Source: an optimization exercise on an open RTL-to-GDS flow (aim: small area and a short achievable clock period). Production flows keep margins and buffers that such runs may drop.
RTL that was checked went through simulation tests only; none was proved equivalent to the original.
Some runs may be left out. An edit can pass the tests and still lose a function that they never use.
Only the layout flow was run in runs 2 and 4 to 7; the RTL was not checked for function there.

### design/flow/design.v
`timescale 1ns / 1ps
module dpram
#(
parameter DATA_WIDTH = 32,
parameter ADDR_WIDTH = 5,
parameter LEVEL = 1
)
(
	input clk,
	input [DATA_WIDTH-1:0] data_a,
	input we_a,
	input [ADDR_WIDTH-1:0] addr_a,
	output reg [DATA_WIDTH-1:0] q_a,
	input [DATA_WIDTH-1:0] data_b,
	input we_b,
	input [ADDR_WIDTH-1:0] addr_b,
	output reg [DATA_WIDTH-1:0] q_b
 );
(* ram_style = "block" *)
	localparam MEM_SIZE = 1<<LEVEL;
	reg [DATA_WIDTH-1:0] ram[MEM_SIZE-1:0];   
generate
	if (MEM_SIZE==1) begin
		reg [DATA_WIDTH-1:0] ram;
		always@(posedge clk) begin
			if (we_a) begin
				q_a <= data_a;
				q_b <= data_a;
				ram <= data_a;
			end
			else if (we_b) begin
				q_a <= data_b;
				q_b <= data_b;
				ram <= data_b;
			end
			else begin
				q_a <= ram;
				q_b <= ram;
			end
		end
	end
	else begin	
		always@(posedge clk) begin		
			if (we_a) begin
				ram[addr_a] <= data_a;
			end
				q_a <= ram[addr_a];
		end
		always@(posedge clk) begin
			if (we_b) begin
				ram[addr_b] <= data_b;
			end
			q_b <= ram[addr_b];
		end
	end
endgenerate
endmodule
`timescale 1ns / 1ps
module data_store
#(
	parameter DATA_WIDTH = 32,
	parameter ADDR_WIDTH = 5,
	parameter LEVEL = 1
)
(
	input clk,
	input [DATA_WIDTH-1:0] lm_din,
	input [ADDR_WIDTH-1:0] lm_addr,
	input lm_we,
	output [DATA_WIDTH-1:0] lm_dout,
	input [DATA_WIDTH-1:0] rm_din,
	input [ADDR_WIDTH-1:0] rm_addr,
	input rm_we,
	output [DATA_WIDTH-1:0] rm_dout,
	input [DATA_WIDTH-1:0] nl_din,
	input [ADDR_WIDTH-1:0] nl_addr,
	input nl_we,
	input nl_branch,	 
	output [DATA_WIDTH-1:0] nl_dout
    );
	wire we_b_lm;
	wire we_b_rm;
	wire [DATA_WIDTH-1:0] q_b_lm;
	wire [DATA_WIDTH-1:0] q_b_rm;
	assign we_b_lm = nl_we & !nl_branch;
	assign we_b_rm = nl_we & nl_branch;
	assign nl_dout = nl_branch ? q_b_rm : q_b_lm;
	dpram #(.DATA_WIDTH(DATA_WIDTH), .ADDR_WIDTH(ADDR_WIDTH), .LEVEL(LEVEL)) lm(
		.clk(clk), 
		.data_a(lm_din), 
		.we_a(lm_we), 
		.addr_a(lm_addr), 
		.q_a(lm_dout), 
		.data_b(nl_din), 
		.we_b(we_b_lm), 
		.addr_b(nl_addr), 
		.q_b(q_b_lm)
	);
	dpram #(.DATA_WIDTH(DATA_WIDTH), .ADDR_WIDTH(ADDR_WIDTH), .LEVEL(LEVEL)) rm(
		.clk(clk),
		.data_a(rm_din), 
		.we_a(rm_we), 
		.addr_a(rm_addr), 
		.q_a(rm_dout), 
		.data_b(nl_din), 
		.we_b(we_b_rm), 
		.addr_b(nl_addr), 
		.q_b(q_b_rm)
	);
endmodule
`timescale 1ns / 1ps
module sort_node
	#(
	parameter DATA_WIDTH = 32,
	parameter KEY_WIDTH = 16,
	parameter ADDR_WIDTH = 5,
	parameter INIT_DATA = {2'b01,{(DATA_WIDTH-2-KEY_WIDTH){1'b0}},{KEY_WIDTH{1'b0}}},
	parameter LEVEL = 1
	)
	(
	input clk,
	input rstn,
	input init,
	input [DATA_WIDTH-1:0] um_in,     
	output [DATA_WIDTH-1:0] um_out,
	output [ADDR_WIDTH-1:0] um_addr,
	output um_we,
	input [DATA_WIDTH-1:0] lm_in,
	output [DATA_WIDTH-1:0] lm_out,
	output [ADDR_WIDTH-1:0] lm_addr,
	output reg lm_we,
	input [DATA_WIDTH-1:0] rm_in,
	output [DATA_WIDTH-1:0] rm_out,
	output [ADDR_WIDTH-1:0] rm_addr,
	output reg rm_we,
	input pl_update_in,						
	input [ADDR_WIDTH-1:0] pl_addr_in,
	input pl_branch_in,                  
	input [DATA_WIDTH-1:0] pl_in,
	output reg [DATA_WIDTH-1:0] pl_out,
	output reg pl_update_out,
	output [ADDR_WIDTH-1:0] pl_addr_out,
	output reg pl_branch_out,
	input nl_update_in,     				 
	input [ADDR_WIDTH-1:0] nl_addr_in,
	input nl_branch_in,
	input [DATA_WIDTH-1:0] nl_in,
	output reg [DATA_WIDTH-1:0] nl_out,
	output reg nl_update_out,				 
	output [ADDR_WIDTH-1:0] nl_addr_out,
	output reg nl_branch_out                
    );
localparam ADDR_MAX = 1<<LEVEL;
localparam IDLE		= 2'b00;	 
localparam INIT		= 2'b01;	 
localparam SWAP		= 2'b10;	 
reg [1:0] pstate;
reg [1:0] nstate;
reg nl_update_in_r;
reg [DATA_WIDTH-1:0] pl_in_r;	 
reg [DATA_WIDTH-1:0] nl_in_r;	 
reg [DATA_WIDTH-1:0] lm_in_r;   
reg [DATA_WIDTH-1:0] rm_in_r;   
reg [DATA_WIDTH-1:0] lm_in_r_reg;  
reg [DATA_WIDTH-1:0] rm_in_r_reg;
reg [DATA_WIDTH-1:0] pl_out_reg;
reg [DATA_WIDTH-1:0] nl_out_reg;
reg [ADDR_WIDTH-1:0] nl_addr_in_r;
reg [ADDR_WIDTH-1:0] pl_addr_in_r;
reg nl_branch_in_r;
reg [ADDR_WIDTH-1:0] lrm_addr;
reg [ADDR_WIDTH-1:0] lrm_addr_r;
reg [ADDR_WIDTH-1:0] addr;	  
always@(posedge clk or negedge rstn) begin
	if (!rstn)
		pstate <= IDLE;
	else
		pstate <= nstate;
end
always@(*) begin
	case (pstate)
	IDLE: nstate = init ? INIT : (pl_update_in ? SWAP : IDLE);
	INIT: nstate = addr==ADDR_MAX-1 ? IDLE : INIT;
	SWAP: nstate = IDLE;
	default: nstate = IDLE;
	endcase
end
assign lm_addr = lrm_addr;
assign lm_out = nl_out;
assign rm_addr = lrm_addr;	
assign rm_out = nl_out;
assign um_we = pl_update_out;
assign um_out = pl_out;
assign um_addr = pl_addr_in_r;	
assign nl_addr_out = lrm_addr;
assign pl_addr_out = pl_addr_in_r;
always@(*) begin
	case (pstate)
	IDLE: begin
		pl_out = pl_out_reg;
		pl_update_out = 0;
		nl_out = nl_out_reg;
		nl_update_out = 0;
		lrm_addr = (pl_addr_in << 1) + pl_branch_in; 
		lm_we = 0;
		rm_we = 0;
		lm_in_r = lm_in_r_reg;
		rm_in_r = rm_in_r_reg;
		nl_branch_out = 0;
	end
	INIT: begin
		pl_out = INIT_DATA;
		pl_update_out = 0;
		nl_out = INIT_DATA;
		nl_update_out = 1;
		lm_we = 1;
		rm_we = 1;
		lrm_addr = addr;
		lm_in_r = lm_in_r_reg;
		rm_in_r = rm_in_r_reg;
		nl_branch_out = 0;
	end
	SWAP: begin
		lrm_addr = lrm_addr_r; 
		if (nl_update_in_r && nl_addr_in_r==lrm_addr_r) begin
			if (!nl_branch_in_r) begin
				lm_in_r = nl_in_r;
				rm_in_r = rm_in;
			end
			else begin
				lm_in_r = lm_in;
				rm_in_r = nl_in_r;
			end
		end
		else begin
			lm_in_r = lm_in;
			rm_in_r = rm_in;
		end	
        if (cmp_lt(pl_in_r, lm_in_r) && cmp_lte(rm_in_r, lm_in_r)) 
        begin
			pl_out = lm_in_r;
			nl_out = pl_in_r;
			pl_update_out = 1;
			nl_update_out = 1;
			lm_we = 1;
			rm_we = 0;
			nl_branch_out = 0;
		end
		else if (cmp_lt(pl_in_r, rm_in_r) && cmp_lt(lm_in_r, rm_in_r))
		begin
			pl_out = rm_in_r;
			nl_out = pl_in_r;
			pl_update_out = 1;
			nl_update_out = 1;
			lm_we = 0;
			rm_we = 1;
			nl_branch_out = 1;
		end
		else begin
			pl_out = pl_in_r;
			nl_out = nl_in_r;
            pl_update_out = 1;
            nl_update_out = 0;
			lm_we = 0;
			rm_we = 0;
			nl_branch_out = 0;
		end
	end
	default: begin
		pl_out = pl_out_reg;
		pl_update_out = 0;
		nl_out = nl_out_reg;
		nl_update_out = 0;
		lrm_addr = lrm_addr_r;
		lm_we = 0;
		rm_we = 0;
		lm_in_r = lm_in_r_reg;
		rm_in_r = rm_in_r_reg;
		nl_branch_out = 0;
	end
	endcase
end
always@(posedge clk or negedge rstn) begin
	if (!rstn) begin
		pl_addr_in_r <= 0;
		nl_addr_in_r <= 0;
		lrm_addr_r <= 0;
		nl_update_in_r <= 0;
		nl_branch_in_r <= 0;
		addr <= 0;
		pl_in_r <= 0;
		nl_in_r <= 0;
		pl_branch_out <= 0;
		lm_in_r_reg <= 0;
		rm_in_r_reg <= 0;
		pl_out_reg <= 0;
		nl_out_reg <= 0;
	end
	else begin
		pl_addr_in_r <= pl_addr_in;
		nl_addr_in_r <= nl_addr_in;
		lrm_addr_r <= lrm_addr;
		nl_update_in_r <= nl_update_in;
		nl_branch_in_r <= nl_branch_in;
		pl_branch_out <= pl_branch_in;
		lm_in_r_reg <= lm_in_r;
		rm_in_r_reg <= rm_in_r;
		pl_out_reg <= pl_out;
		nl_out_reg <= nl_out;
		if (pstate==INIT)
			addr <= addr==ADDR_MAX-1 ? 0 : addr+1;	
		if (pl_update_in) begin
			pl_in_r <= pl_in;
			nl_in_r <= nl_in;
		end
	end
end
function cmp_lt;         
	input [DATA_WIDTH-1:0] d1; 
	input [DATA_WIDTH-1:0] d2;
	reg [1:0] d1_flag;
	reg [1:0] d2_flag;
	reg [KEY_WIDTH-1:0] d1_key;
	reg [KEY_WIDTH-1:0] d2_key;	
	begin
		d1_flag = d1[DATA_WIDTH-1:DATA_WIDTH-2];
		d2_flag = d2[DATA_WIDTH-1:DATA_WIDTH-2];
		d1_key = d1[KEY_WIDTH-1:0];
		d2_key = d2[KEY_WIDTH-1:0];
		case (d1_flag)
		2'b01: begin     
		    case (d2_flag)
		    2'b11: cmp_lt = 1;   
		    2'b00: cmp_lt = 1;   
		    2'b01: cmp_lt = 0;   
		    default: cmp_lt = 0;
		    endcase
        end
        2'b11: begin     
            cmp_lt = 0;
        end
        2'b00: begin     
            case(d2_flag)
            2'b11: cmp_lt = 1;   
            2'b01: cmp_lt = 0;   
            2'b00: cmp_lt = d1_key < d2_key;   
            default: cmp_lt = 0;
            endcase
        end
        default:
            cmp_lt = 0;
        endcase
    end
endfunction
function cmp_lte;         
	input [DATA_WIDTH-1:0] d1; 
	input [DATA_WIDTH-1:0] d2;
	reg [1:0] d1_flag;
	reg [1:0] d2_flag;
	reg [KEY_WIDTH-1:0] d1_key;
	reg [KEY_WIDTH-1:0] d2_key;	
	begin
		d1_flag = d1[DATA_WIDTH-1:DATA_WIDTH-2];
		d2_flag = d2[DATA_WIDTH-1:DATA_WIDTH-2];
		d1_key = d1[KEY_WIDTH-1:0];
		d2_key = d2[KEY_WIDTH-1:0];
		d1_flag = d1[DATA_WIDTH-1:DATA_WIDTH-2];
        d2_flag = d2[DATA_WIDTH-1:DATA_WIDTH-2];
        d1_key = d1[KEY_WIDTH-1:0];
        d2_key = d2[KEY_WIDTH-1:0];
        case (d1_flag)
        2'b01: begin     
            case (d2_flag)
            2'b11: cmp_lte = 1;   
            2'b00: cmp_lte = 1;   
            2'b01: cmp_lte = 1;   
            default: cmp_lte = 0;
            endcase
        end
        2'b11: begin     
            case (d2_flag)
            2'b11: cmp_lte = 1;   
            default: cmp_lte = 0;
            endcase
        end
        2'b00: begin     
            case(d2_flag)
            2'b11: cmp_lte = 1;   
            2'b01: cmp_lte = 0;   
            2'b00: cmp_lte = d1_key < d2_key || d1_key == d2_key;   
            default: cmp_lte = 0;
            endcase
        end
        default:
            cmp_lte = 0;
        endcase
    end
endfunction
wire [KEY_WIDTH-1:0] lm_in_key, rm_in_key, pl_in_key;
wire [KEY_WIDTH-1:0] lm_out_key, rm_out_key, pl_out_key;
assign pl_in_key = pl_in_r[KEY_WIDTH-1:0];
assign lm_in_key = lm_in_r[KEY_WIDTH-1:0];
assign rm_in_key = rm_in_r[KEY_WIDTH-1:0];
assign pl_out_key = pl_out[KEY_WIDTH-1:0];
assign lm_out_key = lm_out[KEY_WIDTH-1:0];
assign rm_out_key = rm_out[KEY_WIDTH-1:0];
endmodule
`timescale 1ns / 1ps
module heap
#(
	parameter DATA_WIDTH = 32,
	parameter KEY_WIDTH = 16,
	parameter NLEVELS = 5
	)
(
	input clk,
	input rstn,
	input [DATA_WIDTH-1:0] din,
	input en,
	input init,
	input flush,
	output reg [DATA_WIDTH-1:0] dout,
	output reg valid
    );
localparam ADDR_WIDTH = NLEVELS;
localparam INIT_DATA = {2'b11,{(DATA_WIDTH-2-KEY_WIDTH){1'b0}},{KEY_WIDTH{1'b1}}};
localparam FLUSH_DATA = {2'b01,{(DATA_WIDTH-2-KEY_WIDTH){1'b0}},{KEY_WIDTH{1'b0}}};
localparam HEAP_SIZE = (1<<(NLEVELS+1))-1;
wire [(NLEVELS+1)*DATA_WIDTH-1:0] um_in;
wire [(NLEVELS+1)*DATA_WIDTH-1:0] um_out;
wire [(NLEVELS+1)*ADDR_WIDTH-1:0] um_addr;
wire [(NLEVELS+1)-1:0] um_we;
wire [NLEVELS*DATA_WIDTH-1:0] lm_in;
wire [NLEVELS*DATA_WIDTH-1:0] lm_out;
wire [NLEVELS*ADDR_WIDTH-1:0] lm_addr;
wire [NLEVELS-1:0] lm_we;
wire [NLEVELS*DATA_WIDTH-1:0] rm_in;
wire [NLEVELS*DATA_WIDTH-1:0] rm_out;
wire [NLEVELS*ADDR_WIDTH-1:0] rm_addr;
wire [NLEVELS-1:0] rm_we;
wire [NLEVELS-1:0] pl_update_in;
wire [NLEVELS*ADDR_WIDTH-1:0] pl_addr_in;
wire [NLEVELS-1:0] pl_branch_in;
wire [NLEVELS*DATA_WIDTH-1:0] pl_in;
wire [NLEVELS*DATA_WIDTH-1:0] pl_out;
wire [NLEVELS-1:0] pl_update_out;
wire [NLEVELS*ADDR_WIDTH-1:0] pl_addr_out;
wire [NLEVELS+1-1:0] pl_branch_out;
wire [NLEVELS-1:0] nl_update_in;
wire [NLEVELS*ADDR_WIDTH-1:0] nl_addr_in;
wire [NLEVELS-1:0] nl_branch_in;
wire [NLEVELS*DATA_WIDTH-1:0] nl_in;
wire [NLEVELS*DATA_WIDTH-1:0] nl_out;
wire [NLEVELS*ADDR_WIDTH-1:0] nl_addr_out;
wire [NLEVELS-1:0] nl_update_out;
wire [NLEVELS-1:0] nl_branch_out;
assign um_out[NLEVELS*DATA_WIDTH +: DATA_WIDTH] = 0;
assign um_addr[NLEVELS*ADDR_WIDTH +: ADDR_WIDTH] = 0;
assign um_we[NLEVELS] = 0;
assign pl_branch_out[NLEVELS] = 0;
reg [DATA_WIDTH-1:0] pl_in_r;   
reg [DATA_WIDTH-1:0] pl_out_r;   
reg [DATA_WIDTH-1:0] din_r;
reg en_r;
reg flush_flag;
reg flush_en;
reg [NLEVELS:0] flush_cnt;
always@(posedge clk or negedge rstn) begin
	if (!rstn) begin
		pl_out_r <= 0;
		din_r <= 0;
		dout <= 0;
		en_r <= 0;
		valid <= 0;
		flush_flag <= 0;
		flush_cnt <= 0;
		flush_en <= 0;
	end
	else begin
		valid <= (en_r || flush_en) && pl_out_r[DATA_WIDTH-1:DATA_WIDTH-2]==2'b00;
		en_r <= en;
		din_r <= din;
		if (init) begin
			pl_out_r <= INIT_DATA;
			flush_flag <= 0;
		end
		if (en_r)
            if (cmp_lt(din_r, pl_out_r))
                dout <= pl_out_r;
            else
                dout <= din_r;
        else if (flush_en)
            dout <= pl_out_r;        
	    if (flush) begin
			flush_flag <= 1;
		end
		else if (flush_cnt==HEAP_SIZE)
			flush_flag <= 0;
		if (pl_update_out[0])
			pl_out_r <= pl_out[DATA_WIDTH-1:0];
		if (flush_flag) begin
			flush_en <= flush_cnt == HEAP_SIZE ? 0 : ~flush_en;
			if (flush_en)
			    flush_cnt <= flush_cnt == HEAP_SIZE ? 0 : flush_cnt+1;
        end
		else begin
			flush_en <= 0;
			flush_cnt <= 0;
        end
	end
end
reg [DATA_WIDTH-1:0] pl_in_reg;
always@(*) begin
    if (en_r)
        if (cmp_lt(din_r, pl_out_r))
            pl_in_r = din_r;
        else
            pl_in_r = pl_out_r;
    else if (flush_en & flush_flag)
        pl_in_r = FLUSH_DATA;
    else
        pl_in_r = pl_in_reg;
end
always@(posedge clk or negedge rstn) begin
    if (!rstn)
        pl_in_reg <= 0;
    else
        pl_in_reg <= pl_in_r;
end
genvar i;
generate for (i=0; i<NLEVELS; i=i+1) begin: loop_a
	sort_node 
# (.DATA_WIDTH(DATA_WIDTH),
	.KEY_WIDTH(KEY_WIDTH),
	.ADDR_WIDTH(ADDR_WIDTH),
	.INIT_DATA(INIT_DATA),
	.LEVEL(i)) U_SN
	(
		.clk(clk), 
		.rstn(rstn), 
		.init(init), 
		.um_in(um_in[i*DATA_WIDTH +: DATA_WIDTH]), 
		.um_out(um_out[i*DATA_WIDTH +: DATA_WIDTH]), 
		.um_addr(um_addr[i*ADDR_WIDTH +: ADDR_WIDTH]), 
		.um_we(um_we[i]), 
		.lm_in(lm_in[i*DATA_WIDTH +: DATA_WIDTH]), 
		.lm_out(lm_out[i*DATA_WIDTH +: DATA_WIDTH]), 
		.lm_addr(lm_addr[i*ADDR_WIDTH +: ADDR_WIDTH]), 
		.lm_we(lm_we[i]), 
		.rm_in(rm_in[i*DATA_WIDTH +: DATA_WIDTH]), 
		.rm_out(rm_out[i*DATA_WIDTH +: DATA_WIDTH]), 
		.rm_addr(rm_addr[i*ADDR_WIDTH +: ADDR_WIDTH]), 
		.rm_we(rm_we[i]), 
		.pl_update_in(pl_update_in[i]), 
		.pl_addr_in(pl_addr_in[i*ADDR_WIDTH +: ADDR_WIDTH]), 
		.pl_branch_in(pl_branch_in[i]), 
		.pl_in(pl_in[i*DATA_WIDTH +: DATA_WIDTH]), 
		.pl_out(pl_out[i*DATA_WIDTH +: DATA_WIDTH]), 
		.pl_update_out(pl_update_out[i]),
		.pl_addr_out(pl_addr_out[i*ADDR_WIDTH +: ADDR_WIDTH]),
		.pl_branch_out(pl_branch_out[i]), 
		.nl_update_in(nl_update_in[i]), 
		.nl_addr_in(nl_addr_in[i*ADDR_WIDTH +: ADDR_WIDTH]), 
		.nl_branch_in(nl_branch_in[i]),
		.nl_in(nl_in[i*DATA_WIDTH +: DATA_WIDTH]), 
		.nl_out(nl_out[i*DATA_WIDTH +: DATA_WIDTH]), 
		.nl_update_out(nl_update_out[i]), 
		.nl_addr_out(nl_addr_out[i*ADDR_WIDTH +: ADDR_WIDTH]),
		.nl_branch_out(nl_branch_out[i])
	);
	data_store #(.DATA_WIDTH(DATA_WIDTH),.ADDR_WIDTH(ADDR_WIDTH),.LEVEL(i)) U_DS 
	(
		.clk(clk), 
		.lm_din(lm_out[i*DATA_WIDTH +: DATA_WIDTH]), 
		.lm_addr(lm_addr[i*ADDR_WIDTH +: ADDR_WIDTH]), 
		.lm_we(lm_we[i]), 
		.lm_dout(lm_in[i*DATA_WIDTH +: DATA_WIDTH]), 
		.rm_din(rm_out[i*DATA_WIDTH +: DATA_WIDTH]), 
		.rm_addr(rm_addr[i*ADDR_WIDTH +: ADDR_WIDTH]), 
		.rm_we(rm_we[i]), 
		.rm_dout(rm_in[i*DATA_WIDTH +: DATA_WIDTH]), 
		.nl_din(um_out[(i+1)*DATA_WIDTH +: DATA_WIDTH]), 
		.nl_addr(um_addr[(i+1)*ADDR_WIDTH +: ADDR_WIDTH]),
		.nl_we(um_we[i+1]), 
		.nl_branch(pl_branch_out[i+1]), 
		.nl_dout(um_in[(i+1)*DATA_WIDTH +: DATA_WIDTH])
	);	
	if (i==0) begin
		assign pl_in[0*DATA_WIDTH +: DATA_WIDTH] = pl_in_r; 
		assign pl_update_in[0] = en_r|flush_en;
		assign pl_branch_in[0] = 0;
		assign pl_addr_in[0*ADDR_WIDTH +: ADDR_WIDTH] = 0;
		assign um_in[0*DATA_WIDTH +: DATA_WIDTH] = pl_in_r;
	end
	else begin
		assign pl_in[i*DATA_WIDTH +: DATA_WIDTH] = nl_out[(i-1)*DATA_WIDTH +: DATA_WIDTH];
		assign pl_update_in[i] = nl_update_out[i-1];
		assign pl_branch_in[i] = nl_branch_out[i-1];
		assign pl_addr_in[i*ADDR_WIDTH +: ADDR_WIDTH] = nl_addr_out[(i-1)*ADDR_WIDTH +: ADDR_WIDTH];
	end
	if (i==NLEVELS-1) begin
		assign nl_in[i*DATA_WIDTH +: DATA_WIDTH] = 0;
		assign nl_update_in[i] = 0;
		assign nl_branch_in[i] = 0;
		assign nl_addr_in[i*ADDR_WIDTH +: ADDR_WIDTH] = 0;	
	end
	else begin
		assign nl_in[i*DATA_WIDTH +: DATA_WIDTH] = pl_out[(i+1)*DATA_WIDTH +: DATA_WIDTH];
		assign nl_update_in[i] = pl_update_out[i+1];
		assign nl_branch_in[i] = pl_branch_out[i+1];
		assign nl_addr_in[i*ADDR_WIDTH +: ADDR_WIDTH] = pl_addr_out[(i+1)*ADDR_WIDTH +: ADDR_WIDTH];
	end
end
endgenerate
function cmp_lt;         
	input [DATA_WIDTH-1:0] d1; 
	input [DATA_WIDTH-1:0] d2;
	reg [1:0] d1_flag;
	reg [1:0] d2_flag;
	reg [KEY_WIDTH-1:0] d1_key;
	reg [KEY_WIDTH-1:0] d2_key;	
	begin
		d1_flag = d1[DATA_WIDTH-1:DATA_WIDTH-2];
		d2_flag = d2[DATA_WIDTH-1:DATA_WIDTH-2];
		d1_key = d1[KEY_WIDTH-1:0];
		d2_key = d2[KEY_WIDTH-1:0];
		case (d1_flag)
		2'b01: begin     
		    case (d2_flag)
		    2'b11: cmp_lt = 1;   
		    2'b00: cmp_lt = 1;   
		    2'b01: cmp_lt = 0;   
		    default: cmp_lt = 0;
		    endcase
        end
        2'b11: begin     
            cmp_lt = 0;
        end
        2'b00: begin     
            case(d2_flag)
            2'b11: cmp_lt = 1;   
            2'b01: cmp_lt = 0;   
            2'b00: cmp_lt = d1_key < d2_key;   
            default: cmp_lt = 0;
            endcase
        end
        default:
            cmp_lt = 0;
        endcase
    end
endfunction
endmodule
### design/flow/run.sh
#!/bin/bash
# synth_recipe.tcl (not shown) runs the flow's synth.tcl, then flattens the netlist and writes it again
# the make line also repeats each setting of config.mk as NAME=value (left out here)
make -C /OpenROAD-flow-scripts/flow DESIGN_CONFIG=/design/flow/config.mk WORK_HOME=/design/flow/orfs CLKGATE_MAP_FILE= SYNTH_SCRIPT=/design/flow/synth_recipe.tcl finish
### design/flow/config.mk
export PLATFORM = sky130hd
export DESIGN_NAME = heap
export DESIGN_NICKNAME = heap
export VERILOG_FILES = /design/flow/design.v
export SDC_FILE = /design/flow/constraint.sdc
export NUM_CORES = 4
export LEC_CHECK = 0
export CAP_MARGIN = 20
export CORE_MARGIN = 2
export CORE_UTILIZATION = 40
export SLEW_MARGIN = 20
### design/flow/constraint.sdc
create_clock -name core_clock -period 8.0 [get_ports {clk}]
set_input_delay 1.6000 -clock core_clock [delete_from_list [all_inputs] [get_ports {clk}]]
set_output_delay 1.6000 -clock core_clock [all_outputs]
set_load 0.01 [all_outputs]
Figure 1. Wires at chosen ports, followed through buffers (run 1).
The bar under the picture is 200 um long.
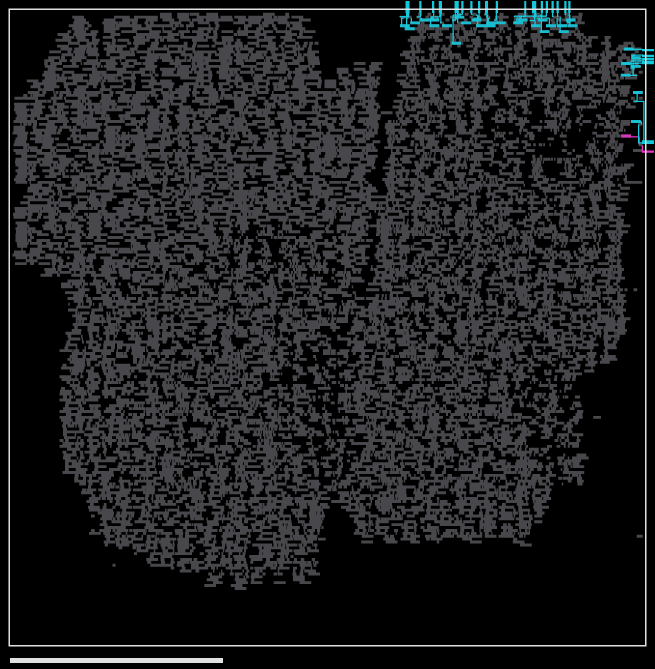
Key: magenta = `valid` [direction output, edge right, end cells 1, buffers 1, wire 22.2 um]; cyan = `din` [direction input, edge 25 top, 7 right, end cells 32, buffers 32, wire 701 um]
port buffer count: 69
IO Pins: 70

Figure 2. Routing view (run 1).
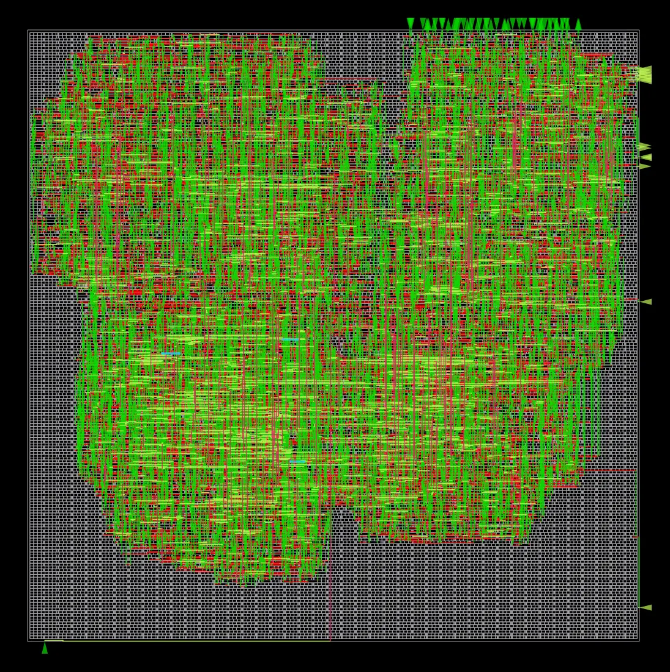
DR top layer: met5
per-cell routed wire length: 26.3 um
Tot GR Track Use: 23.4%
via count: 93,400
wire length on met2: 203,000 um

==> impl_metrics.yaml, run 1 <==
status:
  status: "complete, no violations"
sta:
  setup-tns-final_ns: 0
  rsz0062_at_grt: "no"
  setup_violations: 0
  period_minus_slack_ns: 6.94
  relSlewSlack_pct: 19.4
  finalMaxSlewViolations: 0
  worst_slack_ns: 1.06
  tightest_slew_ns: 1.21
  fmax_mhz: 144
  whs_ns: 0.406
  finClkSkew_ns: 0.0768
  finalCritPeriodShare_pct: 86.7
  hold_viol_final: 0
detailed_routing:
  wl_met3_um: 25700
  drtPass1Iterations: 6
  vias_per_cell: 5.80
  drc: 0
  drt_first_iter_violations: 8986
  ant_nets: 0
  wl_um: 423000
  drt-met1-wl_um: 179000
clock_network:
  hold_buffers: 0
  cts_buffers: 327
  cts_tree: "done"
  clkSinkCount: 3045
  clock_path_buffers: 4
  cts-resized-gates: 0
  htreeDepth: 5
  clk_pin_slew_ns: 0.06
  cts_root_buf: "clkbuf_16"
  post-cts-setup-buffers: 0
  clock_latency_ns: 0.96
worst_hold_path:
  min_path_type: "flip-flop to flip-flop"
placement:
  placed_cell_area_sq_mm: 0.148
  pre_cts_slack_ns: 1.04
  routabilityCongestion: 0.878
  placed_cells: 15500
  dp_hpwl_um: 268000
worst_setup_path:
  cp_cell_sequence: "xor2_1 -> nor4_1 -> buf_4 -> nand2_1 -> mux2i_1 -> inv_1 -> ha_1 -> and3_1 -> a221oi_1 -> o21ai_0 -> or3_1 -> a221oi_2 -> nor2_1 -> buf_4 -> nor2_2 -> buf_4 -> buf_4 -> mux2_2 -> a22oi_1 -> mux2i_1"
  startpoint_type: "flip-flop"
  crit_slowest_cell: "a22oi_1"
  path_class: "flip-flop to flip-flop"
  worst_ep_required_time_ns: 8.61
  crit_buf_inv: 5
  worstPathMaxFanout: 28
  cpMostUsedCell: "buf_4"
  critical_path.top_delay_family: "simple AND/OR/NAND/NOR gates"
  arrival_ns: 7.55
  slowest_delay_ns: 0.58
  crit_path_end_kind: "flip-flop"
  rrSetupSlack_ns: 1.06
final_layout:
  fin_area_sq_mm: 0.159
  fin_util_pct: 45.6
  reg_top3: "loop_a.U_DS.lm.ram: 960 flops, loop_a.U_DS.rm.ram: 960 flops"
  final_nets: 11600
  fin_cells: 16100
  area_growth_pct: 13.7
  final_common_cell: "edfxtp_1"
  final_cell_mix: "edfxtp_1 (1,984), mux2i_1 (1,945), nand2_1 (1,363)"
  drive_gt1_share_pct: 12.6
synthesis:
  synth_top_area_share_pct: 42.6
  synth.distinct_cells: 92
  synth_cells: 11200
  avgSynthCellArea_sq_um: 12.5
  synth_edf_count: 1984
  synth_area_leader_cell: "edfxtp_1"
  yosys-top-cells-area: "edfxtp_1 (43%), dfrtp_1 (14%), mux2i_1 (14%)"
  yosysWarnings: 11
  ys_ff_latch: 3045
  synthFlopType: "edfxtp_1"
  seq_area_frac_synth_pct: 60.6
  synthArstFlopShare_pct: 26.4
  syn_area_sq_mm: 0.140
global_route:
  grt_max_degree: 172
  overflow: 0
  grt_pass1_wl_um: 631000
  antenna_found_initial: 8
  grt_pass1_vias: 94500
floorplanning:
  dieWidth_um: 596
  die_area_sq_mm: 0.355
  start_util_pct: 40.1
  num_rows: 217
  core_sq_mm: 0.349
  die_y_um: 596
job:
  cap_violations: 0
Figure 3. Close-up of the layout (run 1).
Window x 437 to 457, y 437 to 457 um. Cells in gray, sequential cells in the stronger gray; small squares are vias.
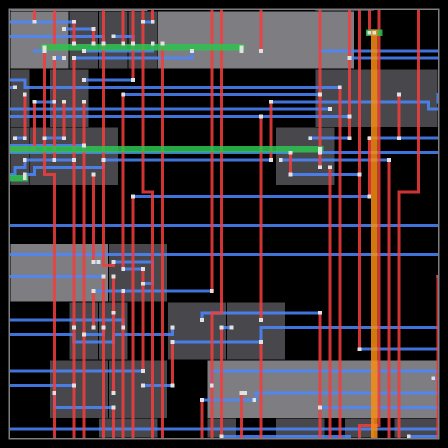
Key: green = met3; orange = met4; red = met2; blue = met1
Sequential cells in the window: 2. Most frequent: nand2_1 (5), buf_4 (5). Netlist names of flops here include `loop_a.U_DS.lm.genblk1.ram` (1), `loop_a.U_SN.nl_branch_in_r` (1). 16 logic cells have their middle in the window.

Figure 4. Ports around the boundary (run 1).
The bar under the picture is 200 um long. Pins as bars across the die edge, other pins in gray.
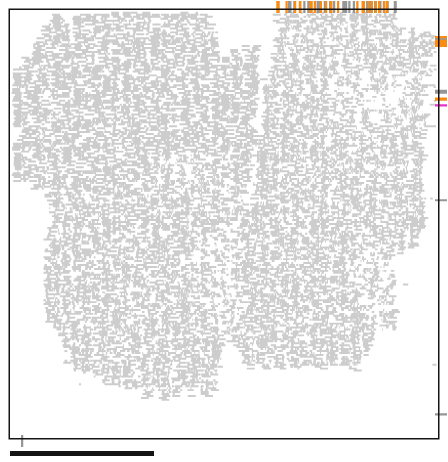
Key: magenta = `valid` [pins 1, direction output, edge right]; orange = `din` [pins 32, direction input, edge 25 top, 7 right]
All pins by edge: 52 top, 17 right, 1 bottom.

## run 1: synthesized netlist by cell type (72+ instances only)
master,number
buf_2,119
buf_1,97
a211oi_1,104
o21ai_0,231
mux2i_1,1945
a311oi_1,72
dfxtp_1,256
and3_1,94
nor2_1,384
inv_1,459
a221oi_1,86
a21oi_1,449
dfrtp_1,805
nand2_1,1371
edfxtp_1,1984
a31oi_1,130
mux2_2,185
ha_1,306
nor3_1,81
a22oi_1,203
nand3_1,264
clkbuf_1,562
## run 1: worst reg2reg max path, stage by stage (launching register included)
cell,delay [ns]
dfrtp_1,0.41
xor2_1,0.17
nor4_1,0.34
buf_4,0.23
nand2_1,0.44
mux2i_1,0.47
inv_1,0.08
ha_1,0.27
and3_1,0.22
a221oi_1,0.35
o21ai_0,0.17
or3_1,0.46
a221oi_2,0.46
nor2_1,0.34
buf_4,0.29
nor2_2,0.08
buf_4,0.45
buf_4,0.28
mux2_2,0.34
a22oi_1,0.58
mux2i_1,0.18
## run 1: kinds of logic after synthesis
family / count (synthesis) / synth area share [%]
and+or+nand+nor: 2564 / 8.16
muxes: 2130 / 15.4
buffers and inverters: 1276 / 3.65
adders and majority gates: 306 / 2.74
AOI/OAI and AO/OA: 1831 / 9.21
xor gates and xnor gates: 37 / 0.232
DFF: 3045 / 60.6
## run 1: path summary, 6_finish.rpt
check,from,endpoint,cells past startpoint
hold / removal,flip-flop,loop_a[3].U_SN.nl_addr_in_r[3],0
min in group asynchronous,rstn,loop_a[2].U_SN.pl_out_reg[9],1
setup reg to reg,loop_a[2].U_SN.pl_addr_in_r[4],loop_a[1].U_DS.lm.ram[0][21],20
setup / recovery,loop_a[2].U_SN.pl_addr_in_r[4],loop_a[1].U_DS.lm.ram[0][21],20
max in group asynchronous,rstn,loop_a[1].U_SN.nl_in_r[18],3
hold reg to reg,flip-flop,loop_a[3].U_SN.nl_addr_in_r[3],0
## run 1: layout make-up
class                           count  area (sq um)
Timing Repair Buffer              509          4770
Multi-Input combinational cell   6868         51100
Clock inverter                    149          1460
Antenna cell                        5          12.5
Sequential cell                  3045         84900
Clock buffer                      461          9360
Fill cell                       31000        190000
Inverter                          467          1770
Tap cell                         4599          5750
## run 1: routing by layer
metal	up-vias	global-route usage, %
li1	41500	-
met5	-	0
met4	6	7.94
met2	3219	38.9
met3	733	3.20
met1	47900	31.5
Figure 5. Routed metal, one color a layer (run 1).
The bar under the picture is 200 um long. Two of the layers only.
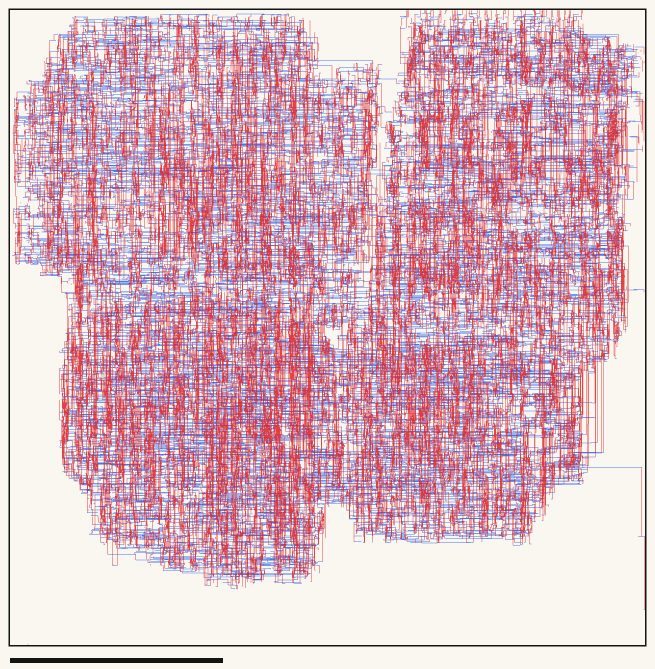

## Run 2: files that changed since run 1, shown whole
==> design/flow/design.v <==
module dpram
#(
	parameter NP = 2,
	parameter AW = 1,
	parameter DW = 62
)
(
	input [AW-1:0] sel,
	input [NP*DW-1:0] din,
	output [DW-1:0] dout
);
	assign dout = din[sel*DW +: DW];
endmodule
module data_store
#(
	parameter K = 1,
	parameter W = 31
)
(
	input clk,
	input clr,
	input we,
	input [(K>0?K:1)-1:0] wa,
	input [W-1:0] wd,
	input [(K>1?K-1:1)-1:0] ra,
	output [(K>0?2*W:W)-1:0] q
);
	localparam N = 1 << K;
	wire [W-1:0] wdc = {wd[W-1:17], wd[16:0] | {17{clr}}};
	wire [N*W-1:0] flat;
	genvar i;
	generate for (i = 0; i < N; i = i + 1) begin: g_node
		reg [W-1:0] v;
		always @(posedge clk)
			if (clr | (we & (K == 0 || wa == i)))
				v <= wdc;
		assign flat[i*W +: W] = v;
	end
	endgenerate
	generate
		if (K == 0)
			assign q = flat;
		else if (K == 1)
			assign q = flat;
		else
			dpram #(.NP(N/2), .AW(K-1), .DW(2*W)) U_RD (.sel(ra), .din(flat), .dout(q));
	endgenerate
endmodule
module sort_node
#(
	parameter K = 0,
	parameter W = 31
)
(
	input clk,
	input rstn,
	input a,                     
	input [(K>0?K:1)-1:0] p,     
	input [W-1:0] x,             
	input [2*W-1:0] pr,          
	output we,                   
	output [W-1:0] wd,
	output reg a_n,              
	output reg [K:0] p_n,
	output reg [W-1:0] x_n
);
	wire [W-1:0] c0 = pr[W-1:0];
	wire [W-1:0] c1 = pr[2*W-1:W];
	wire s   = gt17(c1[16:0], c0[16:0]);
	wire g0  = gt17(c0[16:0], x[16:0]);
	wire g1  = gt17(c1[16:0], x[16:0]);
	wire swp = s ? g1 : g0;
	assign we = a;
	assign wd = swp ? (s ? c1 : c0) : x;
	always @(posedge clk or negedge rstn) begin
		if (!rstn)
			a_n <= 1'b0;
		else
			a_n <= a & swp;
	end
	always @(posedge clk) begin
		x_n <= x;
		if (K == 0)
			p_n <= s;
		else
			p_n <= {p, s};
	end
function gt17;
	input [16:0] ga;
	input [16:0] gb;
	integer gi;
	reg gr;
	begin
		gr = 1'b0;
		for (gi = 0; gi < 17; gi = gi + 1)
			gr = (ga[gi] & ~gb[gi]) | ((ga[gi] | ~gb[gi]) & gr);
		gt17 = gr;
	end
endfunction
endmodule
module heap
#(
	parameter DATA_WIDTH = 32,
	parameter KEY_WIDTH = 16,
	parameter NLEVELS = 5
	)
(
	input clk,
	input rstn,
	input [DATA_WIDTH-1:0] din,
	input en,
	input init,
	input flush,
	output reg [DATA_WIDTH-1:0] dout,
	output reg valid
    );
localparam W = 31;
reg         op0;         
reg [W-1:0] x0;          
reg         init_r;
reg         live;        
reg [5:0]   fcnt;        
reg         fwait;       
wire fop = (fcnt != 6'd0) & ~fwait;
always @(posedge clk or negedge rstn) begin
	if (!rstn) begin
		op0 <= 1'b0;
		init_r <= 1'b0;
		live <= 1'b0;
		fcnt <= 6'd0;
		fwait <= 1'b0;
	end
	else begin
		op0 <= en | fop;
		init_r <= init;
		if (init)
			live <= 1'b1;
		if (flush) begin
			fcnt <= 6'd63;
			fwait <= 1'b0;
		end
		else if (fcnt != 6'd0) begin
			fwait <= ~fwait;
			if (fop)
				fcnt <= fcnt - 6'd1;
		end
	end
end
always @(posedge clk) begin
	x0[W-1:17] <= din[29:16];
	x0[16:0]   <= fop ? 17'd0 : {din[15], ~din[15], din[14:0]};
end
wire [W-1:0] r0;                  
wire [2*W-1:0] pr1, pr2, pr3, pr4, pr5;    
wire         we0, we1, we2, we3, we4, we5;
wire [W-1:0] wd0, wd1, wd2, wd3, wd4, wd5;
wire [3:0]   wa4;
wire [2:0]   wa3;
wire [1:0]   wa2;
wire         wa1;
wire [4:0]   wa5;
wire         a1, a2, a3, a4, a5;
wire [0:0]   p1;
wire [1:0]   p2;
wire [2:0]   p3;
wire [3:0]   p4;
wire [4:0]   p5;
wire [W-1:0] x1, x2, x3, x4, x5;
data_store #(.K(0)) U_L0 (.clk(clk), .clr(init_r), .we(we0), .wa(1'b0), .wd(wd0), .ra(1'b0), .q(r0));
data_store #(.K(1)) U_L1 (.clk(clk), .clr(init_r), .we(we1), .wa(wa1), .wd(wd1), .ra(1'b0), .q(pr1));
data_store #(.K(2)) U_L2 (.clk(clk), .clr(init_r), .we(we2), .wa(wa2), .wd(wd2), .ra(p1),   .q(pr2));
data_store #(.K(3)) U_L3 (.clk(clk), .clr(init_r), .we(we3), .wa(wa3), .wd(wd3), .ra(p2),   .q(pr3));
data_store #(.K(4)) U_L4 (.clk(clk), .clr(init_r), .we(we4), .wa(wa4), .wd(wd4), .ra(p3),   .q(pr4));
data_store #(.K(5)) U_L5 (.clk(clk), .clr(init_r), .we(we5), .wa(wa5), .wd(wd5), .ra(p4),   .q(pr5));
wire gt_rx = gt17(r0[16:0], x0[16:0]);
wire [W-1:0] out = gt_rx ? r0 : x0;
always @(posedge clk) begin
	dout <= {2'b00, out[30:17], out[16], out[14:0]};
end
always @(posedge clk or negedge rstn) begin
	if (!rstn)
		valid <= 1'b0;
	else
		valid <= op0 & live & (out[16] ^ out[15]);
end
sort_node #(.K(0)) U_N0 (.clk(clk), .rstn(rstn), .a(op0 & gt_rx), .p(1'b0), .x(x0), .pr(pr1),
	.we(we0), .wd(wd0), .a_n(a1), .p_n(p1), .x_n(x1));
sort_node #(.K(1)) U_N1 (.clk(clk), .rstn(rstn), .a(a1), .p(p1), .x(x1), .pr(pr2),
	.we(we1), .wd(wd1), .a_n(a2), .p_n(p2), .x_n(x2));
sort_node #(.K(2)) U_N2 (.clk(clk), .rstn(rstn), .a(a2), .p(p2), .x(x2), .pr(pr3),
	.we(we2), .wd(wd2), .a_n(a3), .p_n(p3), .x_n(x3));
sort_node #(.K(3)) U_N3 (.clk(clk), .rstn(rstn), .a(a3), .p(p3), .x(x3), .pr(pr4),
	.we(we3), .wd(wd3), .a_n(a4), .p_n(p4), .x_n(x4));
sort_node #(.K(4)) U_N4 (.clk(clk), .rstn(rstn), .a(a4), .p(p4), .x(x4), .pr(pr5),
	.we(we4), .wd(wd4), .a_n(a5), .p_n(p5), .x_n(x5));
assign wa1 = p1;
assign wa2 = p2;
assign wa3 = p3;
assign wa4 = p4;
assign we5 = a5;
assign wa5 = p5;
assign wd5 = x5;
function gt17;
	input [16:0] ga;
	input [16:0] gb;
	integer gi;
	reg gr;
	begin
		gr = 1'b0;
		for (gi = 0; gi < 17; gi = gi + 1)
			gr = (ga[gi] & ~gb[gi]) | ((ga[gi] | ~gb[gi]) & gr);
		gt17 = gr;
	end
endfunction
endmodule
==> design/flow/config.mk <==
export PLATFORM = sky130hd
export DESIGN_NAME = heap
export DESIGN_NICKNAME = heap
export VERILOG_FILES = /design/flow/design.v
export SDC_FILE = /design/flow/constraint.sdc
export NUM_CORES = 4
export LEC_CHECK = 0
export CAP_MARGIN = 20
export CORE_MARGIN = 2
export CORE_UTILIZATION = 40
export SETUP_SLACK_MARGIN = 4.5
export SLEW_MARGIN = 20
Figure 6. Routed metal, one color a layer (run 2).
The bar under the picture is 100 um long. Two of the layers only.
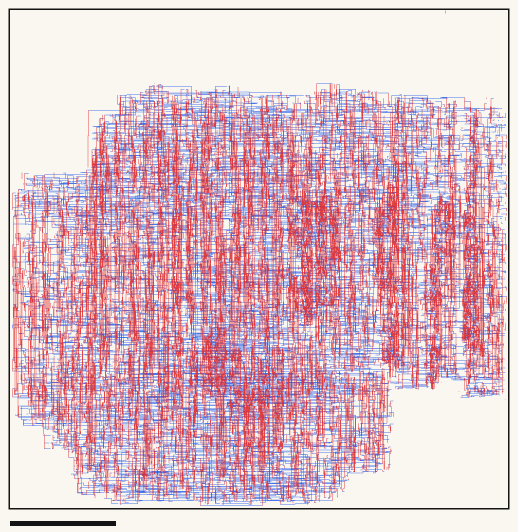
Key: red = met2 [wire length 115 mm]; blue = met1 [wire length 97.2 mm]

Figure 7. Ports around the boundary (run 2).
The bar under the picture is 100 um long. Pins as bars across the die edge, other pins in gray.
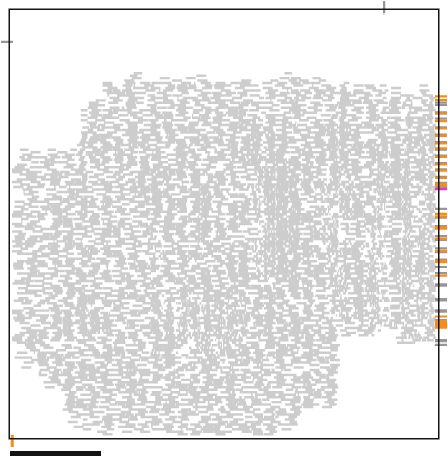
Key: magenta = `valid` [pins 1, direction output, edge right]; orange = `din` [pins 32, direction input, edge 30 right, 2 bottom]
All pins by edge: 66 right, 2 bottom, 1 left, 1 top.
Die Ht: 471 um
port buffer count: 65
die width: 471 um

==> run 2 against run 1 <==
Synthesized cell count is 59% lower; flip-flop and latch count is 845 lower; first-iteration DRC count decreased by 39%; clock skew decreased by 0.0048 ns; non-clock buffer count is 100 higher; area after synthesis is 38% lower; global-route usage down 2.7 points; sequential share of layout area up 5.1 points; core utilization rose by 4.7 points.
==> impl_metrics.yaml, run 2 <==
final_layout:
  final_cell_mix: "edfxtp_1 (1,953), mux4_2 (515), buf_4 (263)"
  multi_input_area_sq_mm: 0.0264
  final_nets: 5221
  fin_area_sq_mm: 0.109
  area_growth_pct: 25.2
  largest_register_ffs: 992
  reg_top3: "U_L5.g_node.v: 992 flops, U_L4.g_node.v: 496 flops, U_L3.g_node.v: 248 flops"
  n_fill_cell: 17100
  fin_util_pct: 50.3
  drive_gt1_share_pct: 38.1
  final_common_cell: "edfxtp_1"
  regMostFlops: "U_L5.g_node.v"
  final-seq-area_sq_mm: 0.0637
sta:
  finalCritPeriodShare_pct: 62.3
  fmax_mhz: 200
  finClkSkew_ns: 0.0720
  tightest_slew_ns: 1.14
  relSlewSlack_pct: 23.6
  rsz0062_at_grt: "yes"
  setup_violations: 0
  finalMaxSlewViolations: 0
  hold_viol_final: 0
  period_minus_slack_ns: 4.99
  setup-tns-final_ns: 0
worst_setup_path:
  r2r-start: "U_N3.p_n[0]"
  crit_path_end_kind: "flip-flop"
  worstRegToRegCells: 19
  worst_ep_required_time_ns: 8.61
  startpoint_type: "flip-flop"
  r2r-end: "U_L4.g_node[3].v[30]"
  worstPathMaxFanout: 8
  path_class: "flip-flop to flip-flop"
  crit_start: "U_N3.p_n[0]"
  rrSetupSlack_ns: 3.01
  arrival_ns: 5.59
  cp-endpoint: "U_L4.g_node[3].v[30]"
detailed_routing:
  wl_per_cell_um: 28.5
  drc: 0
  wl_um: 234000
  ant_nets: 0
  vias_per_cell: 5.77
  drtPass1Iterations: 6
  drt_first_iter_violations: 5492
  vias: 47500
clock_network:
  cts_tree: "done"
  clock_latency_ns: 0.88
  cts_root_buf: "clkbuf_16"
  clkSinkCount: 2200
  htreeDepth: 4
  hold_buffers: 0
  cts_buffers: 212
  clk_pin_slew_ns: 0.06
  clock_path_buffers: 3
placement:
  placed_cell_area_sq_mm: 0.0927
  routabilityCongestion: 0.793
  dp_hpwl_um: 121000
synthesis:
  syn_area_sq_mm: 0.0871
  yosysWarnings: 12
  synth_edf_count: 1953
  synth_area_leader_cell: "edfxtp_1"
  seq_area_frac_synth_pct: 73.1
  synth_cells: 4555
  yosys-top-cells-area: "edfxtp_1 (67%), mux4_2 (13%), dfxtp_1 (5.3%)"
  avgSynthCellArea_sq_um: 19.1
  synth_commonest_cells: "edfxtp_1 (1,953), mux4_2 (515), dfxtp_1 (231)"
  synth_top_area_share_pct: 67.3
  synth.most_common_cell: "edfxtp_1"
  synth.distinct_cells: 98
  ys_ff_latch: 2200
  synthArstFlopShare_pct: 0.727
  synthFlopType: "edfxtp_1"
worst_hold_path:
  min_from: "U_N0.x_n[28]"
  min_path_type: "flip-flop to flip-flop"
global_route:
  overflow: 0
  grt_pass1_wl_um: 335000
  grt.total_usage_pct: 20.7
  grt_max_degree: 108
  antenna_found_initial: 9
  grt_pass1_vias: 47400
floorplanning:
  io-pin-count: 70
  num_rows: 171
  core_sq_mm: 0.217
  die_area_sq_mm: 0.222
  start_util_pct: 40.2
job:
  cap_violations: 0
status:
  status: "complete, no violations"
[run 2: changes by cell type after synthesis, moves of 87 or more]
cell,delta
mux2_2,-102
dfrtp_1,-789
nor2_1,-244
nand3_1,-237
a22oi_1,-193
mux2i_1,-1786
mux4_2,+515
ha_1,-304
inv_1,-339
and3_1,-87
nand2_1,-1220
clkbuf_1,-457
a21oi_1,-355
[run 2: cell type report]
cell class                 instances  share of cell area [%]
clock inverter                   120                    1.14
timing repair buffer             609                    7.15
inverter                         123                   0.443
multi-input combinational       2036                    24.2
antenna                            4                 0.00918
clock buffer                     280                    5.33
sequential                      2200                    58.4
tap                             2854                    3.27
[run 2: stage by stage]
| step | hold slack (ns) | setup WS (ns) | instances |
|---|---|---|---|
| 2_1_floorplan | 0.325 | 3.75 | 4556 |
| 3_3_place_gp | 0.338 | 1.83 | 7359 |
| 3_5_place_dp | 0.337 | 1.83 | 7359 |
| 4_1_cts | 0.354 | 3.13 | 8139 |
| 5_1_grt | 0.359 | 2.95 | 8224 |
| 6_report | 0.350 | 3.01 | 8226 |
[run 2: how the worst min path moves through the flow]
stage	to	slack [ns]	cells past startpoint
floorplan	U_N2.x_n[21]	0.32	0
global placement	U_N1.x_n[28]	0.34	0
detailed placement	U_N2.x_n[25]	0.34	0
CTS	U_N1.x_n[28]	0.35	0
global route	U_N1.x_n[28]	0.36	0
finish	U_N1.x_n[28]	0.35	0
[run 2: what timing repair did]
| item | in CTS | in global routing |
|---|---|---|
| buffers inserted | 327 | 68 |
| cloned | 53 | 12 |
| hold endpoints to repair | 0 | 0 |
| gates resized for setup | 585 | 259 |
| setup endpoints to repair | 1040 | 1013 |
| pin swaps | 156 | 121 |
[run 2: layer usage]
layer / global-route usage [%] / vias to the layer above / part of all wire (%)
li1: - / 20000 / -
met1: 28.7 / 25200 / 41
met2: 33.8 / 1834 / 49
met3: 3.24 / 408 / 6.6
met4: 6.25 / 4 / 3.0
met5: 0 / - / 0.012
[run 2: worst max-delay path, cell delays in order (launching register included)]
cell and delay [ns]:
dfxtp_4 0.40, buf_12 0.14, buf_12 0.13, buf_16 0.13, mux4_2 0.50, mux4_2 0.61
nor2b_4 0.21, a211oi_2 0.07, maj3_2 0.36, nor4_1 0.29, a21oi_1 0.10, a2bb2oi_2 0.18
nand3b_1 0.22, buf_4 0.18, buf_12 0.12, a211oi_4 0.23, buf_12 0.17, buf_16 0.18
nor2_4 0.09, mux2_4 0.37
[run 2: kinds of logic after synthesis]
family | count (synthesis) | share of synthesized area (%)
AOI/OAI and AO/OA | 590 | 4.56
other | 1 | 0.00430
muxes | 758 | 16.2
adders and majority gates | 68 | 0.793
and+or+nand+nor | 590 | 3.39
buffers and inverters | 343 | 1.88
DFF | 2200 | 73.1
xor gates and xnor gates | 5 | 0.0503
Figure 8. Routing view (run 2).
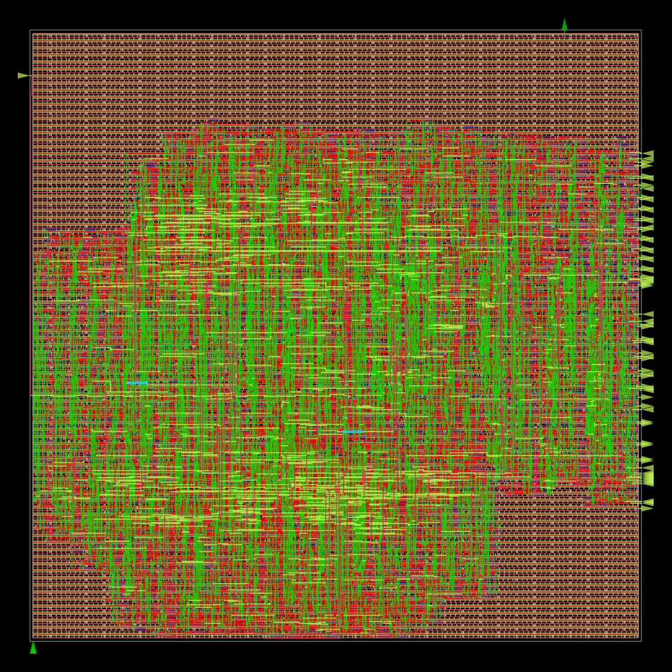

==> inputs of run 3 (changes only) <==
--- a/design/flow/design.v
+++ b/design/flow/design.v
@@ -67,7 +67,7 @@
 	wire [W-1:0] c0 = pr[W-1:0];
 	wire [W-1:0] c1 = pr[2*W-1:W];
-	wire s   = gt17(c1[16:0], c0[16:0]);
-	wire g0  = gt17(c0[16:0], x[16:0]);
-	wire g1  = gt17(c1[16:0], x[16:0]);
+	wire s   = c1[16:0] > c0[16:0];
+	wire g0  = c0[16:0] > x[16:0];
+	wire g1  = c1[16:0] > x[16:0];
 	wire swp = s ? g1 : g0;
 	assign we = a;
@@ -86,16 +86,4 @@
 			p_n <= {p, s};
 	end
-function gt17;
-	input [16:0] ga;
-	input [16:0] gb;
-	integer gi;
-	reg gr;
-	begin
-		gr = 1'b0;
-		for (gi = 0; gi < 17; gi = gi + 1)
-			gr = (ga[gi] & ~gb[gi]) | ((ga[gi] | ~gb[gi]) & gr);
-		gt17 = gr;
-	end
-endfunction
 endmodule
 module heap
@@ -173,5 +161,5 @@
 data_store #(.K(4)) U_L4 (.clk(clk), .clr(init_r), .we(we4), .wa(wa4), .wd(wd4), .ra(p3),   .q(pr4));
 data_store #(.K(5)) U_L5 (.clk(clk), .clr(init_r), .we(we5), .wa(wa5), .wd(wd5), .ra(p4),   .q(pr5));
-wire gt_rx = gt17(r0[16:0], x0[16:0]);
+wire gt_rx = r0[16:0] > x0[16:0];
 wire [W-1:0] out = gt_rx ? r0 : x0;
 always @(posedge clk) begin
@@ -201,15 +189,3 @@
 assign wa5 = p5;
 assign wd5 = x5;
-function gt17;
-	input [16:0] ga;
-	input [16:0] gb;
-	integer gi;
-	reg gr;
-	begin
-		gr = 1'b0;
-		for (gi = 0; gi < 17; gi = gi + 1)
-			gr = (ga[gi] & ~gb[gi]) | ((ga[gi] | ~gb[gi]) & gr);
-		gt17 = gr;
-	end
-endfunction
 endmodule
--- a/design/flow/config.mk
+++ b/design/flow/config.mk
@@ -9,4 +9,3 @@
 export CORE_MARGIN = 2
 export CORE_UTILIZATION = 40
-export SETUP_SLACK_MARGIN = 4.5
 export SLEW_MARGIN = 20
Figure 9. Routing view (run 3).
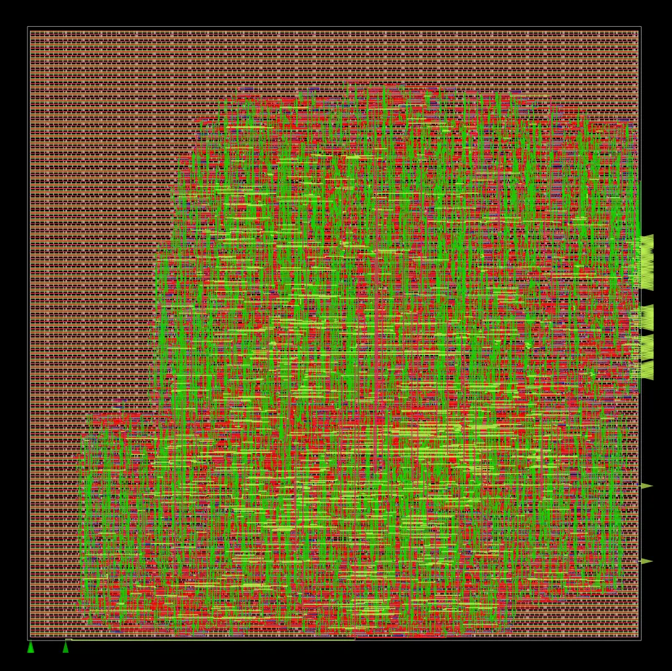
M1 wire length: 98,200 um
final WL: 225,000 um

Figure 10. Close-up of the layout (run 3).
Window x 347 to 367, y 347 to 367 um. Cells in gray, sequential cells in the stronger gray; small squares are vias.
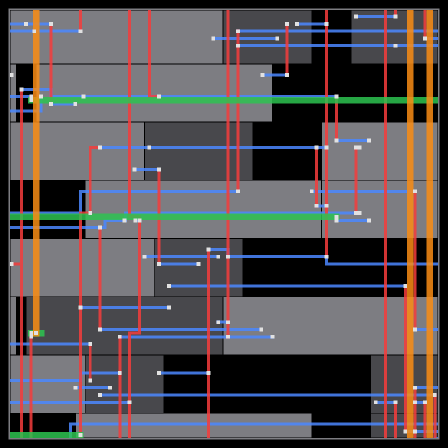
Key: red = met2; orange = met4; green = met3; blue = met1
13 logic cells have their middle in the window. Netlist names of flops here include `U_L2.g_node.v` (6). Sequential cells in the window: 6. Most frequent: edfxtp_1 (6), mux2_2 (2), ha_1 (2).

==> run 3 against run 2 <==
Sequential share of layout area increased by 4.2 points; cell area shrank 6.8%; register-to-register slack worse by 1.7 ns; worst setup slack worse by 1.7 ns; flip-flop and latch count stayed put.
==> impl_metrics.yaml, run 3 <==
synthesis:
  yosys-top-cells-area: "edfxtp_1 (66%), mux4_2 (11%), dfxtp_1 (5.2%)"
  synth.distinct_cells: 82
  synthArstFlopShare_pct: 0.727
  avgSynthCellArea_sq_um: 18.1
  synth_area_leader_cell: "edfxtp_1"
  ys_ff_latch: 2200
  syn_area_sq_mm: 0.0894
  synth.most_common_cell: "edfxtp_1"
  synth_cells: 4948
  synth_edf_count: 1953
  yosysWarnings: 12
  synth_top_area_share_pct: 65.6
  synth_commonest_cells: "edfxtp_1 (1,953), mux4_2 (438), ha_1 (274)"
  synthFlopType: "edfxtp_1"
  seq_area_frac_synth_pct: 71.3
clock_network:
  cts_tree: "done"
  clk_pin_slew_ns: 0.06
  cts_root_buf: "clkbuf_16"
  htreeDepth: 4
  clock_latency_ns: 0.89
  clkSinkCount: 2200
  hold_buffers: 0
  cts-resized-gates: 0
  post-cts-setup-buffers: 0
  cts_buffers: 219
  clock_path_buffers: 3
final_layout:
  largest_register_ffs: 992
  area_growth_pct: 13.8
  drive_gt1_share_pct: 21.9
  final_common_cell: "edfxtp_1"
  reg_top3: "U_L5.g_node.v: 992 flops, U_L4.g_node.v: 496 flops, U_L3.g_node.v: 248 flops"
  final_cell_mix: "edfxtp_1 (1,953), mux4_2 (438), ha_1 (274)"
  fin_area_sq_mm: 0.102
  final_nets: 5438
  regMostFlops: "U_L5.g_node.v"
global_route:
  grt_util_met1_pct: 28.0
  busiest_layer: "met2"
  grt_pass1_vias: 46900
  antenna_found_initial: 3
  gr-usage-met2_pct: 31.2
  overflow: 0
  use_met3_pct: 3.06
  grt.total_usage_pct: 19.6
  grt_pass1_wl_um: 327000
  grt_max_degree: 105
floorplanning:
  io-pin-count: 70
  num_rows: 173
  die_y_um: 477
  start_util_pct: 40.2
  core_sq_mm: 0.222
  die_area_sq_mm: 0.227
  dieWidth_um: 477
detailed_routing:
  wl_per_cell_um: 27.1
  drt_first_iter_violations: 4786
  ant_nets: 0
  drtPass1Iterations: 6
  drc: 0
  vias_per_cell: 5.69
  vias: 47200
sta:
  finClkSkew_ns: 0.0822
  rsz0062_at_grt: "no"
  tightest_slew_ns: 1.10
  fmax_mhz: 150
  relSlewSlack_pct: 26.9
  setup-tns-final_ns: 0
  hold_viol_final: 0
  period_minus_slack_ns: 6.66
  finalCritPeriodShare_pct: 83.2
  setup_violations: 0
  finalMaxSlewViolations: 0
worst_setup_path:
  arrival_ns: 7.31
  worstPathMaxFanout: 34
  rrSetupSlack_ns: 1.34
  startpoint_type: "flip-flop"
  path_class: "flip-flop to flip-flop"
  worst_ep_required_time_ns: 8.65
  crit_path_end_kind: "flip-flop"
worst_hold_path:
  min_path_type: "flip-flop to flip-flop"
status:
  status: "complete, no violations"
placement:
  placed_cell_area_sq_mm: 0.0945
  portBuffers: 65
  dp_hpwl_um: 133000
  routabilityCongestion: 0.868
job:
  cap_violations: 0
run 3: changes by cell type in the layout (fill, tap and decap cells not counted), sizes merged, moves of 55 or more:
cell,delta
maj3,-68
mux4,-77
nand3,+55
inv,+71
o21ai,-114
mux2,+56
ha,+272
buf,-374
run 3: path summary, 6_finish.rpt:
kind / startpoint / depth (start not counted) / endpoint
setup / recovery: U_N3.p_n[0] / 14 / U_L4.g_node[8].v[8]
hold / removal: U_N0.x_n[20] / 0 / U_N1.x_n[20]
setup reg to reg: U_N3.p_n[0] / 14 / U_L4.g_node[8].v[8]
hold reg to reg: U_N0.x_n[20] / 0 / U_N1.x_n[20]
max in group asynchronous: rstn / 2 / init_r
min in group asynchronous: rstn / 2 / U_N4.a_n
run 3: cell families (layout without fill, tap and decap cells):
logic type               count (synthesis)  in the layout  synth area share [%]
adder cells (fa/ha/maj)                274            274                  3.84
AO/OA/AOI/OAI                          631            631                  4.87
other                                    1              5               0.00420
XOR/XNOR                                 6              6                0.0588
flip-flops                            2200           2200                  71.3
multiplexers                           688            688                  14.1
AND/OR/NAND/NOR                        694            694                  3.87
buffers and inverters                  454            831                  2.05
run 3: layout make-up:
cell class,count,area [sq um]
Timing Repair Buffer,219,1890
Tap cell,2975,3720
Clock buffer,312,6070
Inverter,192,726
Clock inverter,108,1100
Antenna cell,3,7.51
Sequential cell,2200,63700
Multi-Input combinational cell,2295,24500
Fill cell,18800,120000
run 3: layer usage:
metal	vias up	routed length, um
met4	0	5910
met3	321	14900
met2	1613	106000
met1	24900	98200
met5	-	0
li1	20400	-
run 3: worst max-delay path: stages (launching register included):
cell,delay (ns)
dfxtp_4,0.84
buf_12,0.37
mux4_2,0.54
a22o_1,0.25
a221oi_1,0.75
ha_1,0.40
nand4_1,0.19
and4bb_1,0.24
a221o_1,0.39
a211oi_2,0.36
nor2_4,0.20
a31oi_4,0.17
buf_4,0.58
mux2i_1,0.69
buf_4,0.33
run 3: metrics by stage:
stage	util [%]	setup WS, ns	hold slack (ns)	std cells
after detailed placement	42.6	1.39	0.337	7881
after CTS	45.8	1.32	0.355	8301
final	45.8	1.34	0.353	8304
after global routing	45.8	1.06	0.361	8302
after global placement	42.6	1.48	0.339	7881
after floorplan	-	3.01	0.326	4949
Figure 11. Ports around the boundary (run 3).
The bar under the picture is 100 um long. Pins as bars across the die edge, other pins in gray.
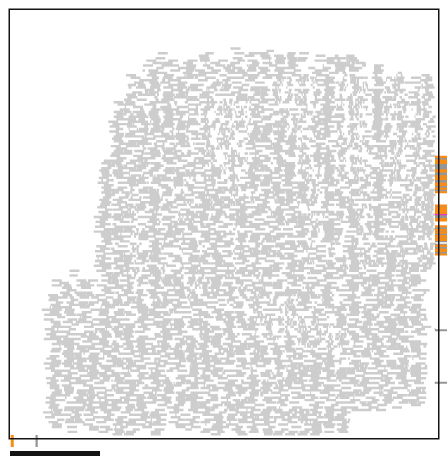

==> inputs of run 4 (changes only) <==
--- a/design/flow/design.v
+++ b/design/flow/design.v
@@ -15,5 +15,6 @@
 #(
 	parameter K = 1,
-	parameter W = 31
+	parameter W = 31,
+	parameter PEND = 0
 )
 (
@@ -27,11 +28,39 @@
 );
 	localparam N = 1 << K;
-	wire [W-1:0] wdc = {wd[W-1:17], wd[16:0] | {17{clr}}};
 	wire [N*W-1:0] flat;
+	wire         we_i;
+	wire [(K>0?K:1)-1:0] wa_i;
+	wire [W-1:0] wd_i;
+	wire [(K>0?2*W:W)-1:0] rq;
+	generate
+		if (PEND) begin: g_pend
+			reg         pv;
+			reg [K-1:0] pa;
+			reg [W-1:0] pd;
+			always @(posedge clk) begin
+				pv <= we;
+				pa <= wa;
+				pd <= wd;
+			end
+			assign we_i = pv;
+			assign wa_i = pa;
+			assign wd_i = pd;
+			wire hit = pv & (pa[K-1:1] == ra);
+			assign q[W-1:0]   = (hit & ~pa[0]) ? pd : rq[W-1:0];
+			assign q[2*W-1:W] = (hit &  pa[0]) ? pd : rq[2*W-1:W];
+		end
+		else begin: g_direct
+			assign we_i = we;
+			assign wa_i = wa;
+			assign wd_i = wd;
+			assign q = rq;
+		end
+	endgenerate
+	wire [W-1:0] wdc = {wd_i[W-1:17], wd_i[16:0] | {17{clr}}};
 	genvar i;
 	generate for (i = 0; i < N; i = i + 1) begin: g_node
 		reg [W-1:0] v;
 		always @(posedge clk)
-			if (clr | (we & (K == 0 || wa == i)))
+			if (clr | (we_i & (K == 0 || wa_i == i)))
 				v <= wdc;
 		assign flat[i*W +: W] = v;
@@ -39,10 +68,8 @@
 	endgenerate
 	generate
-		if (K == 0)
-			assign q = flat;
-		else if (K == 1)
-			assign q = flat;
+		if (K <= 1)
+			assign rq = flat;
 		else
-			dpram #(.NP(N/2), .AW(K-1), .DW(2*W)) U_RD (.sel(ra), .din(flat), .dout(q));
+			dpram #(.NP(N/2), .AW(K-1), .DW(2*W)) U_RD (.sel(ra), .din(flat), .dout(rq));
 	endgenerate
 endmodule
@@ -67,7 +94,7 @@
 	wire [W-1:0] c0 = pr[W-1:0];
 	wire [W-1:0] c1 = pr[2*W-1:W];
-	wire s   = c1[16:0] > c0[16:0];
-	wire g0  = c0[16:0] > x[16:0];
-	wire g1  = c1[16:0] > x[16:0];
+	wire s   = gt17(c1[16:0], c0[16:0]);
+	wire g0  = gt17(c0[16:0], x[16:0]);
+	wire g1  = gt17(c1[16:0], x[16:0]);
 	wire swp = s ? g1 : g0;
 	assign we = a;
@@ -86,4 +113,16 @@
 			p_n <= {p, s};
 	end
+function gt17;
+	input [16:0] ga;
+	input [16:0] gb;
+	integer gi;
+	reg gr;
+	begin
+		gr = 1'b0;
+		for (gi = 0; gi < 17; gi = gi + 1)
+			gr = (ga[gi] & ~gb[gi]) | ((ga[gi] | ~gb[gi]) & gr);
+		gt17 = gr;
+	end
+endfunction
 endmodule
 module heap
@@ -157,9 +196,9 @@
 data_store #(.K(0)) U_L0 (.clk(clk), .clr(init_r), .we(we0), .wa(1'b0), .wd(wd0), .ra(1'b0), .q(r0));
 data_store #(.K(1)) U_L1 (.clk(clk), .clr(init_r), .we(we1), .wa(wa1), .wd(wd1), .ra(1'b0), .q(pr1));
-data_store #(.K(2)) U_L2 (.clk(clk), .clr(init_r), .we(we2), .wa(wa2), .wd(wd2), .ra(p1),   .q(pr2));
-data_store #(.K(3)) U_L3 (.clk(clk), .clr(init_r), .we(we3), .wa(wa3), .wd(wd3), .ra(p2),   .q(pr3));
-data_store #(.K(4)) U_L4 (.clk(clk), .clr(init_r), .we(we4), .wa(wa4), .wd(wd4), .ra(p3),   .q(pr4));
+data_store #(.K(2), .PEND(1)) U_L2 (.clk(clk), .clr(init_r), .we(we2), .wa(wa2), .wd(wd2), .ra(p1),   .q(pr2));
+data_store #(.K(3), .PEND(1)) U_L3 (.clk(clk), .clr(init_r), .we(we3), .wa(wa3), .wd(wd3), .ra(p2),   .q(pr3));
+data_store #(.K(4), .PEND(1)) U_L4 (.clk(clk), .clr(init_r), .we(we4), .wa(wa4), .wd(wd4), .ra(p3),   .q(pr4));
 data_store #(.K(5)) U_L5 (.clk(clk), .clr(init_r), .we(we5), .wa(wa5), .wd(wd5), .ra(p4),   .q(pr5));
-wire gt_rx = r0[16:0] > x0[16:0];
+wire gt_rx = gt17(r0[16:0], x0[16:0]);
 wire [W-1:0] out = gt_rx ? r0 : x0;
 always @(posedge clk) begin
@@ -189,3 +228,15 @@
 assign wa5 = p5;
 assign wd5 = x5;
-endmodule
+function gt17;
+	input [16:0] ga;
+	input [16:0] gb;
+	integer gi;
+	reg gr;
+	begin
+		gr = 1'b0;
+		for (gi = 0; gi < 17; gi = gi + 1)
+			gr = (ga[gi] & ~gb[gi]) | ((ga[gi] | ~gb[gi]) & gr);
+		gt17 = gr;
+	end
+endfunction
+endmodule
--- a/design/flow/config.mk
+++ b/design/flow/config.mk
@@ -9,3 +9,4 @@
 export CORE_MARGIN = 2
 export CORE_UTILIZATION = 40
+export SETUP_SLACK_MARGIN = 4.5
 export SLEW_MARGIN = 20
Figure 12. Ports around the boundary (run 4).
The bar under the picture is 100 um long. Pins as bars across the die edge, other pins in gray.
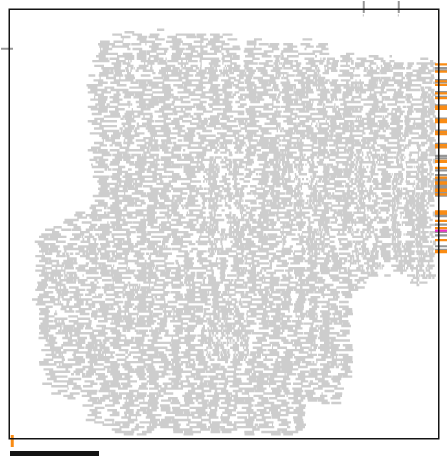
Key: orange = `din` [pins 32, direction input, edge 30 right, 2 bottom]; magenta = `valid` [pins 1, direction output, edge right]
die width: 483 um
Die Ht: 483 um

Figure 13. Routed metal, one color a layer (run 4).
The bar under the picture is 100 um long. Two of the layers only.
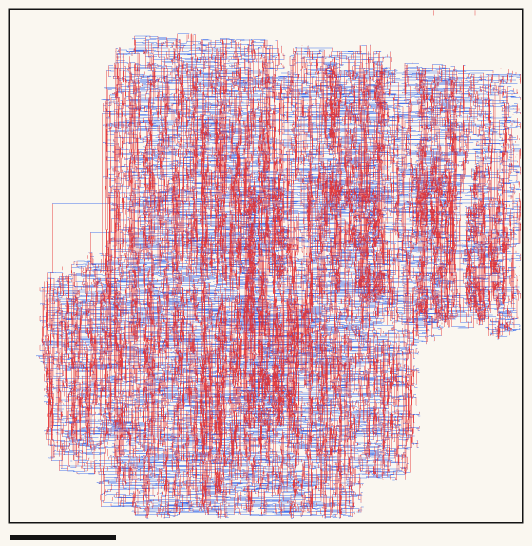
Key: blue = met1 [wire length 104 mm]; red = met2 [wire length 119 mm]

==> run 4 against run 3 <==
Die area is 2.8% higher; critical endpoint is now U_L3.g_pend.pd[2]; cell area up 8.9%; highest routed layer unchanged; still clean on timing, DRC and antenna; via count up 8.9%; core utilization grew 2.8 points; sequential share of layout area down 3.3 points; fmax rose by 41%; largest cell class unchanged.
==> impl_metrics.yaml, run 4 <==
detailed_routing:
  drtPass1Iterations: 6
  wl_um: 248000
  drc: 0
  drt_first_iter_violations: 5553
  wl_per_cell_um: 27.7
  ant_nets: 0
  vias: 51400
  vias_per_cell: 5.74
floorplanning:
  start_util_pct: 40.3
  num_rows: 175
  io-pin-count: 70
  core_sq_mm: 0.228
  die_area_sq_mm: 0.234
synthesis:
  synthMuxAreaShare_pct: 15.3
  seq_area_frac_synth_pct: 71.4
  synth-xor-area-share_pct: 0.150
  ys_ff_latch: 2296
  synth_commonest_cells: "edfxtp_1 (1,953), mux4_2 (395), mux2i_1 (333)"
  synth_edf_count: 1953
  syn_area_sq_mm: 0.0919
  avgSynthCellArea_sq_um: 17.4
  synth_top_family_by_area: "multiplexers"
  synth.most_common_cell: "edfxtp_1"
  synth.distinct_cells: 99
  synth_cells: 5294
  yosys-top-cells-area: "edfxtp_1 (64%), mux4_2 (9.7%), dfxtp_1 (7.1%)"
  synthSimpleGateAreaFrac_pct: 4.42
  synth_fa_ha_area_share_pct: 0.774
  synth_top_area_share_pct: 63.8
  synthArstFlopShare_pct: 0.697
  yosysWarnings: 12
  synth_area_leader_cell: "edfxtp_1"
  synth_compound_area_share_pct: 5.98
  synthFlopType: "edfxtp_1"
sta:
  rsz0062_at_grt: "yes"
  finalMaxSlewViolations: 0
  tightest_slew_ns: 1.15
  finalCritPeriodShare_pct: 59.1
  period_minus_slack_ns: 4.73
  finClkSkew_ns: 0.0462
  setup-tns-final_ns: 0
  setup_violations: 0
  hold_viol_final: 0
  relSlewSlack_pct: 23.6
  fmax_mhz: 212
worst_setup_path:
  worstRegToRegCells: 17
  worst_ep_required_time_ns: 8.75
  rrSetupSlack_ns: 3.27
  crit_start: "U_N2.p_n[0]"
  arrival_ns: 5.47
  startpoint_type: "flip-flop"
  crit_path_end_kind: "flip-flop"
  path_class: "flip-flop to flip-flop"
  worstPathMaxFanout: 7
  r2r-start: "U_N2.p_n[0]"
  r2r-end: "U_L3.g_pend.pd[2]"
final_layout:
  final_cell_mix: "edfxtp_1 (1,953), mux4_2 (395), dfxtp_1 (312)"
  drive_gt1_share_pct: 29.8
  fin_area_sq_mm: 0.111
  largest_register_ffs: 992
  regMostFlops: "U_L5.g_node.v"
  final_common_cell: "edfxtp_1"
  final_nets: 5782
  area_growth_pct: 20.4
  reg_top3: "U_L5.g_node.v: 992 flops, U_L4.g_node.v: 496 flops, U_L3.g_node.v: 248 flops"
clock_network:
  clkSinkCount: 2296
  cts_root_buf: "clkbuf_16"
  cts_tree: "done"
  clock_latency_ns: 0.88
  clk_pin_slew_ns: 0.07
  htreeDepth: 4
  cts_buffers: 227
  clock_path_buffers: 3
global_route:
  overflow: 0
  grt_pass1_vias: 50300
  grt_pass1_wl_um: 354000
  grt.total_usage_pct: 20.7
  antenna_found_initial: 5
  grt_max_degree: 104
placement:
  routabilityCongestion: 0.870
  portBuffers: 65
  placed_cell_area_sq_mm: 0.0973
  dp_hpwl_um: 129000
worst_hold_path:
  whs_path_depth: 0
  min_path_type: "flip-flop to flip-flop"
  min_from: "U_N1.x_n[28]"
  hold_path_end: "U_N2.x_n[28]"
job:
  cap_violations: 0
status:
  status: "complete, no violations"
==> run 4: cell types whose count changed after synthesis, sizes merged, moves of 60 or more <==
cell   before  now
maj3        0   67
nand2     129  196
nor2      174  277
or2        22   82
inv       190  124
o21ai     103  181
mux2i     109  335
dfxtp     231  327
ha        274    2
==> run 4: layout make-up <==
type                            instances  area [sq um]
Antenna cell                            7          17.5
Clock buffer                          320          6450
Clock inverter                        108          1030
Fill cell                           18500        117000
Inverter                              125           483
Multi-Input combinational cell       2610         27200
Sequential cell                      2296         65600
Tap cell                             3009          3760
Timing Repair Buffer                  483          6140
==> run 4: worst max-delay path: stages (launching register included) <==
cell and delay (ns):
dfxtp_4 0.46, buf_12 0.16, bufbuf_16 0.26, mux4_2 0.48, mux2_2 0.35, mux2i_2 0.28, inv_1 0.13, maj3_1 0.36
a41oi_2 0.21, o21a_1 0.16, maj3_2 0.26, a21oi_2 0.04, or3_1 0.38, a32o_2 0.24, a31oi_4 0.17, buf_6 0.19
buf_12 0.15, mux2_4 0.30
==> run 4: layer usage <==
| layer | vias up | wire [um] | global-route usage [%] |
|---|---|---|---|
| li1 | 22200 | - | - |
| met1 | 26900 | 104000 | 28.3 |
| met5 | - | 0 | 0 |
| met2 | 1908 | 119000 | 33.6 |
| met3 | 449 | 15900 | 3.13 |
| met4 | 0 | 9410 | 7.62 |
==> run 4: how the worst max path moves through the flow <==
| stage | cells past startpoint | endpoint |
|---|---|---|
| 2_1_floorplan | 4 | U_L5.g_node[4].v[0] |
| 3_3_place_gp | 15 | U_L3.g_pend.pd[24] |
| 3_5_place_dp | 15 | U_L3.g_pend.pd[24] |
| 4_1_cts | 18 | U_L3.g_pend.pd[2] |
| 5_1_grt | 18 | U_L3.g_pend.pd[2] |
| 6_report | 17 | U_L3.g_pend.pd[2] |
==> run 4: metrics by stage <==
step | utilization [%] | hold WS [ns] | setup WS (ns) | std cells
finish | 48.6 | 0.356 | 3.27 | 8958
global route | 48.6 | 0.364 | 3.15 | 8953
CTS | 48.2 | 0.359 | 3.31 | 8908
global placement | 42.7 | 0.341 | 1.88 | 8210
detailed placement | 42.7 | 0.341 | 1.84 | 8211
floorplan | - | 0.326 | 3.24 | 5295
==> run 4: cell families (layout without fill, tap and decap cells) <==
| kind of cell | Yosys count | after routing |
|---|---|---|
| fa+ha+maj | 69 | 77 |
| mux | 893 | 893 |
| xor+xnor | 14 | 14 |
| flops | 2296 | 2296 |
| compound gates | 783 | 786 |
| buf+inv | 402 | 1036 |
| simple gates | 836 | 838 |
| other cells | 1 | 9 |
==> run 4: what timing repair did <==
action	4_1_cts	5_1_grt
buffers inserted	215	39
gates resized for setup	364	112
hold buffers	0	0
setup endpoints to repair	385	255
gates cloned	54	4
pin swaps	94	77
hold endpoints to repair	0	0
Figure 14. Routing view (run 4).
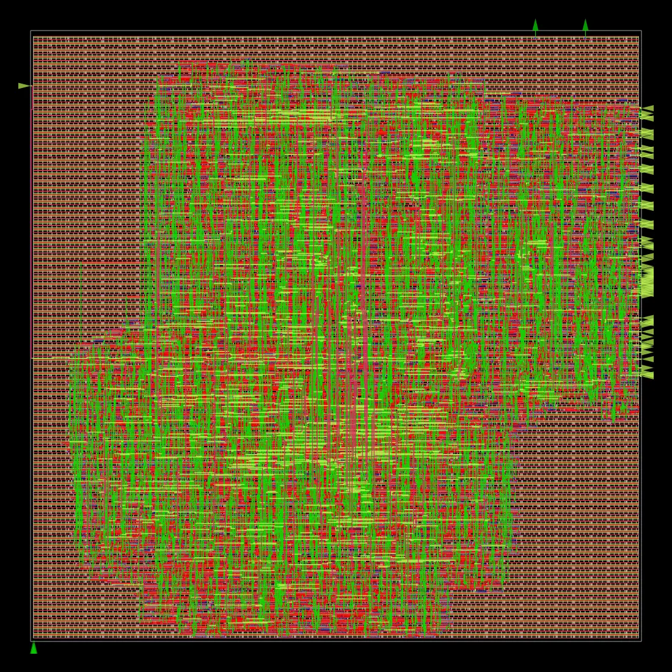

==> inputs of run 5 (changes only) <==
--- a/design/flow/design.v
+++ b/design/flow/design.v
@@ -116,11 +116,19 @@
 	input [16:0] ga;
 	input [16:0] gb;
-	integer gi;
-	reg gr;
+	integer gi, gl;
+	reg [31:0] gg, ge;
 	begin
-		gr = 1'b0;
-		for (gi = 0; gi < 17; gi = gi + 1)
-			gr = (ga[gi] & ~gb[gi]) | ((ga[gi] | ~gb[gi]) & gr);
-		gt17 = gr;
+		gg = 32'd0;
+		ge = {32{1'b1}};
+		for (gi = 0; gi < 17; gi = gi + 1) begin
+			gg[gi] = ga[gi] & ~gb[gi];
+			ge[gi] = ~(ga[gi] ^ gb[gi]);
+		end
+		for (gl = 16; gl >= 1; gl = gl / 2)
+			for (gi = 0; gi < gl; gi = gi + 1) begin
+				gg[gi] = gg[2*gi+1] | (ge[2*gi+1] & gg[2*gi]);
+				ge[gi] = ge[2*gi+1] & ge[2*gi];
+			end
+		gt17 = gg[0];
 	end
 endfunction
@@ -231,11 +239,19 @@
 	input [16:0] ga;
 	input [16:0] gb;
-	integer gi;
-	reg gr;
+	integer gi, gl;
+	reg [31:0] gg, ge;
 	begin
-		gr = 1'b0;
-		for (gi = 0; gi < 17; gi = gi + 1)
-			gr = (ga[gi] & ~gb[gi]) | ((ga[gi] | ~gb[gi]) & gr);
-		gt17 = gr;
+		gg = 32'd0;
+		ge = {32{1'b1}};
+		for (gi = 0; gi < 17; gi = gi + 1) begin
+			gg[gi] = ga[gi] & ~gb[gi];
+			ge[gi] = ~(ga[gi] ^ gb[gi]);
+		end
+		for (gl = 16; gl >= 1; gl = gl / 2)
+			for (gi = 0; gi < gl; gi = gi + 1) begin
+				gg[gi] = gg[2*gi+1] | (ge[2*gi+1] & gg[2*gi]);
+				ge[gi] = ge[2*gi+1] & ge[2*gi];
+			end
+		gt17 = gg[0];
 	end
 endfunction
--- a/design/flow/config.mk
+++ b/design/flow/config.mk
@@ -9,4 +9,4 @@
 export CORE_MARGIN = 2
 export CORE_UTILIZATION = 40
-export SETUP_SLACK_MARGIN = 4.5
+export SETUP_SLACK_MARGIN = 3.5
 export SLEW_MARGIN = 20
Figure 15. Routing view (run 5).
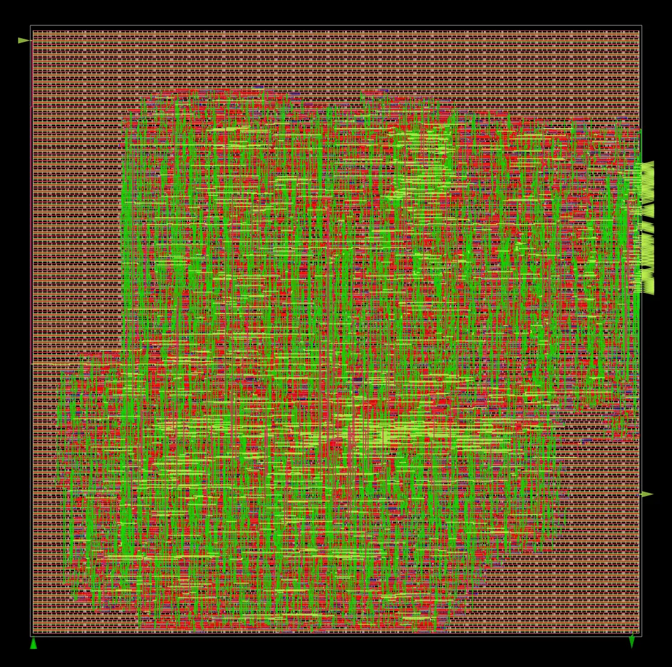
met3 routed WL: 16,400 um
Tot GR Track Use: 20.6%
M1 wire length: 105,000 um
final WL: 246,000 um
via count: 50,800

==> run 5 against run 4 <==
Still clean on timing, DRC and antenna; fmax rose by 0.37%; area after synthesis rose by 0.95%; cell count grew 0.22%; core utilization down 1.1 points.
==> impl_metrics.yaml, run 5 <==
sta:
  worst_slack_ns: 3.29
  finalCritPeriodShare_pct: 58.9
  fmax_mhz: 212
  tightest_slew_ns: 1.04
  setup_violations: 0
  setup-tns-final_ns: 0
  rsz0062_at_grt: "yes"
  finalMaxSlewViolations: 0
  whs_ns: 0.324
  hold_viol_final: 0
  finClkSkew_ns: 0.0926
  period_minus_slack_ns: 4.71
  relSlewSlack_pct: 30.7
worst_hold_path:
  whs_path_depth: 0
  min_path_type: "flip-flop to flip-flop"
  hold_path_end: "U_N4.x_n[5]"
  min_from: "U_N3.x_n[5]"
placement:
  placed_cells: 8386
  routabilityCongestion: 0.840
  portBuffers: 65
  dp_hpwl_um: 138000
  pre_cts_slack_ns: 1.88
final_layout:
  n_fill_cell: 19100
  largest_register_ffs: 992
  final_cell_mix: "edfxtp_1 (1,953), mux4_2 (408), dfxtp_1 (314)"
  drive_gt1_share_pct: 25.3
  fin_cells: 8978
  final_nets: 6038
  reg_top3: "U_L5.g_node.v: 992 flops, U_L4.g_node.v: 496 flops, U_L3.g_node.v: 248 flops"
  area_growth_pct: 17.9
  final_common_cell: "edfxtp_1"
  regMostFlops: "U_L5.g_node.v"
floorplanning:
  start_util_pct: 40.3
  core_sq_mm: 0.230
  dieWidth_um: 486
  num_rows: 176
  io-pin-count: 70
  die_y_um: 486
  die_area_sq_mm: 0.236
worst_setup_path:
  arrival_ns: 5.44
  slowest_delay_ns: 0.57
  startpoint_type: "flip-flop"
  worstPathMaxFanout: 7
  path_class: "flip-flop to flip-flop"
  cpMostUsedCell: "buf_12"
  cp_cell_sequence: "buf_12 -> buf_16 -> buf_16 -> buf_12 -> mux4_2 -> mux4_2 -> ha_4 -> nand2_2 -> or4_4 -> nor4_4 -> a2111oi_4 -> buf_4 -> o21bai_4 -> buf_12 -> nand2_8 -> nor2_1 -> a311oi_4"
  r2r-end: "U_L4.g_pend.pd[25]"
  rrSetupSlack_ns: 3.29
  worst_ep_required_time_ns: 8.73
  worstRegToRegCells: 17
  crit_path_end_kind: "flip-flop"
  crit_slowest_cell: "mux4_2"
  r2r-start: "U_N3.p_n[1]"
synthesis:
  synth_commonest_cells: "edfxtp_1 (1,953), mux4_2 (408), dfxtp_1 (327)"
  syn_area_sq_mm: 0.0928
  synth_cells: 5438
  synth.distinct_cells: 77
  synth_edf_count: 1953
  ys_ff_latch: 2296
  synth_top_area_share_pct: 63.2
  avgSynthCellArea_sq_um: 17.1
  synth.most_common_cell: "edfxtp_1"
  synth_area_leader_cell: "edfxtp_1"
  yosys-top-cells-area: "edfxtp_1 (63%), mux4_2 (9.9%), dfxtp_1 (7.1%)"
  synthArstFlopShare_pct: 0.697
  synthFlopType: "edfxtp_1"
  yosysWarnings: 12
  seq_area_frac_synth_pct: 70.7
clock_network:
  cts_tree: "done"
  cts_root_buf: "clkbuf_16"
  clock_path_buffers: 3
  clkSinkCount: 2296
  cts_buffers: 225
  hold_buffers: 0
  htreeDepth: 4
  clk_pin_slew_ns: 0.07
  clock_latency_ns: 0.89
detailed_routing:
  drt_first_iter_violations: 5338
  drtPass1Iterations: 5
  vias_per_cell: 5.66
  drc: 0
  ant_nets: 0
  wl_per_cell_um: 27.4
job:
  cap_violations: 0
global_route:
  grt_max_degree: 108
  antenna_found_initial: 9
  grt_pass1_wl_um: 354000
  overflow: 0
  grt_pass1_vias: 50300
status:
  status: "complete, no violations"
Figure 16. Close-up of the layout (run 5).
Window x 354 to 374, y 354 to 374 um. Cells in gray, sequential cells in the stronger gray; small squares are vias.
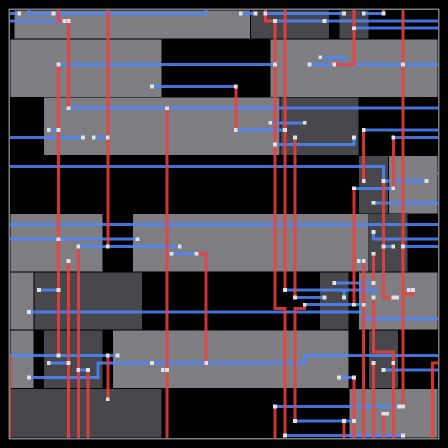
Key: blue = met1; red = met2
Most frequent: edfxtp_1 (5), nor2_1 (2). Netlist names of flops here include `U_L2.g_node.v` (5). 13 logic cells have their middle in the window. Sequential cells in the window: 5.

## run 5: changes by cell type after synthesis, moves of 32 or more
cell,delta
a21o_1,+56
a21oi_1,+94
a221o_1,-63
a311oi_1,+51
a31oi_1,+32
clkbuf_1,+34
ha_1,+261
inv_1,+79
maj3_1,-53
mux2i_1,-114
nand2_1,+46
nand2b_1,-33
o21ai_0,-33
## run 5: critical path: cells and delay by family, from the launching register on
kind	cells	cell delay [ns]
mux	2	1.07
compound gates	3	0.69
flops	1	0.41
simple gates	5	1.17
fa+ha+maj	1	0.31
buf+inv	6	0.88
## run 5: per-layer routing
layer	wire length [um]	GRT usage [%]
met1	105000	28.8
met2	118000	33.3
met3	16400	2.94
met4	6940	6.28
met5	0	0
## run 5: worst max-delay path by stage
stage	cells after the start	slack [ns]	start	to
after floorplan	17	3.50	U_N3.p_n[1]	U_L4.g_pend.pd[24]
after global placement	13	1.93	U_N3.p_n[1]	U_L4.g_pend.pd[25]
after detailed placement	15	1.88	U_N0.p_n	U_L1.g_node[0].v[6]
after CTS	16	3.33	U_N3.p_n[1]	U_L4.g_pend.pd[25]
after global routing	18	3.24	U_N3.p_n[1]	U_L4.g_pend.pd[0]
final	17	3.29	U_N3.p_n[1]	U_L4.g_pend.pd[25]
## run 5: layout make-up
type / instances / area, sq um / share of cell area [%]
Antenna cell: 11 / 27.5 / 0.0252
Clock buffer: 318 / 6500 / 5.94
Clock inverter: 112 / 1170 / 1.07
Inverter: 206 / 781 / 0.714
Multi-Input combinational cell: 2664 / 27500 / 25.1
Sequential cell: 2296 / 65600 / 60.0
Tap cell: 3026 / 3790 / 3.46
Timing Repair Buffer: 345 / 4060 / 3.71
## run 5: timing repair
item,in CTS,in global routing
resized for setup,224,137
cloned,23,5
endpoints found under the setup margin,161,148
pin swaps,42,38
setup buffers,88,35
## run 5: logic make-up after synthesis
| kind of cell | count (synthesis) | share of synthesized area (%) |
|---|---|---|
| buffers and inverters | 489 | 2.08 |
| and+or+nand+nor | 801 | 3.95 |
| adders and majority gates | 264 | 3.56 |
| other | 1 | 0.00404 |
| DFF | 2296 | 70.7 |
| xor gates and xnor gates | 13 | 0.123 |
| muxes | 752 | 13.8 |
| AOI/OAI and AO/OA | 822 | 5.83 |
## run 5: metrics by stage
stage / instance area [sq um] / util (%)
after floorplan: 92900 / -
after global placement: 98000 / 42.5
after detailed placement: 98100 / 42.6
after CTS: 108000 / 47.0
after global routing: 109000 / 47.5
final: 109000 / 47.5
Figure 17. Routed metal, one color a layer (run 5).
The bar under the picture is 100 um long. Two of the layers only.
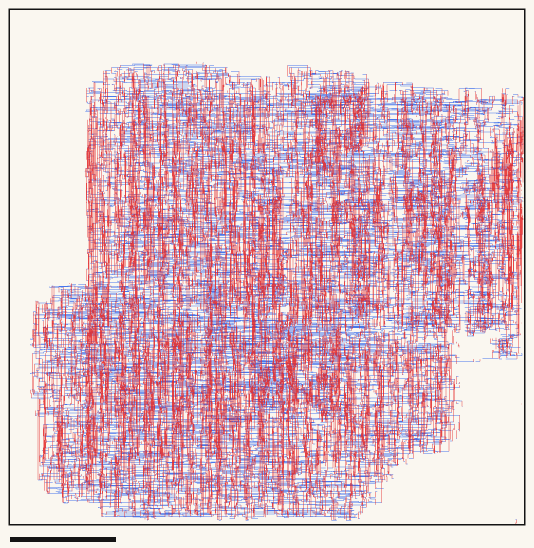

==> inputs of run 6 (changes only) <==
--- a/design/flow/config.mk
+++ b/design/flow/config.mk
@@ -9,4 +9,4 @@
 export CORE_MARGIN = 2
 export CORE_UTILIZATION = 40
-export SETUP_SLACK_MARGIN = 3.5
+export SETUP_SLACK_MARGIN = 4.5
 export SLEW_MARGIN = 20
Figure 18. Routed metal, one color a layer (run 6).
The bar under the picture is 100 um long. Two of the layers only.
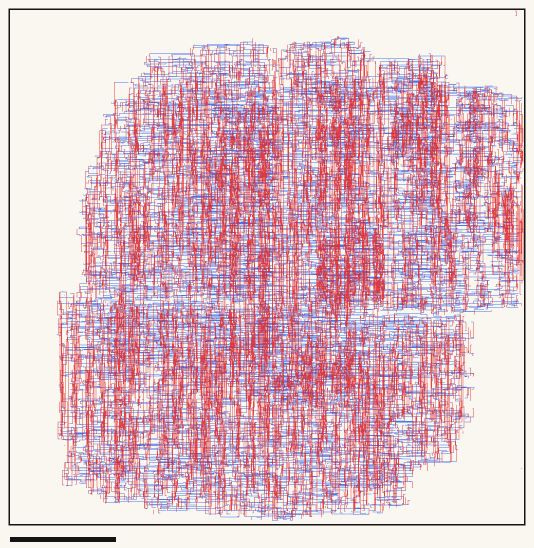
Key: red = met2 [wire length 123 mm]; blue = met1 [wire length 106 mm]

==> run 6 against run 5 <==
Core utilization is 2.6 points higher; cell count rose by 2.4%; critical path depth decreased by 1; clock skew down 0.036 ns; non-clock buffer count up 212; wire length is 5.0% higher; fmax grew 2.2%; sequential share of layout area decreased by 3.1 points; highest routed layer is now met5.
==> impl_metrics.yaml, run 6 <==
final_layout:
  fin_area_sq_mm: 0.115
  n_fill_cell: 18400
  final_nets: 6258
  largest_register_ffs: 992
  regMostFlops: "U_L5.g_node.v"
  drive_gt1_share_pct: 33.2
  area_growth_pct: 24.4
  final_cell_mix: "edfxtp_1 (1,953), mux4_2 (408), dfxtp_1 (313)"
  final_common_cell: "edfxtp_1"
clock_network:
  clock_path_buffers: 3
  hold_buffers: 0
  cts_root_buf: "clkbuf_16"
  clk_pin_slew_ns: 0.06
  clkSinkCount: 2296
  cts_buffers: 225
  htreeDepth: 4
  cts_tree: "done"
  clock_latency_ns: 0.90
worst_setup_path:
  worstRegToRegCells: 16
  arrival_ns: 5.33
  worstPathMaxFanout: 12
  rrSetupSlack_ns: 3.39
  crit_path_end_kind: "flip-flop"
  cp-endpoint: "U_L4.g_pend.pd[17]"
  worst_ep_required_time_ns: 8.73
  r2r-start: "U_N3.p_n[1]"
  crit_start: "U_N3.p_n[1]"
  r2r-end: "U_L4.g_pend.pd[17]"
  startpoint_type: "flip-flop"
detailed_routing:
  ant_nets: 0
  vias_per_cell: 5.73
  drc: 0
  wl_per_cell_um: 28.1
  drtPass1Iterations: 6
sta:
  rsz0062_at_grt: "yes"
  relSlewSlack_pct: 14.0
  finalMaxSlewViolations: 0
  finClkSkew_ns: 0.0567
  tightest_slew_ns: 1.29
  setup-tns-final_ns: 0
  hold_viol_final: 0
  whs_ns: 0.353
  fmax_mhz: 217
  period_minus_slack_ns: 4.61
  finalCritPeriodShare_pct: 57.6
  setup_violations: 0
floorplanning:
  core_sq_mm: 0.230
  start_util_pct: 40.3
  num_rows: 176
  die_y_um: 486
  dieWidth_um: 486
  die_area_sq_mm: 0.236
  io-pin-count: 70
synthesis:
  synth_commonest_cells: "edfxtp_1 (1,953), mux4_2 (408), dfxtp_1 (327)"
  avgSynthCellArea_sq_um: 17.1
  synth_compound_area_share_pct: 5.83
  synth.distinct_cells: 77
  synthMuxAreaShare_pct: 13.8
  synth.most_common_cell: "edfxtp_1"
  synthSimpleGateAreaFrac_pct: 3.95
  synth_cells: 5438
  synth_top_family_by_area: "multiplexers"
  synth-xor-area-share_pct: 0.123
  yosys-top-cells-area: "edfxtp_1 (63%), mux4_2 (9.9%), dfxtp_1 (7.1%)"
  synth_area_leader_cell: "edfxtp_1"
  syn_area_sq_mm: 0.0928
  synthFlopType: "edfxtp_1"
  synth_top_area_share_pct: 63.2
  yosysWarnings: 12
  ys_ff_latch: 2296
  seq_area_frac_synth_pct: 70.7
  synth_edf_count: 1953
  synthArstFlopShare_pct: 0.697
  synth_fa_ha_area_share_pct: 3.56
placement:
  dp_hpwl_um: 135000
  placed_cell_area_sq_mm: 0.0985
  placed_cells: 8376
  portBuffers: 65
  routabilityCongestion: 0.858
global_route:
  grt_pass1_wl_um: 370000
  overflow: 0
  antenna_found_initial: 12
  grt_max_degree: 98
status:
  status: "complete, no violations"
worst_hold_path:
  whs_path_depth: 0
  min_path_type: "flip-flop to flip-flop"
job:
  cap_violations: 0
Figure 19. Routing view (run 6).
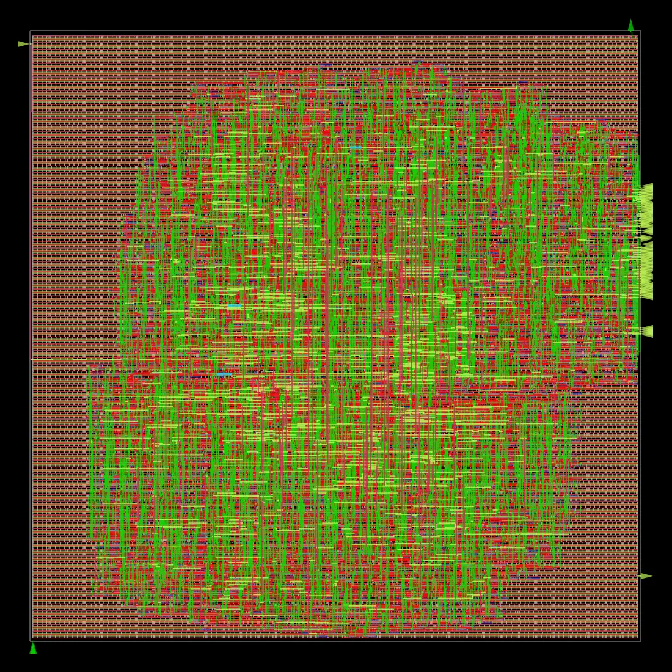
via count: 52,700
final WL: 258,000 um
Tot GR Track Use: 21.5%
M1 wire length: 106,000 um
wire length on met2: 123,000 um

[run 6: cell counts after synthesis]
No cell type changed its count.
[run 6: per-stage QoR]
step                util (%)  setup slack [ns]
global placement        42.8              2.05
floorplan                  -              4.04
finish                  50.1              3.39
global route            50.1              3.33
detailed placement      42.8              2.02
CTS                     49.1              3.41
[run 6: critical path, cell delays in order, from the launching register on]
cell and delay, ns:
dfxtp_4 0.38, buf_16 0.19, buf_12 0.15, bufbuf_16 0.25
mux4_2 0.48, mux4_2 0.56, buf_4 0.19, ha_1 0.31
nand4_1 0.15, o22ai_1 0.13, a311oi_2 0.36, nor3_2 0.10
o221ai_4 0.23, buf_6 0.17, buf_16 0.21, a311oi_2 0.08
a311oi_2 0.43
[run 6: kinds of logic (layout without fill, tap and decap cells)]
kind of cell               Yosys count  count (layout)
DFF                               2296            2296
AOI/OAI and AO/OA                  822             825
and+or+nand+nor                    801             807
muxes                              752             760
buffers and inverters              489            1194
adders and majority gates          264             264
xor gates and xnor gates            13              13
other                                1               8
[run 6: what timing repair did]
action	4_1_cts	5_1_grt
setup buffers	239	69
cloned	63	10
setup endpoints to repair	300	218
pin swaps	123	108
gates resized for setup	604	325
hold endpoints to repair	0	0
[run 6: layout make-up]
cell class              count  area (sq um)  area share [%]
flip-flops and latches   2296         65600            56.8
multi-input cells        2671         30300            26.2
repair buffers            557          7130            6.17
clock buffers             330          6550            5.68
well taps                3026          3790            3.28
clock inverters           100          1220            1.06
inverters                 206           812           0.703
diodes                      6          15.0          0.0130
repair inverters            1          8.76         0.00758
[run 6: how the worst min path moves through the flow]
stage	startpoint	end	slack, ns
4_1_cts	U_N3.x_n[7]	U_N4.x_n[7]	0.34
3_5_place_dp	U_N3.x_n[24]	U_N4.x_n[24]	0.34
3_3_place_gp	U_N0.x_n[30]	U_N1.x_n[30]	0.34
5_1_grt	U_N3.x_n[7]	U_N4.x_n[7]	0.36
6_report	U_N3.x_n[15]	U_N4.x_n[15]	0.35
2_1_floorplan	U_N3.p_n[2]	U_N4.p_n[3]	0.33
[run 6: per-layer routing]
layer / track usage [%] / routed length, um / part of all wire, % / up-vias
li1: - / - / - / 22500
met1: 29.2 / 106000 / 41 / 27500
met2: 34.6 / 123000 / 48 / 2122
met3: 3.50 / 18600 / 7.2 / 495
met4: 8.79 / 11000 / 4.3 / 6
met5: 0 / 25 / 0.0097 / -
Figure 20. Ports around the boundary (run 6).
The bar under the picture is 100 um long. Pins as bars across the die edge, other pins in gray.
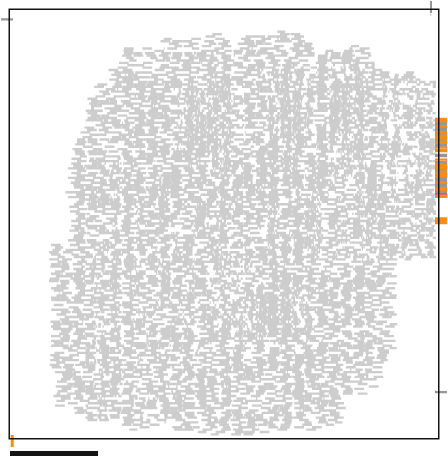

--- run 7 (changed files replaced; the others as in run 6) ---
==> design/flow/design.v <==
module dpram
#(
	parameter NP = 2,
	parameter AW = 1,
	parameter DW = 62
)
(
	input [AW-1:0] sel,
	input [NP*DW-1:0] din,
	output [DW-1:0] dout
);
	assign dout = din[sel*DW +: DW];
endmodule
module data_store
#(
	parameter K = 1,
	parameter W = 31
)
(
	input clk,
	input clr,
	input we,
	input [(K>0?K:1)-1:0] wa,
	input [W-1:0] wd,
	output [(W<<K)-1:0] q
);
	localparam N = 1 << K;
	wire [W-1:0] wdc = {wd[W-1:17], wd[16:0] | {17{clr}}};
	genvar i;
	generate for (i = 0; i < N; i = i + 1) begin: g_node
		reg [W-1:0] v;
		always @(posedge clk)
			if (clr | (we & (K == 0 || wa == i)))
				v <= wdc;
		assign q[i*W +: W] = v;
	end
	endgenerate
endmodule
module sort_node
#(
	parameter W = 31
)
(
	input [W-1:0] x,
	input [W-1:0] c0,
	input [W-1:0] c1,
	output s,
	output swp,
	output [W-1:0] wd
);
	wire g01 = gt17(c1[16:0], c0[16:0]);
	wire g0x = gt17(c0[16:0], x[16:0]);
	wire g1x = gt17(c1[16:0], x[16:0]);
	assign s   = g01;
	assign swp = g01 ? g1x : g0x;
	assign wd  = (g01 & g1x) ? c1 : ((~g01 & g0x) ? c0 : x);
function gt17;
	input [16:0] ga;
	input [16:0] gb;
	integer gi, gl;
	reg [31:0] gg, ge;
	begin
		gg = 32'd0;
		ge = {32{1'b1}};
		for (gi = 0; gi < 17; gi = gi + 1) begin
			gg[gi] = ga[gi] & ~gb[gi];
			ge[gi] = ~(ga[gi] ^ gb[gi]);
		end
		for (gl = 16; gl >= 1; gl = gl / 2)
			for (gi = 0; gi < gl; gi = gi + 1) begin
				gg[gi] = gg[2*gi+1] | (ge[2*gi+1] & gg[2*gi]);
				ge[gi] = ge[2*gi+1] & ge[2*gi];
			end
		gt17 = gg[0];
	end
endfunction
endmodule
module heap
#(
	parameter DATA_WIDTH = 32,
	parameter KEY_WIDTH = 16,
	parameter NLEVELS = 5
	)
(
	input clk,
	input rstn,
	input [DATA_WIDTH-1:0] din,
	input en,
	input init,
	input flush,
	output reg [DATA_WIDTH-1:0] dout,
	output reg valid
    );
localparam W = 31;
reg         op0;         
reg [W-1:0] x0;          
reg         init_r;
reg         live;        
reg [5:0]   fcnt;        
reg         fwait;       
wire fop = (fcnt != 6'd0) & ~fwait;
always @(posedge clk or negedge rstn) begin
	if (!rstn) begin
		op0 <= 1'b0;
		init_r <= 1'b0;
		live <= 1'b0;
		fcnt <= 6'd0;
		fwait <= 1'b0;
	end
	else begin
		op0 <= en | fop;
		init_r <= init;
		if (init)
			live <= 1'b1;
		if (flush) begin
			fcnt <= 6'd63;
			fwait <= 1'b0;
		end
		else if (fcnt != 6'd0) begin
			fwait <= ~fwait;
			if (fop)
				fcnt <= fcnt - 6'd1;
		end
	end
end
always @(posedge clk) begin
	x0[W-1:17] <= din[29:16];
	x0[16:0]   <= fop ? 17'd0 : {din[15], ~din[15], din[14:0]};
end
wire [W*1-1:0]  l0;
wire [W*2-1:0]  l1;
wire [W*4-1:0]  l2;
wire [W*8-1:0]  l3;
wire [W*16-1:0] l4;
wire [W*32-1:0] l5;
wire         we0, we1, we2;
wire [W-1:0] wd0, wd1, wd2;
reg          a1, a2, a3, a4, a5;
reg  [0:0]   p1;
reg  [1:0]   p2;
reg  [2:0]   p3;
reg  [3:0]   p4;
reg  [4:0]   p5;
reg  [W-1:0] x1, x2, x3, x4, x5;
reg          pv3, pv4;
reg  [2:0]   pa3;
reg  [3:0]   pa4;
reg  [W-1:0] pd3, pd4;
data_store #(.K(0)) U_L0 (.clk(clk), .clr(init_r), .we(we0), .wa(1'b0), .wd(wd0), .q(l0));
data_store #(.K(1)) U_L1 (.clk(clk), .clr(init_r), .we(we1), .wa(p1),   .wd(wd1), .q(l1));
data_store #(.K(2)) U_L2 (.clk(clk), .clr(init_r), .we(we2), .wa(p2),   .wd(wd2), .q(l2));
data_store #(.K(3)) U_L3 (.clk(clk), .clr(init_r), .we(pv3), .wa(pa3),  .wd(pd3), .q(l3));
data_store #(.K(4)) U_L4 (.clk(clk), .clr(init_r), .we(pv4), .wa(pa4),  .wd(pd4), .q(l4));
data_store #(.K(5)) U_L5 (.clk(clk), .clr(init_r), .we(a5),  .wa(p5),   .wd(x5),  .q(l5));
wire gt_rx;
wire s0, swp0;
sort_node U_CR (.x(x0), .c0(x0), .c1(l0), .s(gt_rx), .swp(), .wd());
sort_node U_N0 (.x(x0), .c0(l1[0 +: W]), .c1(l1[W +: W]), .s(s0), .swp(swp0), .wd(wd0));
wire [W-1:0] out = gt_rx ? l0 : x0;
assign we0 = op0 & gt_rx;
always @(posedge clk) begin
	dout <= {2'b00, out[30:17], out[16], out[14:0]};
end
always @(posedge clk or negedge rstn) begin
	if (!rstn)
		valid <= 1'b0;
	else
		valid <= op0 & live & (out[16] ^ out[15]);
end
wire s1, swp1;
wire [2*W-1:0] pr1 = p1[0] ? l2[2*W +: 2*W] : l2[0 +: 2*W];
sort_node U_N1 (.x(x1), .c0(pr1[0 +: W]), .c1(pr1[W +: W]), .s(s1), .swp(swp1), .wd(wd1));
assign we1 = a1;
reg  [4*W-1:0] pf2;
wire [4*W-1:0] rd3r = p1[0] ? l3[4*W +: 4*W] : l3[0 +: 4*W];
wire [4*W-1:0] rd3;
wire h3p = pv3 & (pa3[2] == p1[0]);
genvar j;
generate for (j = 0; j < 4; j = j + 1) begin: g_f3
	assign rd3[j*W +: W] = (h3p & (pa3[1:0] == j)) ? pd3 : rd3r[j*W +: W];
end
endgenerate
wire s2, swp2;
wire [2*W-1:0] q2 = p2[0] ? pf2[2*W +: 2*W] : pf2[0 +: 2*W];
wire h2 = pv3 & (pa3[2:1] == p2);
wire [W-1:0] c20 = (h2 & ~pa3[0]) ? pd3 : q2[0 +: W];
wire [W-1:0] c21 = (h2 &  pa3[0]) ? pd3 : q2[W +: W];
sort_node U_N2 (.x(x2), .c0(c20), .c1(c21), .s(s2), .swp(swp2), .wd(wd2));
assign we2 = a2;
reg  [4*W-1:0] pf3;
wire [4*W-1:0] rd4r, rd4;
dpram #(.NP(4), .AW(2), .DW(4*W)) U_RD4 (.sel(p2), .din(l4), .dout(rd4r));
wire h4p = pv4 & (pa4[3:2] == p2);
generate for (j = 0; j < 4; j = j + 1) begin: g_f4
	assign rd4[j*W +: W] = (h4p & (pa4[1:0] == j)) ? pd4 : rd4r[j*W +: W];
end
endgenerate
wire s3, swp3;
wire [W-1:0] wd3;
wire [2*W-1:0] q3 = p3[0] ? pf3[2*W +: 2*W] : pf3[0 +: 2*W];
wire h3 = pv4 & (pa4[3:1] == p3);
wire [W-1:0] c30 = (h3 & ~pa4[0]) ? pd4 : q3[0 +: W];
wire [W-1:0] c31 = (h3 &  pa4[0]) ? pd4 : q3[W +: W];
sort_node U_N3 (.x(x3), .c0(c30), .c1(c31), .s(s3), .swp(swp3), .wd(wd3));
reg  [4*W-1:0] pf4;
wire [4*W-1:0] rd5;
dpram #(.NP(8), .AW(3), .DW(4*W)) U_RD5 (.sel(p3), .din(l5), .dout(rd5));
wire h5 = a5 & (p5[4:2] == p3);
wire [4*W-1:0] rd5f;
generate for (j = 0; j < 4; j = j + 1) begin: g_f5
	assign rd5f[j*W +: W] = (h5 & (p5[1:0] == j)) ? x5 : rd5[j*W +: W];
end
endgenerate
wire s4, swp4;
wire [W-1:0] wd4;
wire [2*W-1:0] q4 = p4[0] ? pf4[2*W +: 2*W] : pf4[0 +: 2*W];
sort_node U_N4 (.x(x4), .c0(q4[0 +: W]), .c1(q4[W +: W]), .s(s4), .swp(swp4), .wd(wd4));
always @(posedge clk or negedge rstn) begin
	if (!rstn) begin
		a1 <= 1'b0;
		a2 <= 1'b0;
		a3 <= 1'b0;
		a4 <= 1'b0;
		a5 <= 1'b0;
		pv3 <= 1'b0;
		pv4 <= 1'b0;
	end
	else begin
		a1 <= op0 & gt_rx & swp0;
		a2 <= a1 & swp1;
		a3 <= a2 & swp2;
		a4 <= a3 & swp3;
		a5 <= a4 & swp4;
		pv3 <= a3;
		pv4 <= a4;
	end
end
always @(posedge clk) begin
	x1 <= x0;
	x2 <= x1;
	x3 <= x2;
	x4 <= x3;
	x5 <= x4;
	p1 <= s0;
	p2 <= {p1, s1};
	p3 <= {p2, s2};
	p4 <= {p3, s3};
	p5 <= {p4, s4};
	pa3 <= p3;
	pa4 <= p4;
	pd3 <= wd3;
	pd4 <= wd4;
	pf2 <= rd3;
	pf3 <= rd4;
	pf4 <= rd5f;
end
endmodule
==> design/flow/config.mk <==
export PLATFORM = sky130hd
export DESIGN_NAME = heap
export DESIGN_NICKNAME = heap
export VERILOG_FILES = /design/flow/design.v
export SDC_FILE = /design/flow/constraint.sdc
export NUM_CORES = 4
export LEC_CHECK = 0
export CAP_MARGIN = 20
export CORE_MARGIN = 2
export CORE_UTILIZATION = 40
export SETUP_SLACK_MARGIN = 3.5
export SLEW_MARGIN = 20
Figure 21. Ports around the boundary (run 7).
The bar under the picture is 200 um long. Pins as bars across the die edge, other pins in gray.
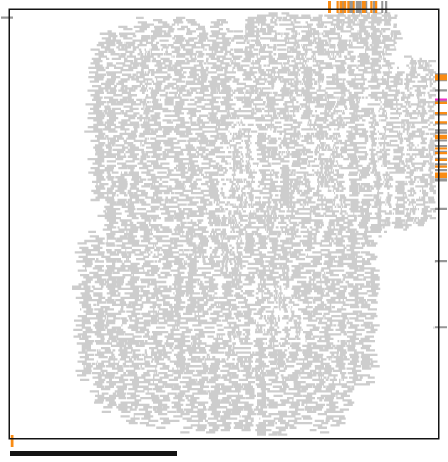
Key: orange = `din` [pins 32, direction input, edge 16 right, 14 top, 2 bottom]; magenta = `valid` [pins 1, direction output, edge right]
All pins by edge: 38 right, 29 top, 2 bottom, 1 left.

==> run 7 against run 6 <==
Still clean on timing, DRC and antenna; via count rose by 4.3%; critical path type unchanged; synthesized cell count rose by 15%; first-iteration DRC count fell by 1.5%; global-route usage down 1.9 points.
==> impl_metrics.yaml, run 7 <==
final_layout:
  regMostFlops: "U_L5.g_node.v"
  final_cell_mix: "edfxtp_1 (1,953), dfxtp_1 (637), mux2i_1 (471)"
  final_nets: 6728
  largest_register_ffs: 992
  area_growth_pct: 14.4
  n_fill_cell: 21700
  drive_gt1_share_pct: 20.3
worst_setup_path:
  worstPathMaxFanout: 26
  startpoint_type: "flip-flop"
  arrival_ns: 5.36
synthesis:
  ys_ff_latch: 2636
  yosysWarnings: 8
  synth_commonest_cells: "edfxtp_1 (1,953), dfxtp_1 (665), mux2i_1 (476)"
  synthFlopType: "edfxtp_1"
  synth.most_common_cell: "edfxtp_1"
  seq_area_frac_synth_pct: 70.4
  synth.distinct_cells: 71
  avgSynthCellArea_sq_um: 16.5
  synth_top_family_by_area: "multiplexers"
  synth_top_area_share_pct: 57.0
  synth_cells: 6250
  yosys-top-cells-area: "edfxtp_1 (57%), dfxtp_1 (13%), mux4_2 (8.1%)"
  synthMuxAreaShare_pct: 15.3
  synth-xor-area-share_pct: 0.102
  synth_area_leader_cell: "edfxtp_1"
sta:
  period_minus_slack_ns: 4.48
  relSlewSlack_pct: 8.52
  tightest_slew_ns: 1.37
  setup-tns-final_ns: 0
  setup_violations: 0
  whs_ns: 0.345
  finalMaxSlewViolations: 0
  fmax_mhz: 223
  finalCritPeriodShare_pct: 56.0
  finClkSkew_ns: 0.0490
worst_hold_path:
  min_path_type: "flip-flop to flip-flop"
clock_network:
  hold_buffers: 0
  clk_pin_slew_ns: 0.06
  cts_tree: "done"
detailed_routing:
  vias_per_cell: 5.48
  wl_um: 260000
  drtPass1Iterations: 6
  wl_per_cell_um: 26.0
  ant_nets: 0
  vias: 55000
floorplanning:
  num_rows: 186
  dieWidth_um: 511
  die_y_um: 511
  start_util_pct: 40.2
  core_sq_mm: 0.256
global_route:
  grt.total_usage_pct: 19.6
  grt_pass1_wl_um: 376000
  grt_max_degree: 130
  overflow: 0
  antenna_found_initial: 9
status:
  status: "complete, no violations"
placement:
  dp_hpwl_um: 143000
  portBuffers: 65
job:
  cap_violations: 0
Figure 22. Hierarchy map of the flops (run 7).
Other sequential cells in the stronger gray, the rest of the logic in the fainter gray.
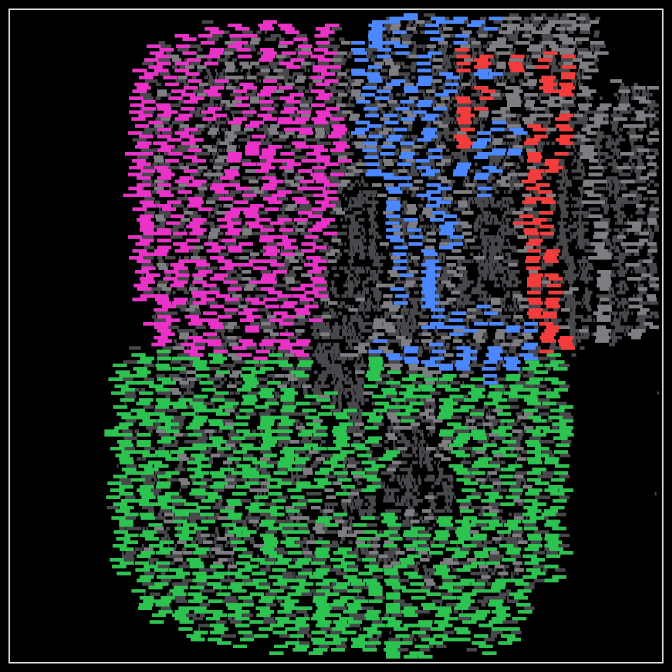
Key: magenta = `U_L4` [placed flops 496]; red = `U_L2` [placed flops 124]; blue = `U_L3` [placed flops 248]; green = `U_L5` [placed flops 992]
Another 776 sequential cells are not colored.
final core utilization: 45.9%
die area: 0.261 sq mm
non-filler cells in the finished layout: 10,000

-- run 7: cell count changes after synthesis, sizes merged, moves of 21 or more --
cell    before  now
nand2      240  286
dfxtp      327  665
mux2i      219  476
clkbuf     161  236
buf        122   87
mux4       408  372
o31ai       36    3
o21bai      18   39
a311oi      56    0
a31oi       48   15
o21ai      147  279
o22ai       48    2
mux2       125  229
-- run 7: final timing paths --
path | startpoint | endpoint | slack, ns | cells after the start
worst max-delay path | p4[0] | pd4[28] | 3.52 | 12
worst min-delay path | x1[29] | x2[29] | 0.34 | 0
worst max register to register | p4[0] | pd4[28] | 3.52 | 12
worst min register to register | x1[29] | x2[29] | 0.34 | 0
max in group asynchronous | rstn | init_r | 6.57 | 2
min in group asynchronous | rstn | valid | 1.09 | 2
-- run 7: cell type report --
class                           instances  area, sq um  area share, %
Sequential cell                      2636        72500           61.6
Multi-Input combinational cell       3086        29200           24.8
Clock buffer                          406         8020           6.82
Tap cell                             3384         4230           3.60
Timing Repair Buffer                  220         2180           1.86
Inverter                              212          796          0.676
Clock inverter                         79          702          0.597
Antenna cell                            9         22.5         0.0191
-- run 7: cells by family after synthesis --
family                   after synthesis
flip-flops                          2636
multiplexers                        1077
AO/OA/AOI/OAI                        892
AND/OR/NAND/NOR                      840
buffers and inverters                535
adder cells (fa/ha/maj)              257
XOR/XNOR                              12
other                                  1
-- run 7: per-layer routing --
metal	up-vias	GRT usage, %	wire length [um]
met2	1634	32.7	127000
met5	-	0	0
li1	24500	-	-
met3	390	2.86	14300
met4	0	6.91	9620
met1	28500	26.0	110000
-- run 7: timing repair --
| action | in CTS | in global routing |
|---|---|---|
| cloned | 4 | 5 |
| endpoints found under the setup margin | 251 | 203 |
| buffers inserted | 16 | 12 |
| pin swaps | 5 | 11 |
| resized for setup | 61 | 66 |
-- run 7: worst max-delay path, cell delays in order (launching register included) --
cell       delay (ns)
dfxtp_4          0.58
buf_12           0.30
mux2_2           0.44
ha_1             0.33
a21o_1           0.19
a21o_1           0.17
a21oi_1          0.19
nor2_1           0.10
o32ai_4          0.32
buf_4            0.36
a2111oi_0        0.12
a31oi_1          1.02
o21a_1           0.24
-- run 7: through the flow --
| step | util (%) | area, sq um | instances | setup slack (ns) |
|---|---|---|---|---|
| after global routing | 45.9 | 118000 | 10000 | 3.47 |
| after CTS | 45.7 | 117000 | 10000 | 3.38 |
| after floorplan | - | 103000 | 6251 | 3.51 |
| after global placement | 42.1 | 108000 | 9499 | 2.07 |
| after detailed placement | 42.2 | 108000 | 9500 | 2.11 |
| final | 45.9 | 118000 | 10000 | 3.52 |

==> layout pictures side by side <==
Hierarchy map of the flops.
Other sequential cells in the stronger gray, the rest of the logic in the fainter gray.
picture 1
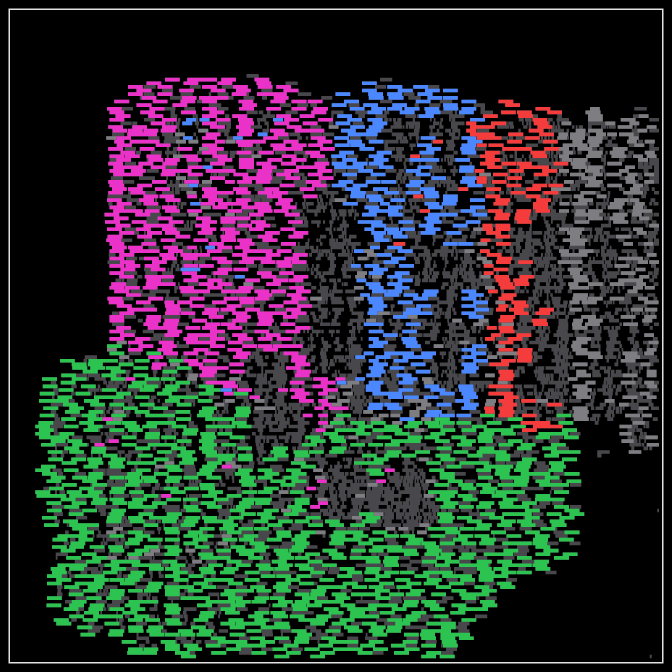
picture 2
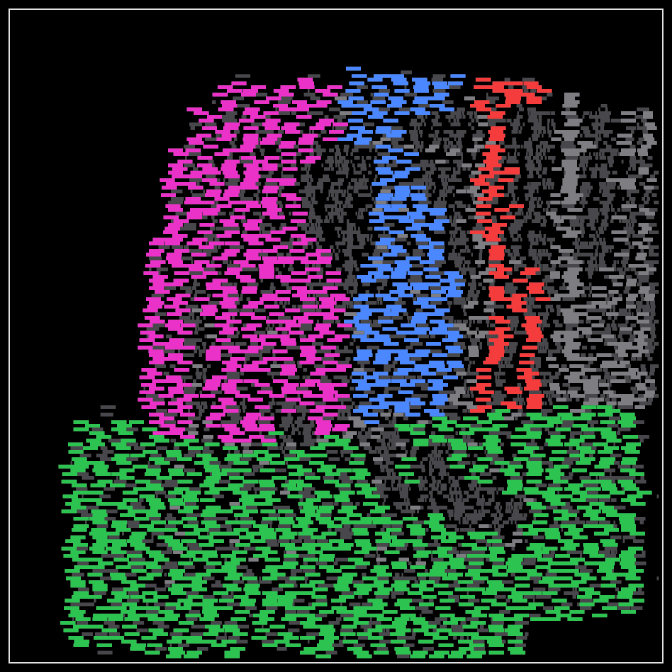
picture 3
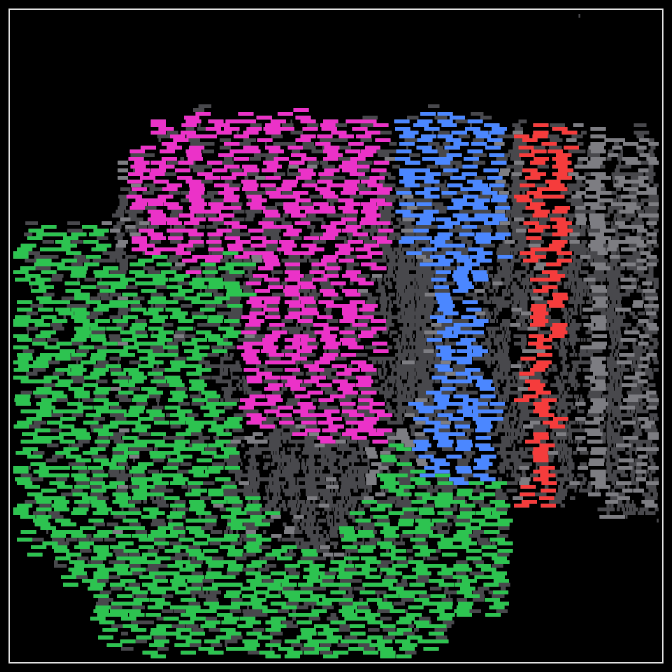
| picture | from |
|---|---|
| picture 2 | run 3 |
| picture 1 | run 5 |
| picture 3 | run 2 |

Key to picture 3:
Key: green = `U_L5` [placed flops 992]; magenta = `U_L4` [placed flops 496]; blue = `U_L3` [placed flops 248]; red = `U_L2` [placed flops 124]
Another 340 sequential cells are not colored.


==> layout pictures side by side <==
Close-up of the layout.
image #1
Window x 353 to 373, y 353 to 373 um. Cells in gray, sequential cells in the stronger gray; small squares are vias.
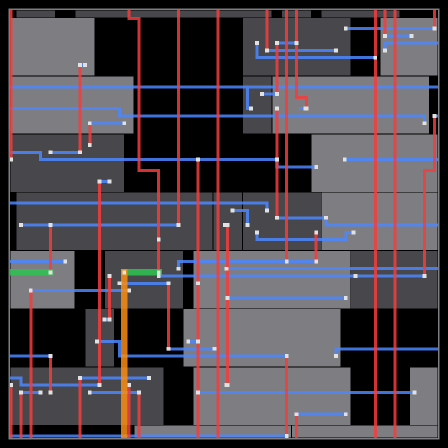
image #2
Window x 343 to 363, y 343 to 363 um. Cells in gray, sequential cells in the stronger gray; small squares are vias.
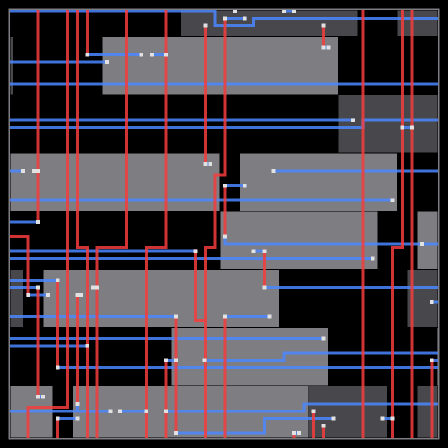
image #3
Window x 373 to 393, y 373 to 393 um. Cells in gray, sequential cells in the stronger gray; small squares are vias.
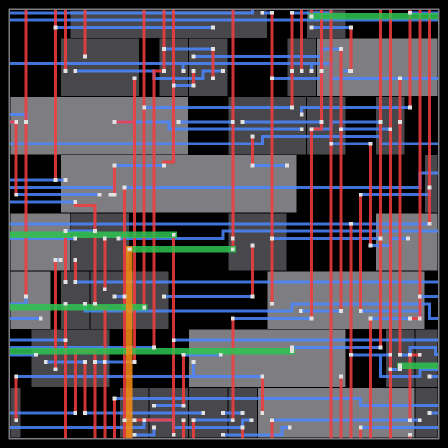
image #4
Window x 354 to 374, y 354 to 374 um. Cells in gray, sequential cells in the stronger gray; small squares are vias.
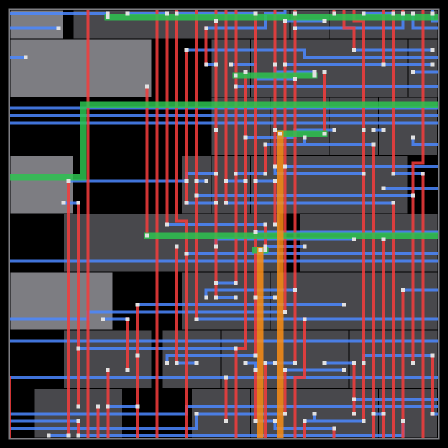
run 2: image #2
run 6: image #4
run 4: image #1
run 7: image #3

Key to image #3:
Key: green = met3; red = met2; blue = met1; orange = met4
Netlist names of flops here include `pf2` (4), `U_L3.g_node.v` (2). Sequential cells in the window: 6. Most frequent: nor2_1 (5), mux2i_1 (4), dfxtp_1 (4). 25 logic cells have their middle in the window.

[port drivers added, routing unchanged]
Ports are ideal in the flow. The routed layouts listed here were re-timed in OpenROAD.
Step 1: set_driving_cell puts a clkbuf_16 on clk and a buf_2 on each other input, an assumption about the parent block.
Step 2, shift: input delay + t, output delay - t, t = (earliest + latest rising clock arrival at the registers) / 2. This alone moves slack from input paths to output paths.
Slacks: no drivers / after step 1 / after step 2; pairs: no drivers / after step 1.
run	t, ns	setup WS [ns]	slew at the worst register clock pin (ns)	worst data-port slew with drivers (ns)
run 1	1.019	1.062 / 1.062 / 1.062	0.07 / 0.07	0.08
run 2	0.936	3.012 / 3.012 / 3.012	0.07 / 0.07	0.04
run 3	0.932	1.344 / 1.344 / 1.344	0.07 / 0.07	0.06
run 4	0.952	3.273 / 3.273 / 3.273	0.07 / 0.07	0.08
run 5	0.941	3.290 / 3.290 / 3.290	0.07 / 0.07	0.16
run 6	0.963	3.394 / 3.394 / 3.394	0.07 / 0.07	0.09
run 7	1.014	3.523 / 3.523 / 3.523	0.07 / 0.07	0.05
After both steps setup and hold are still met in every run listed.
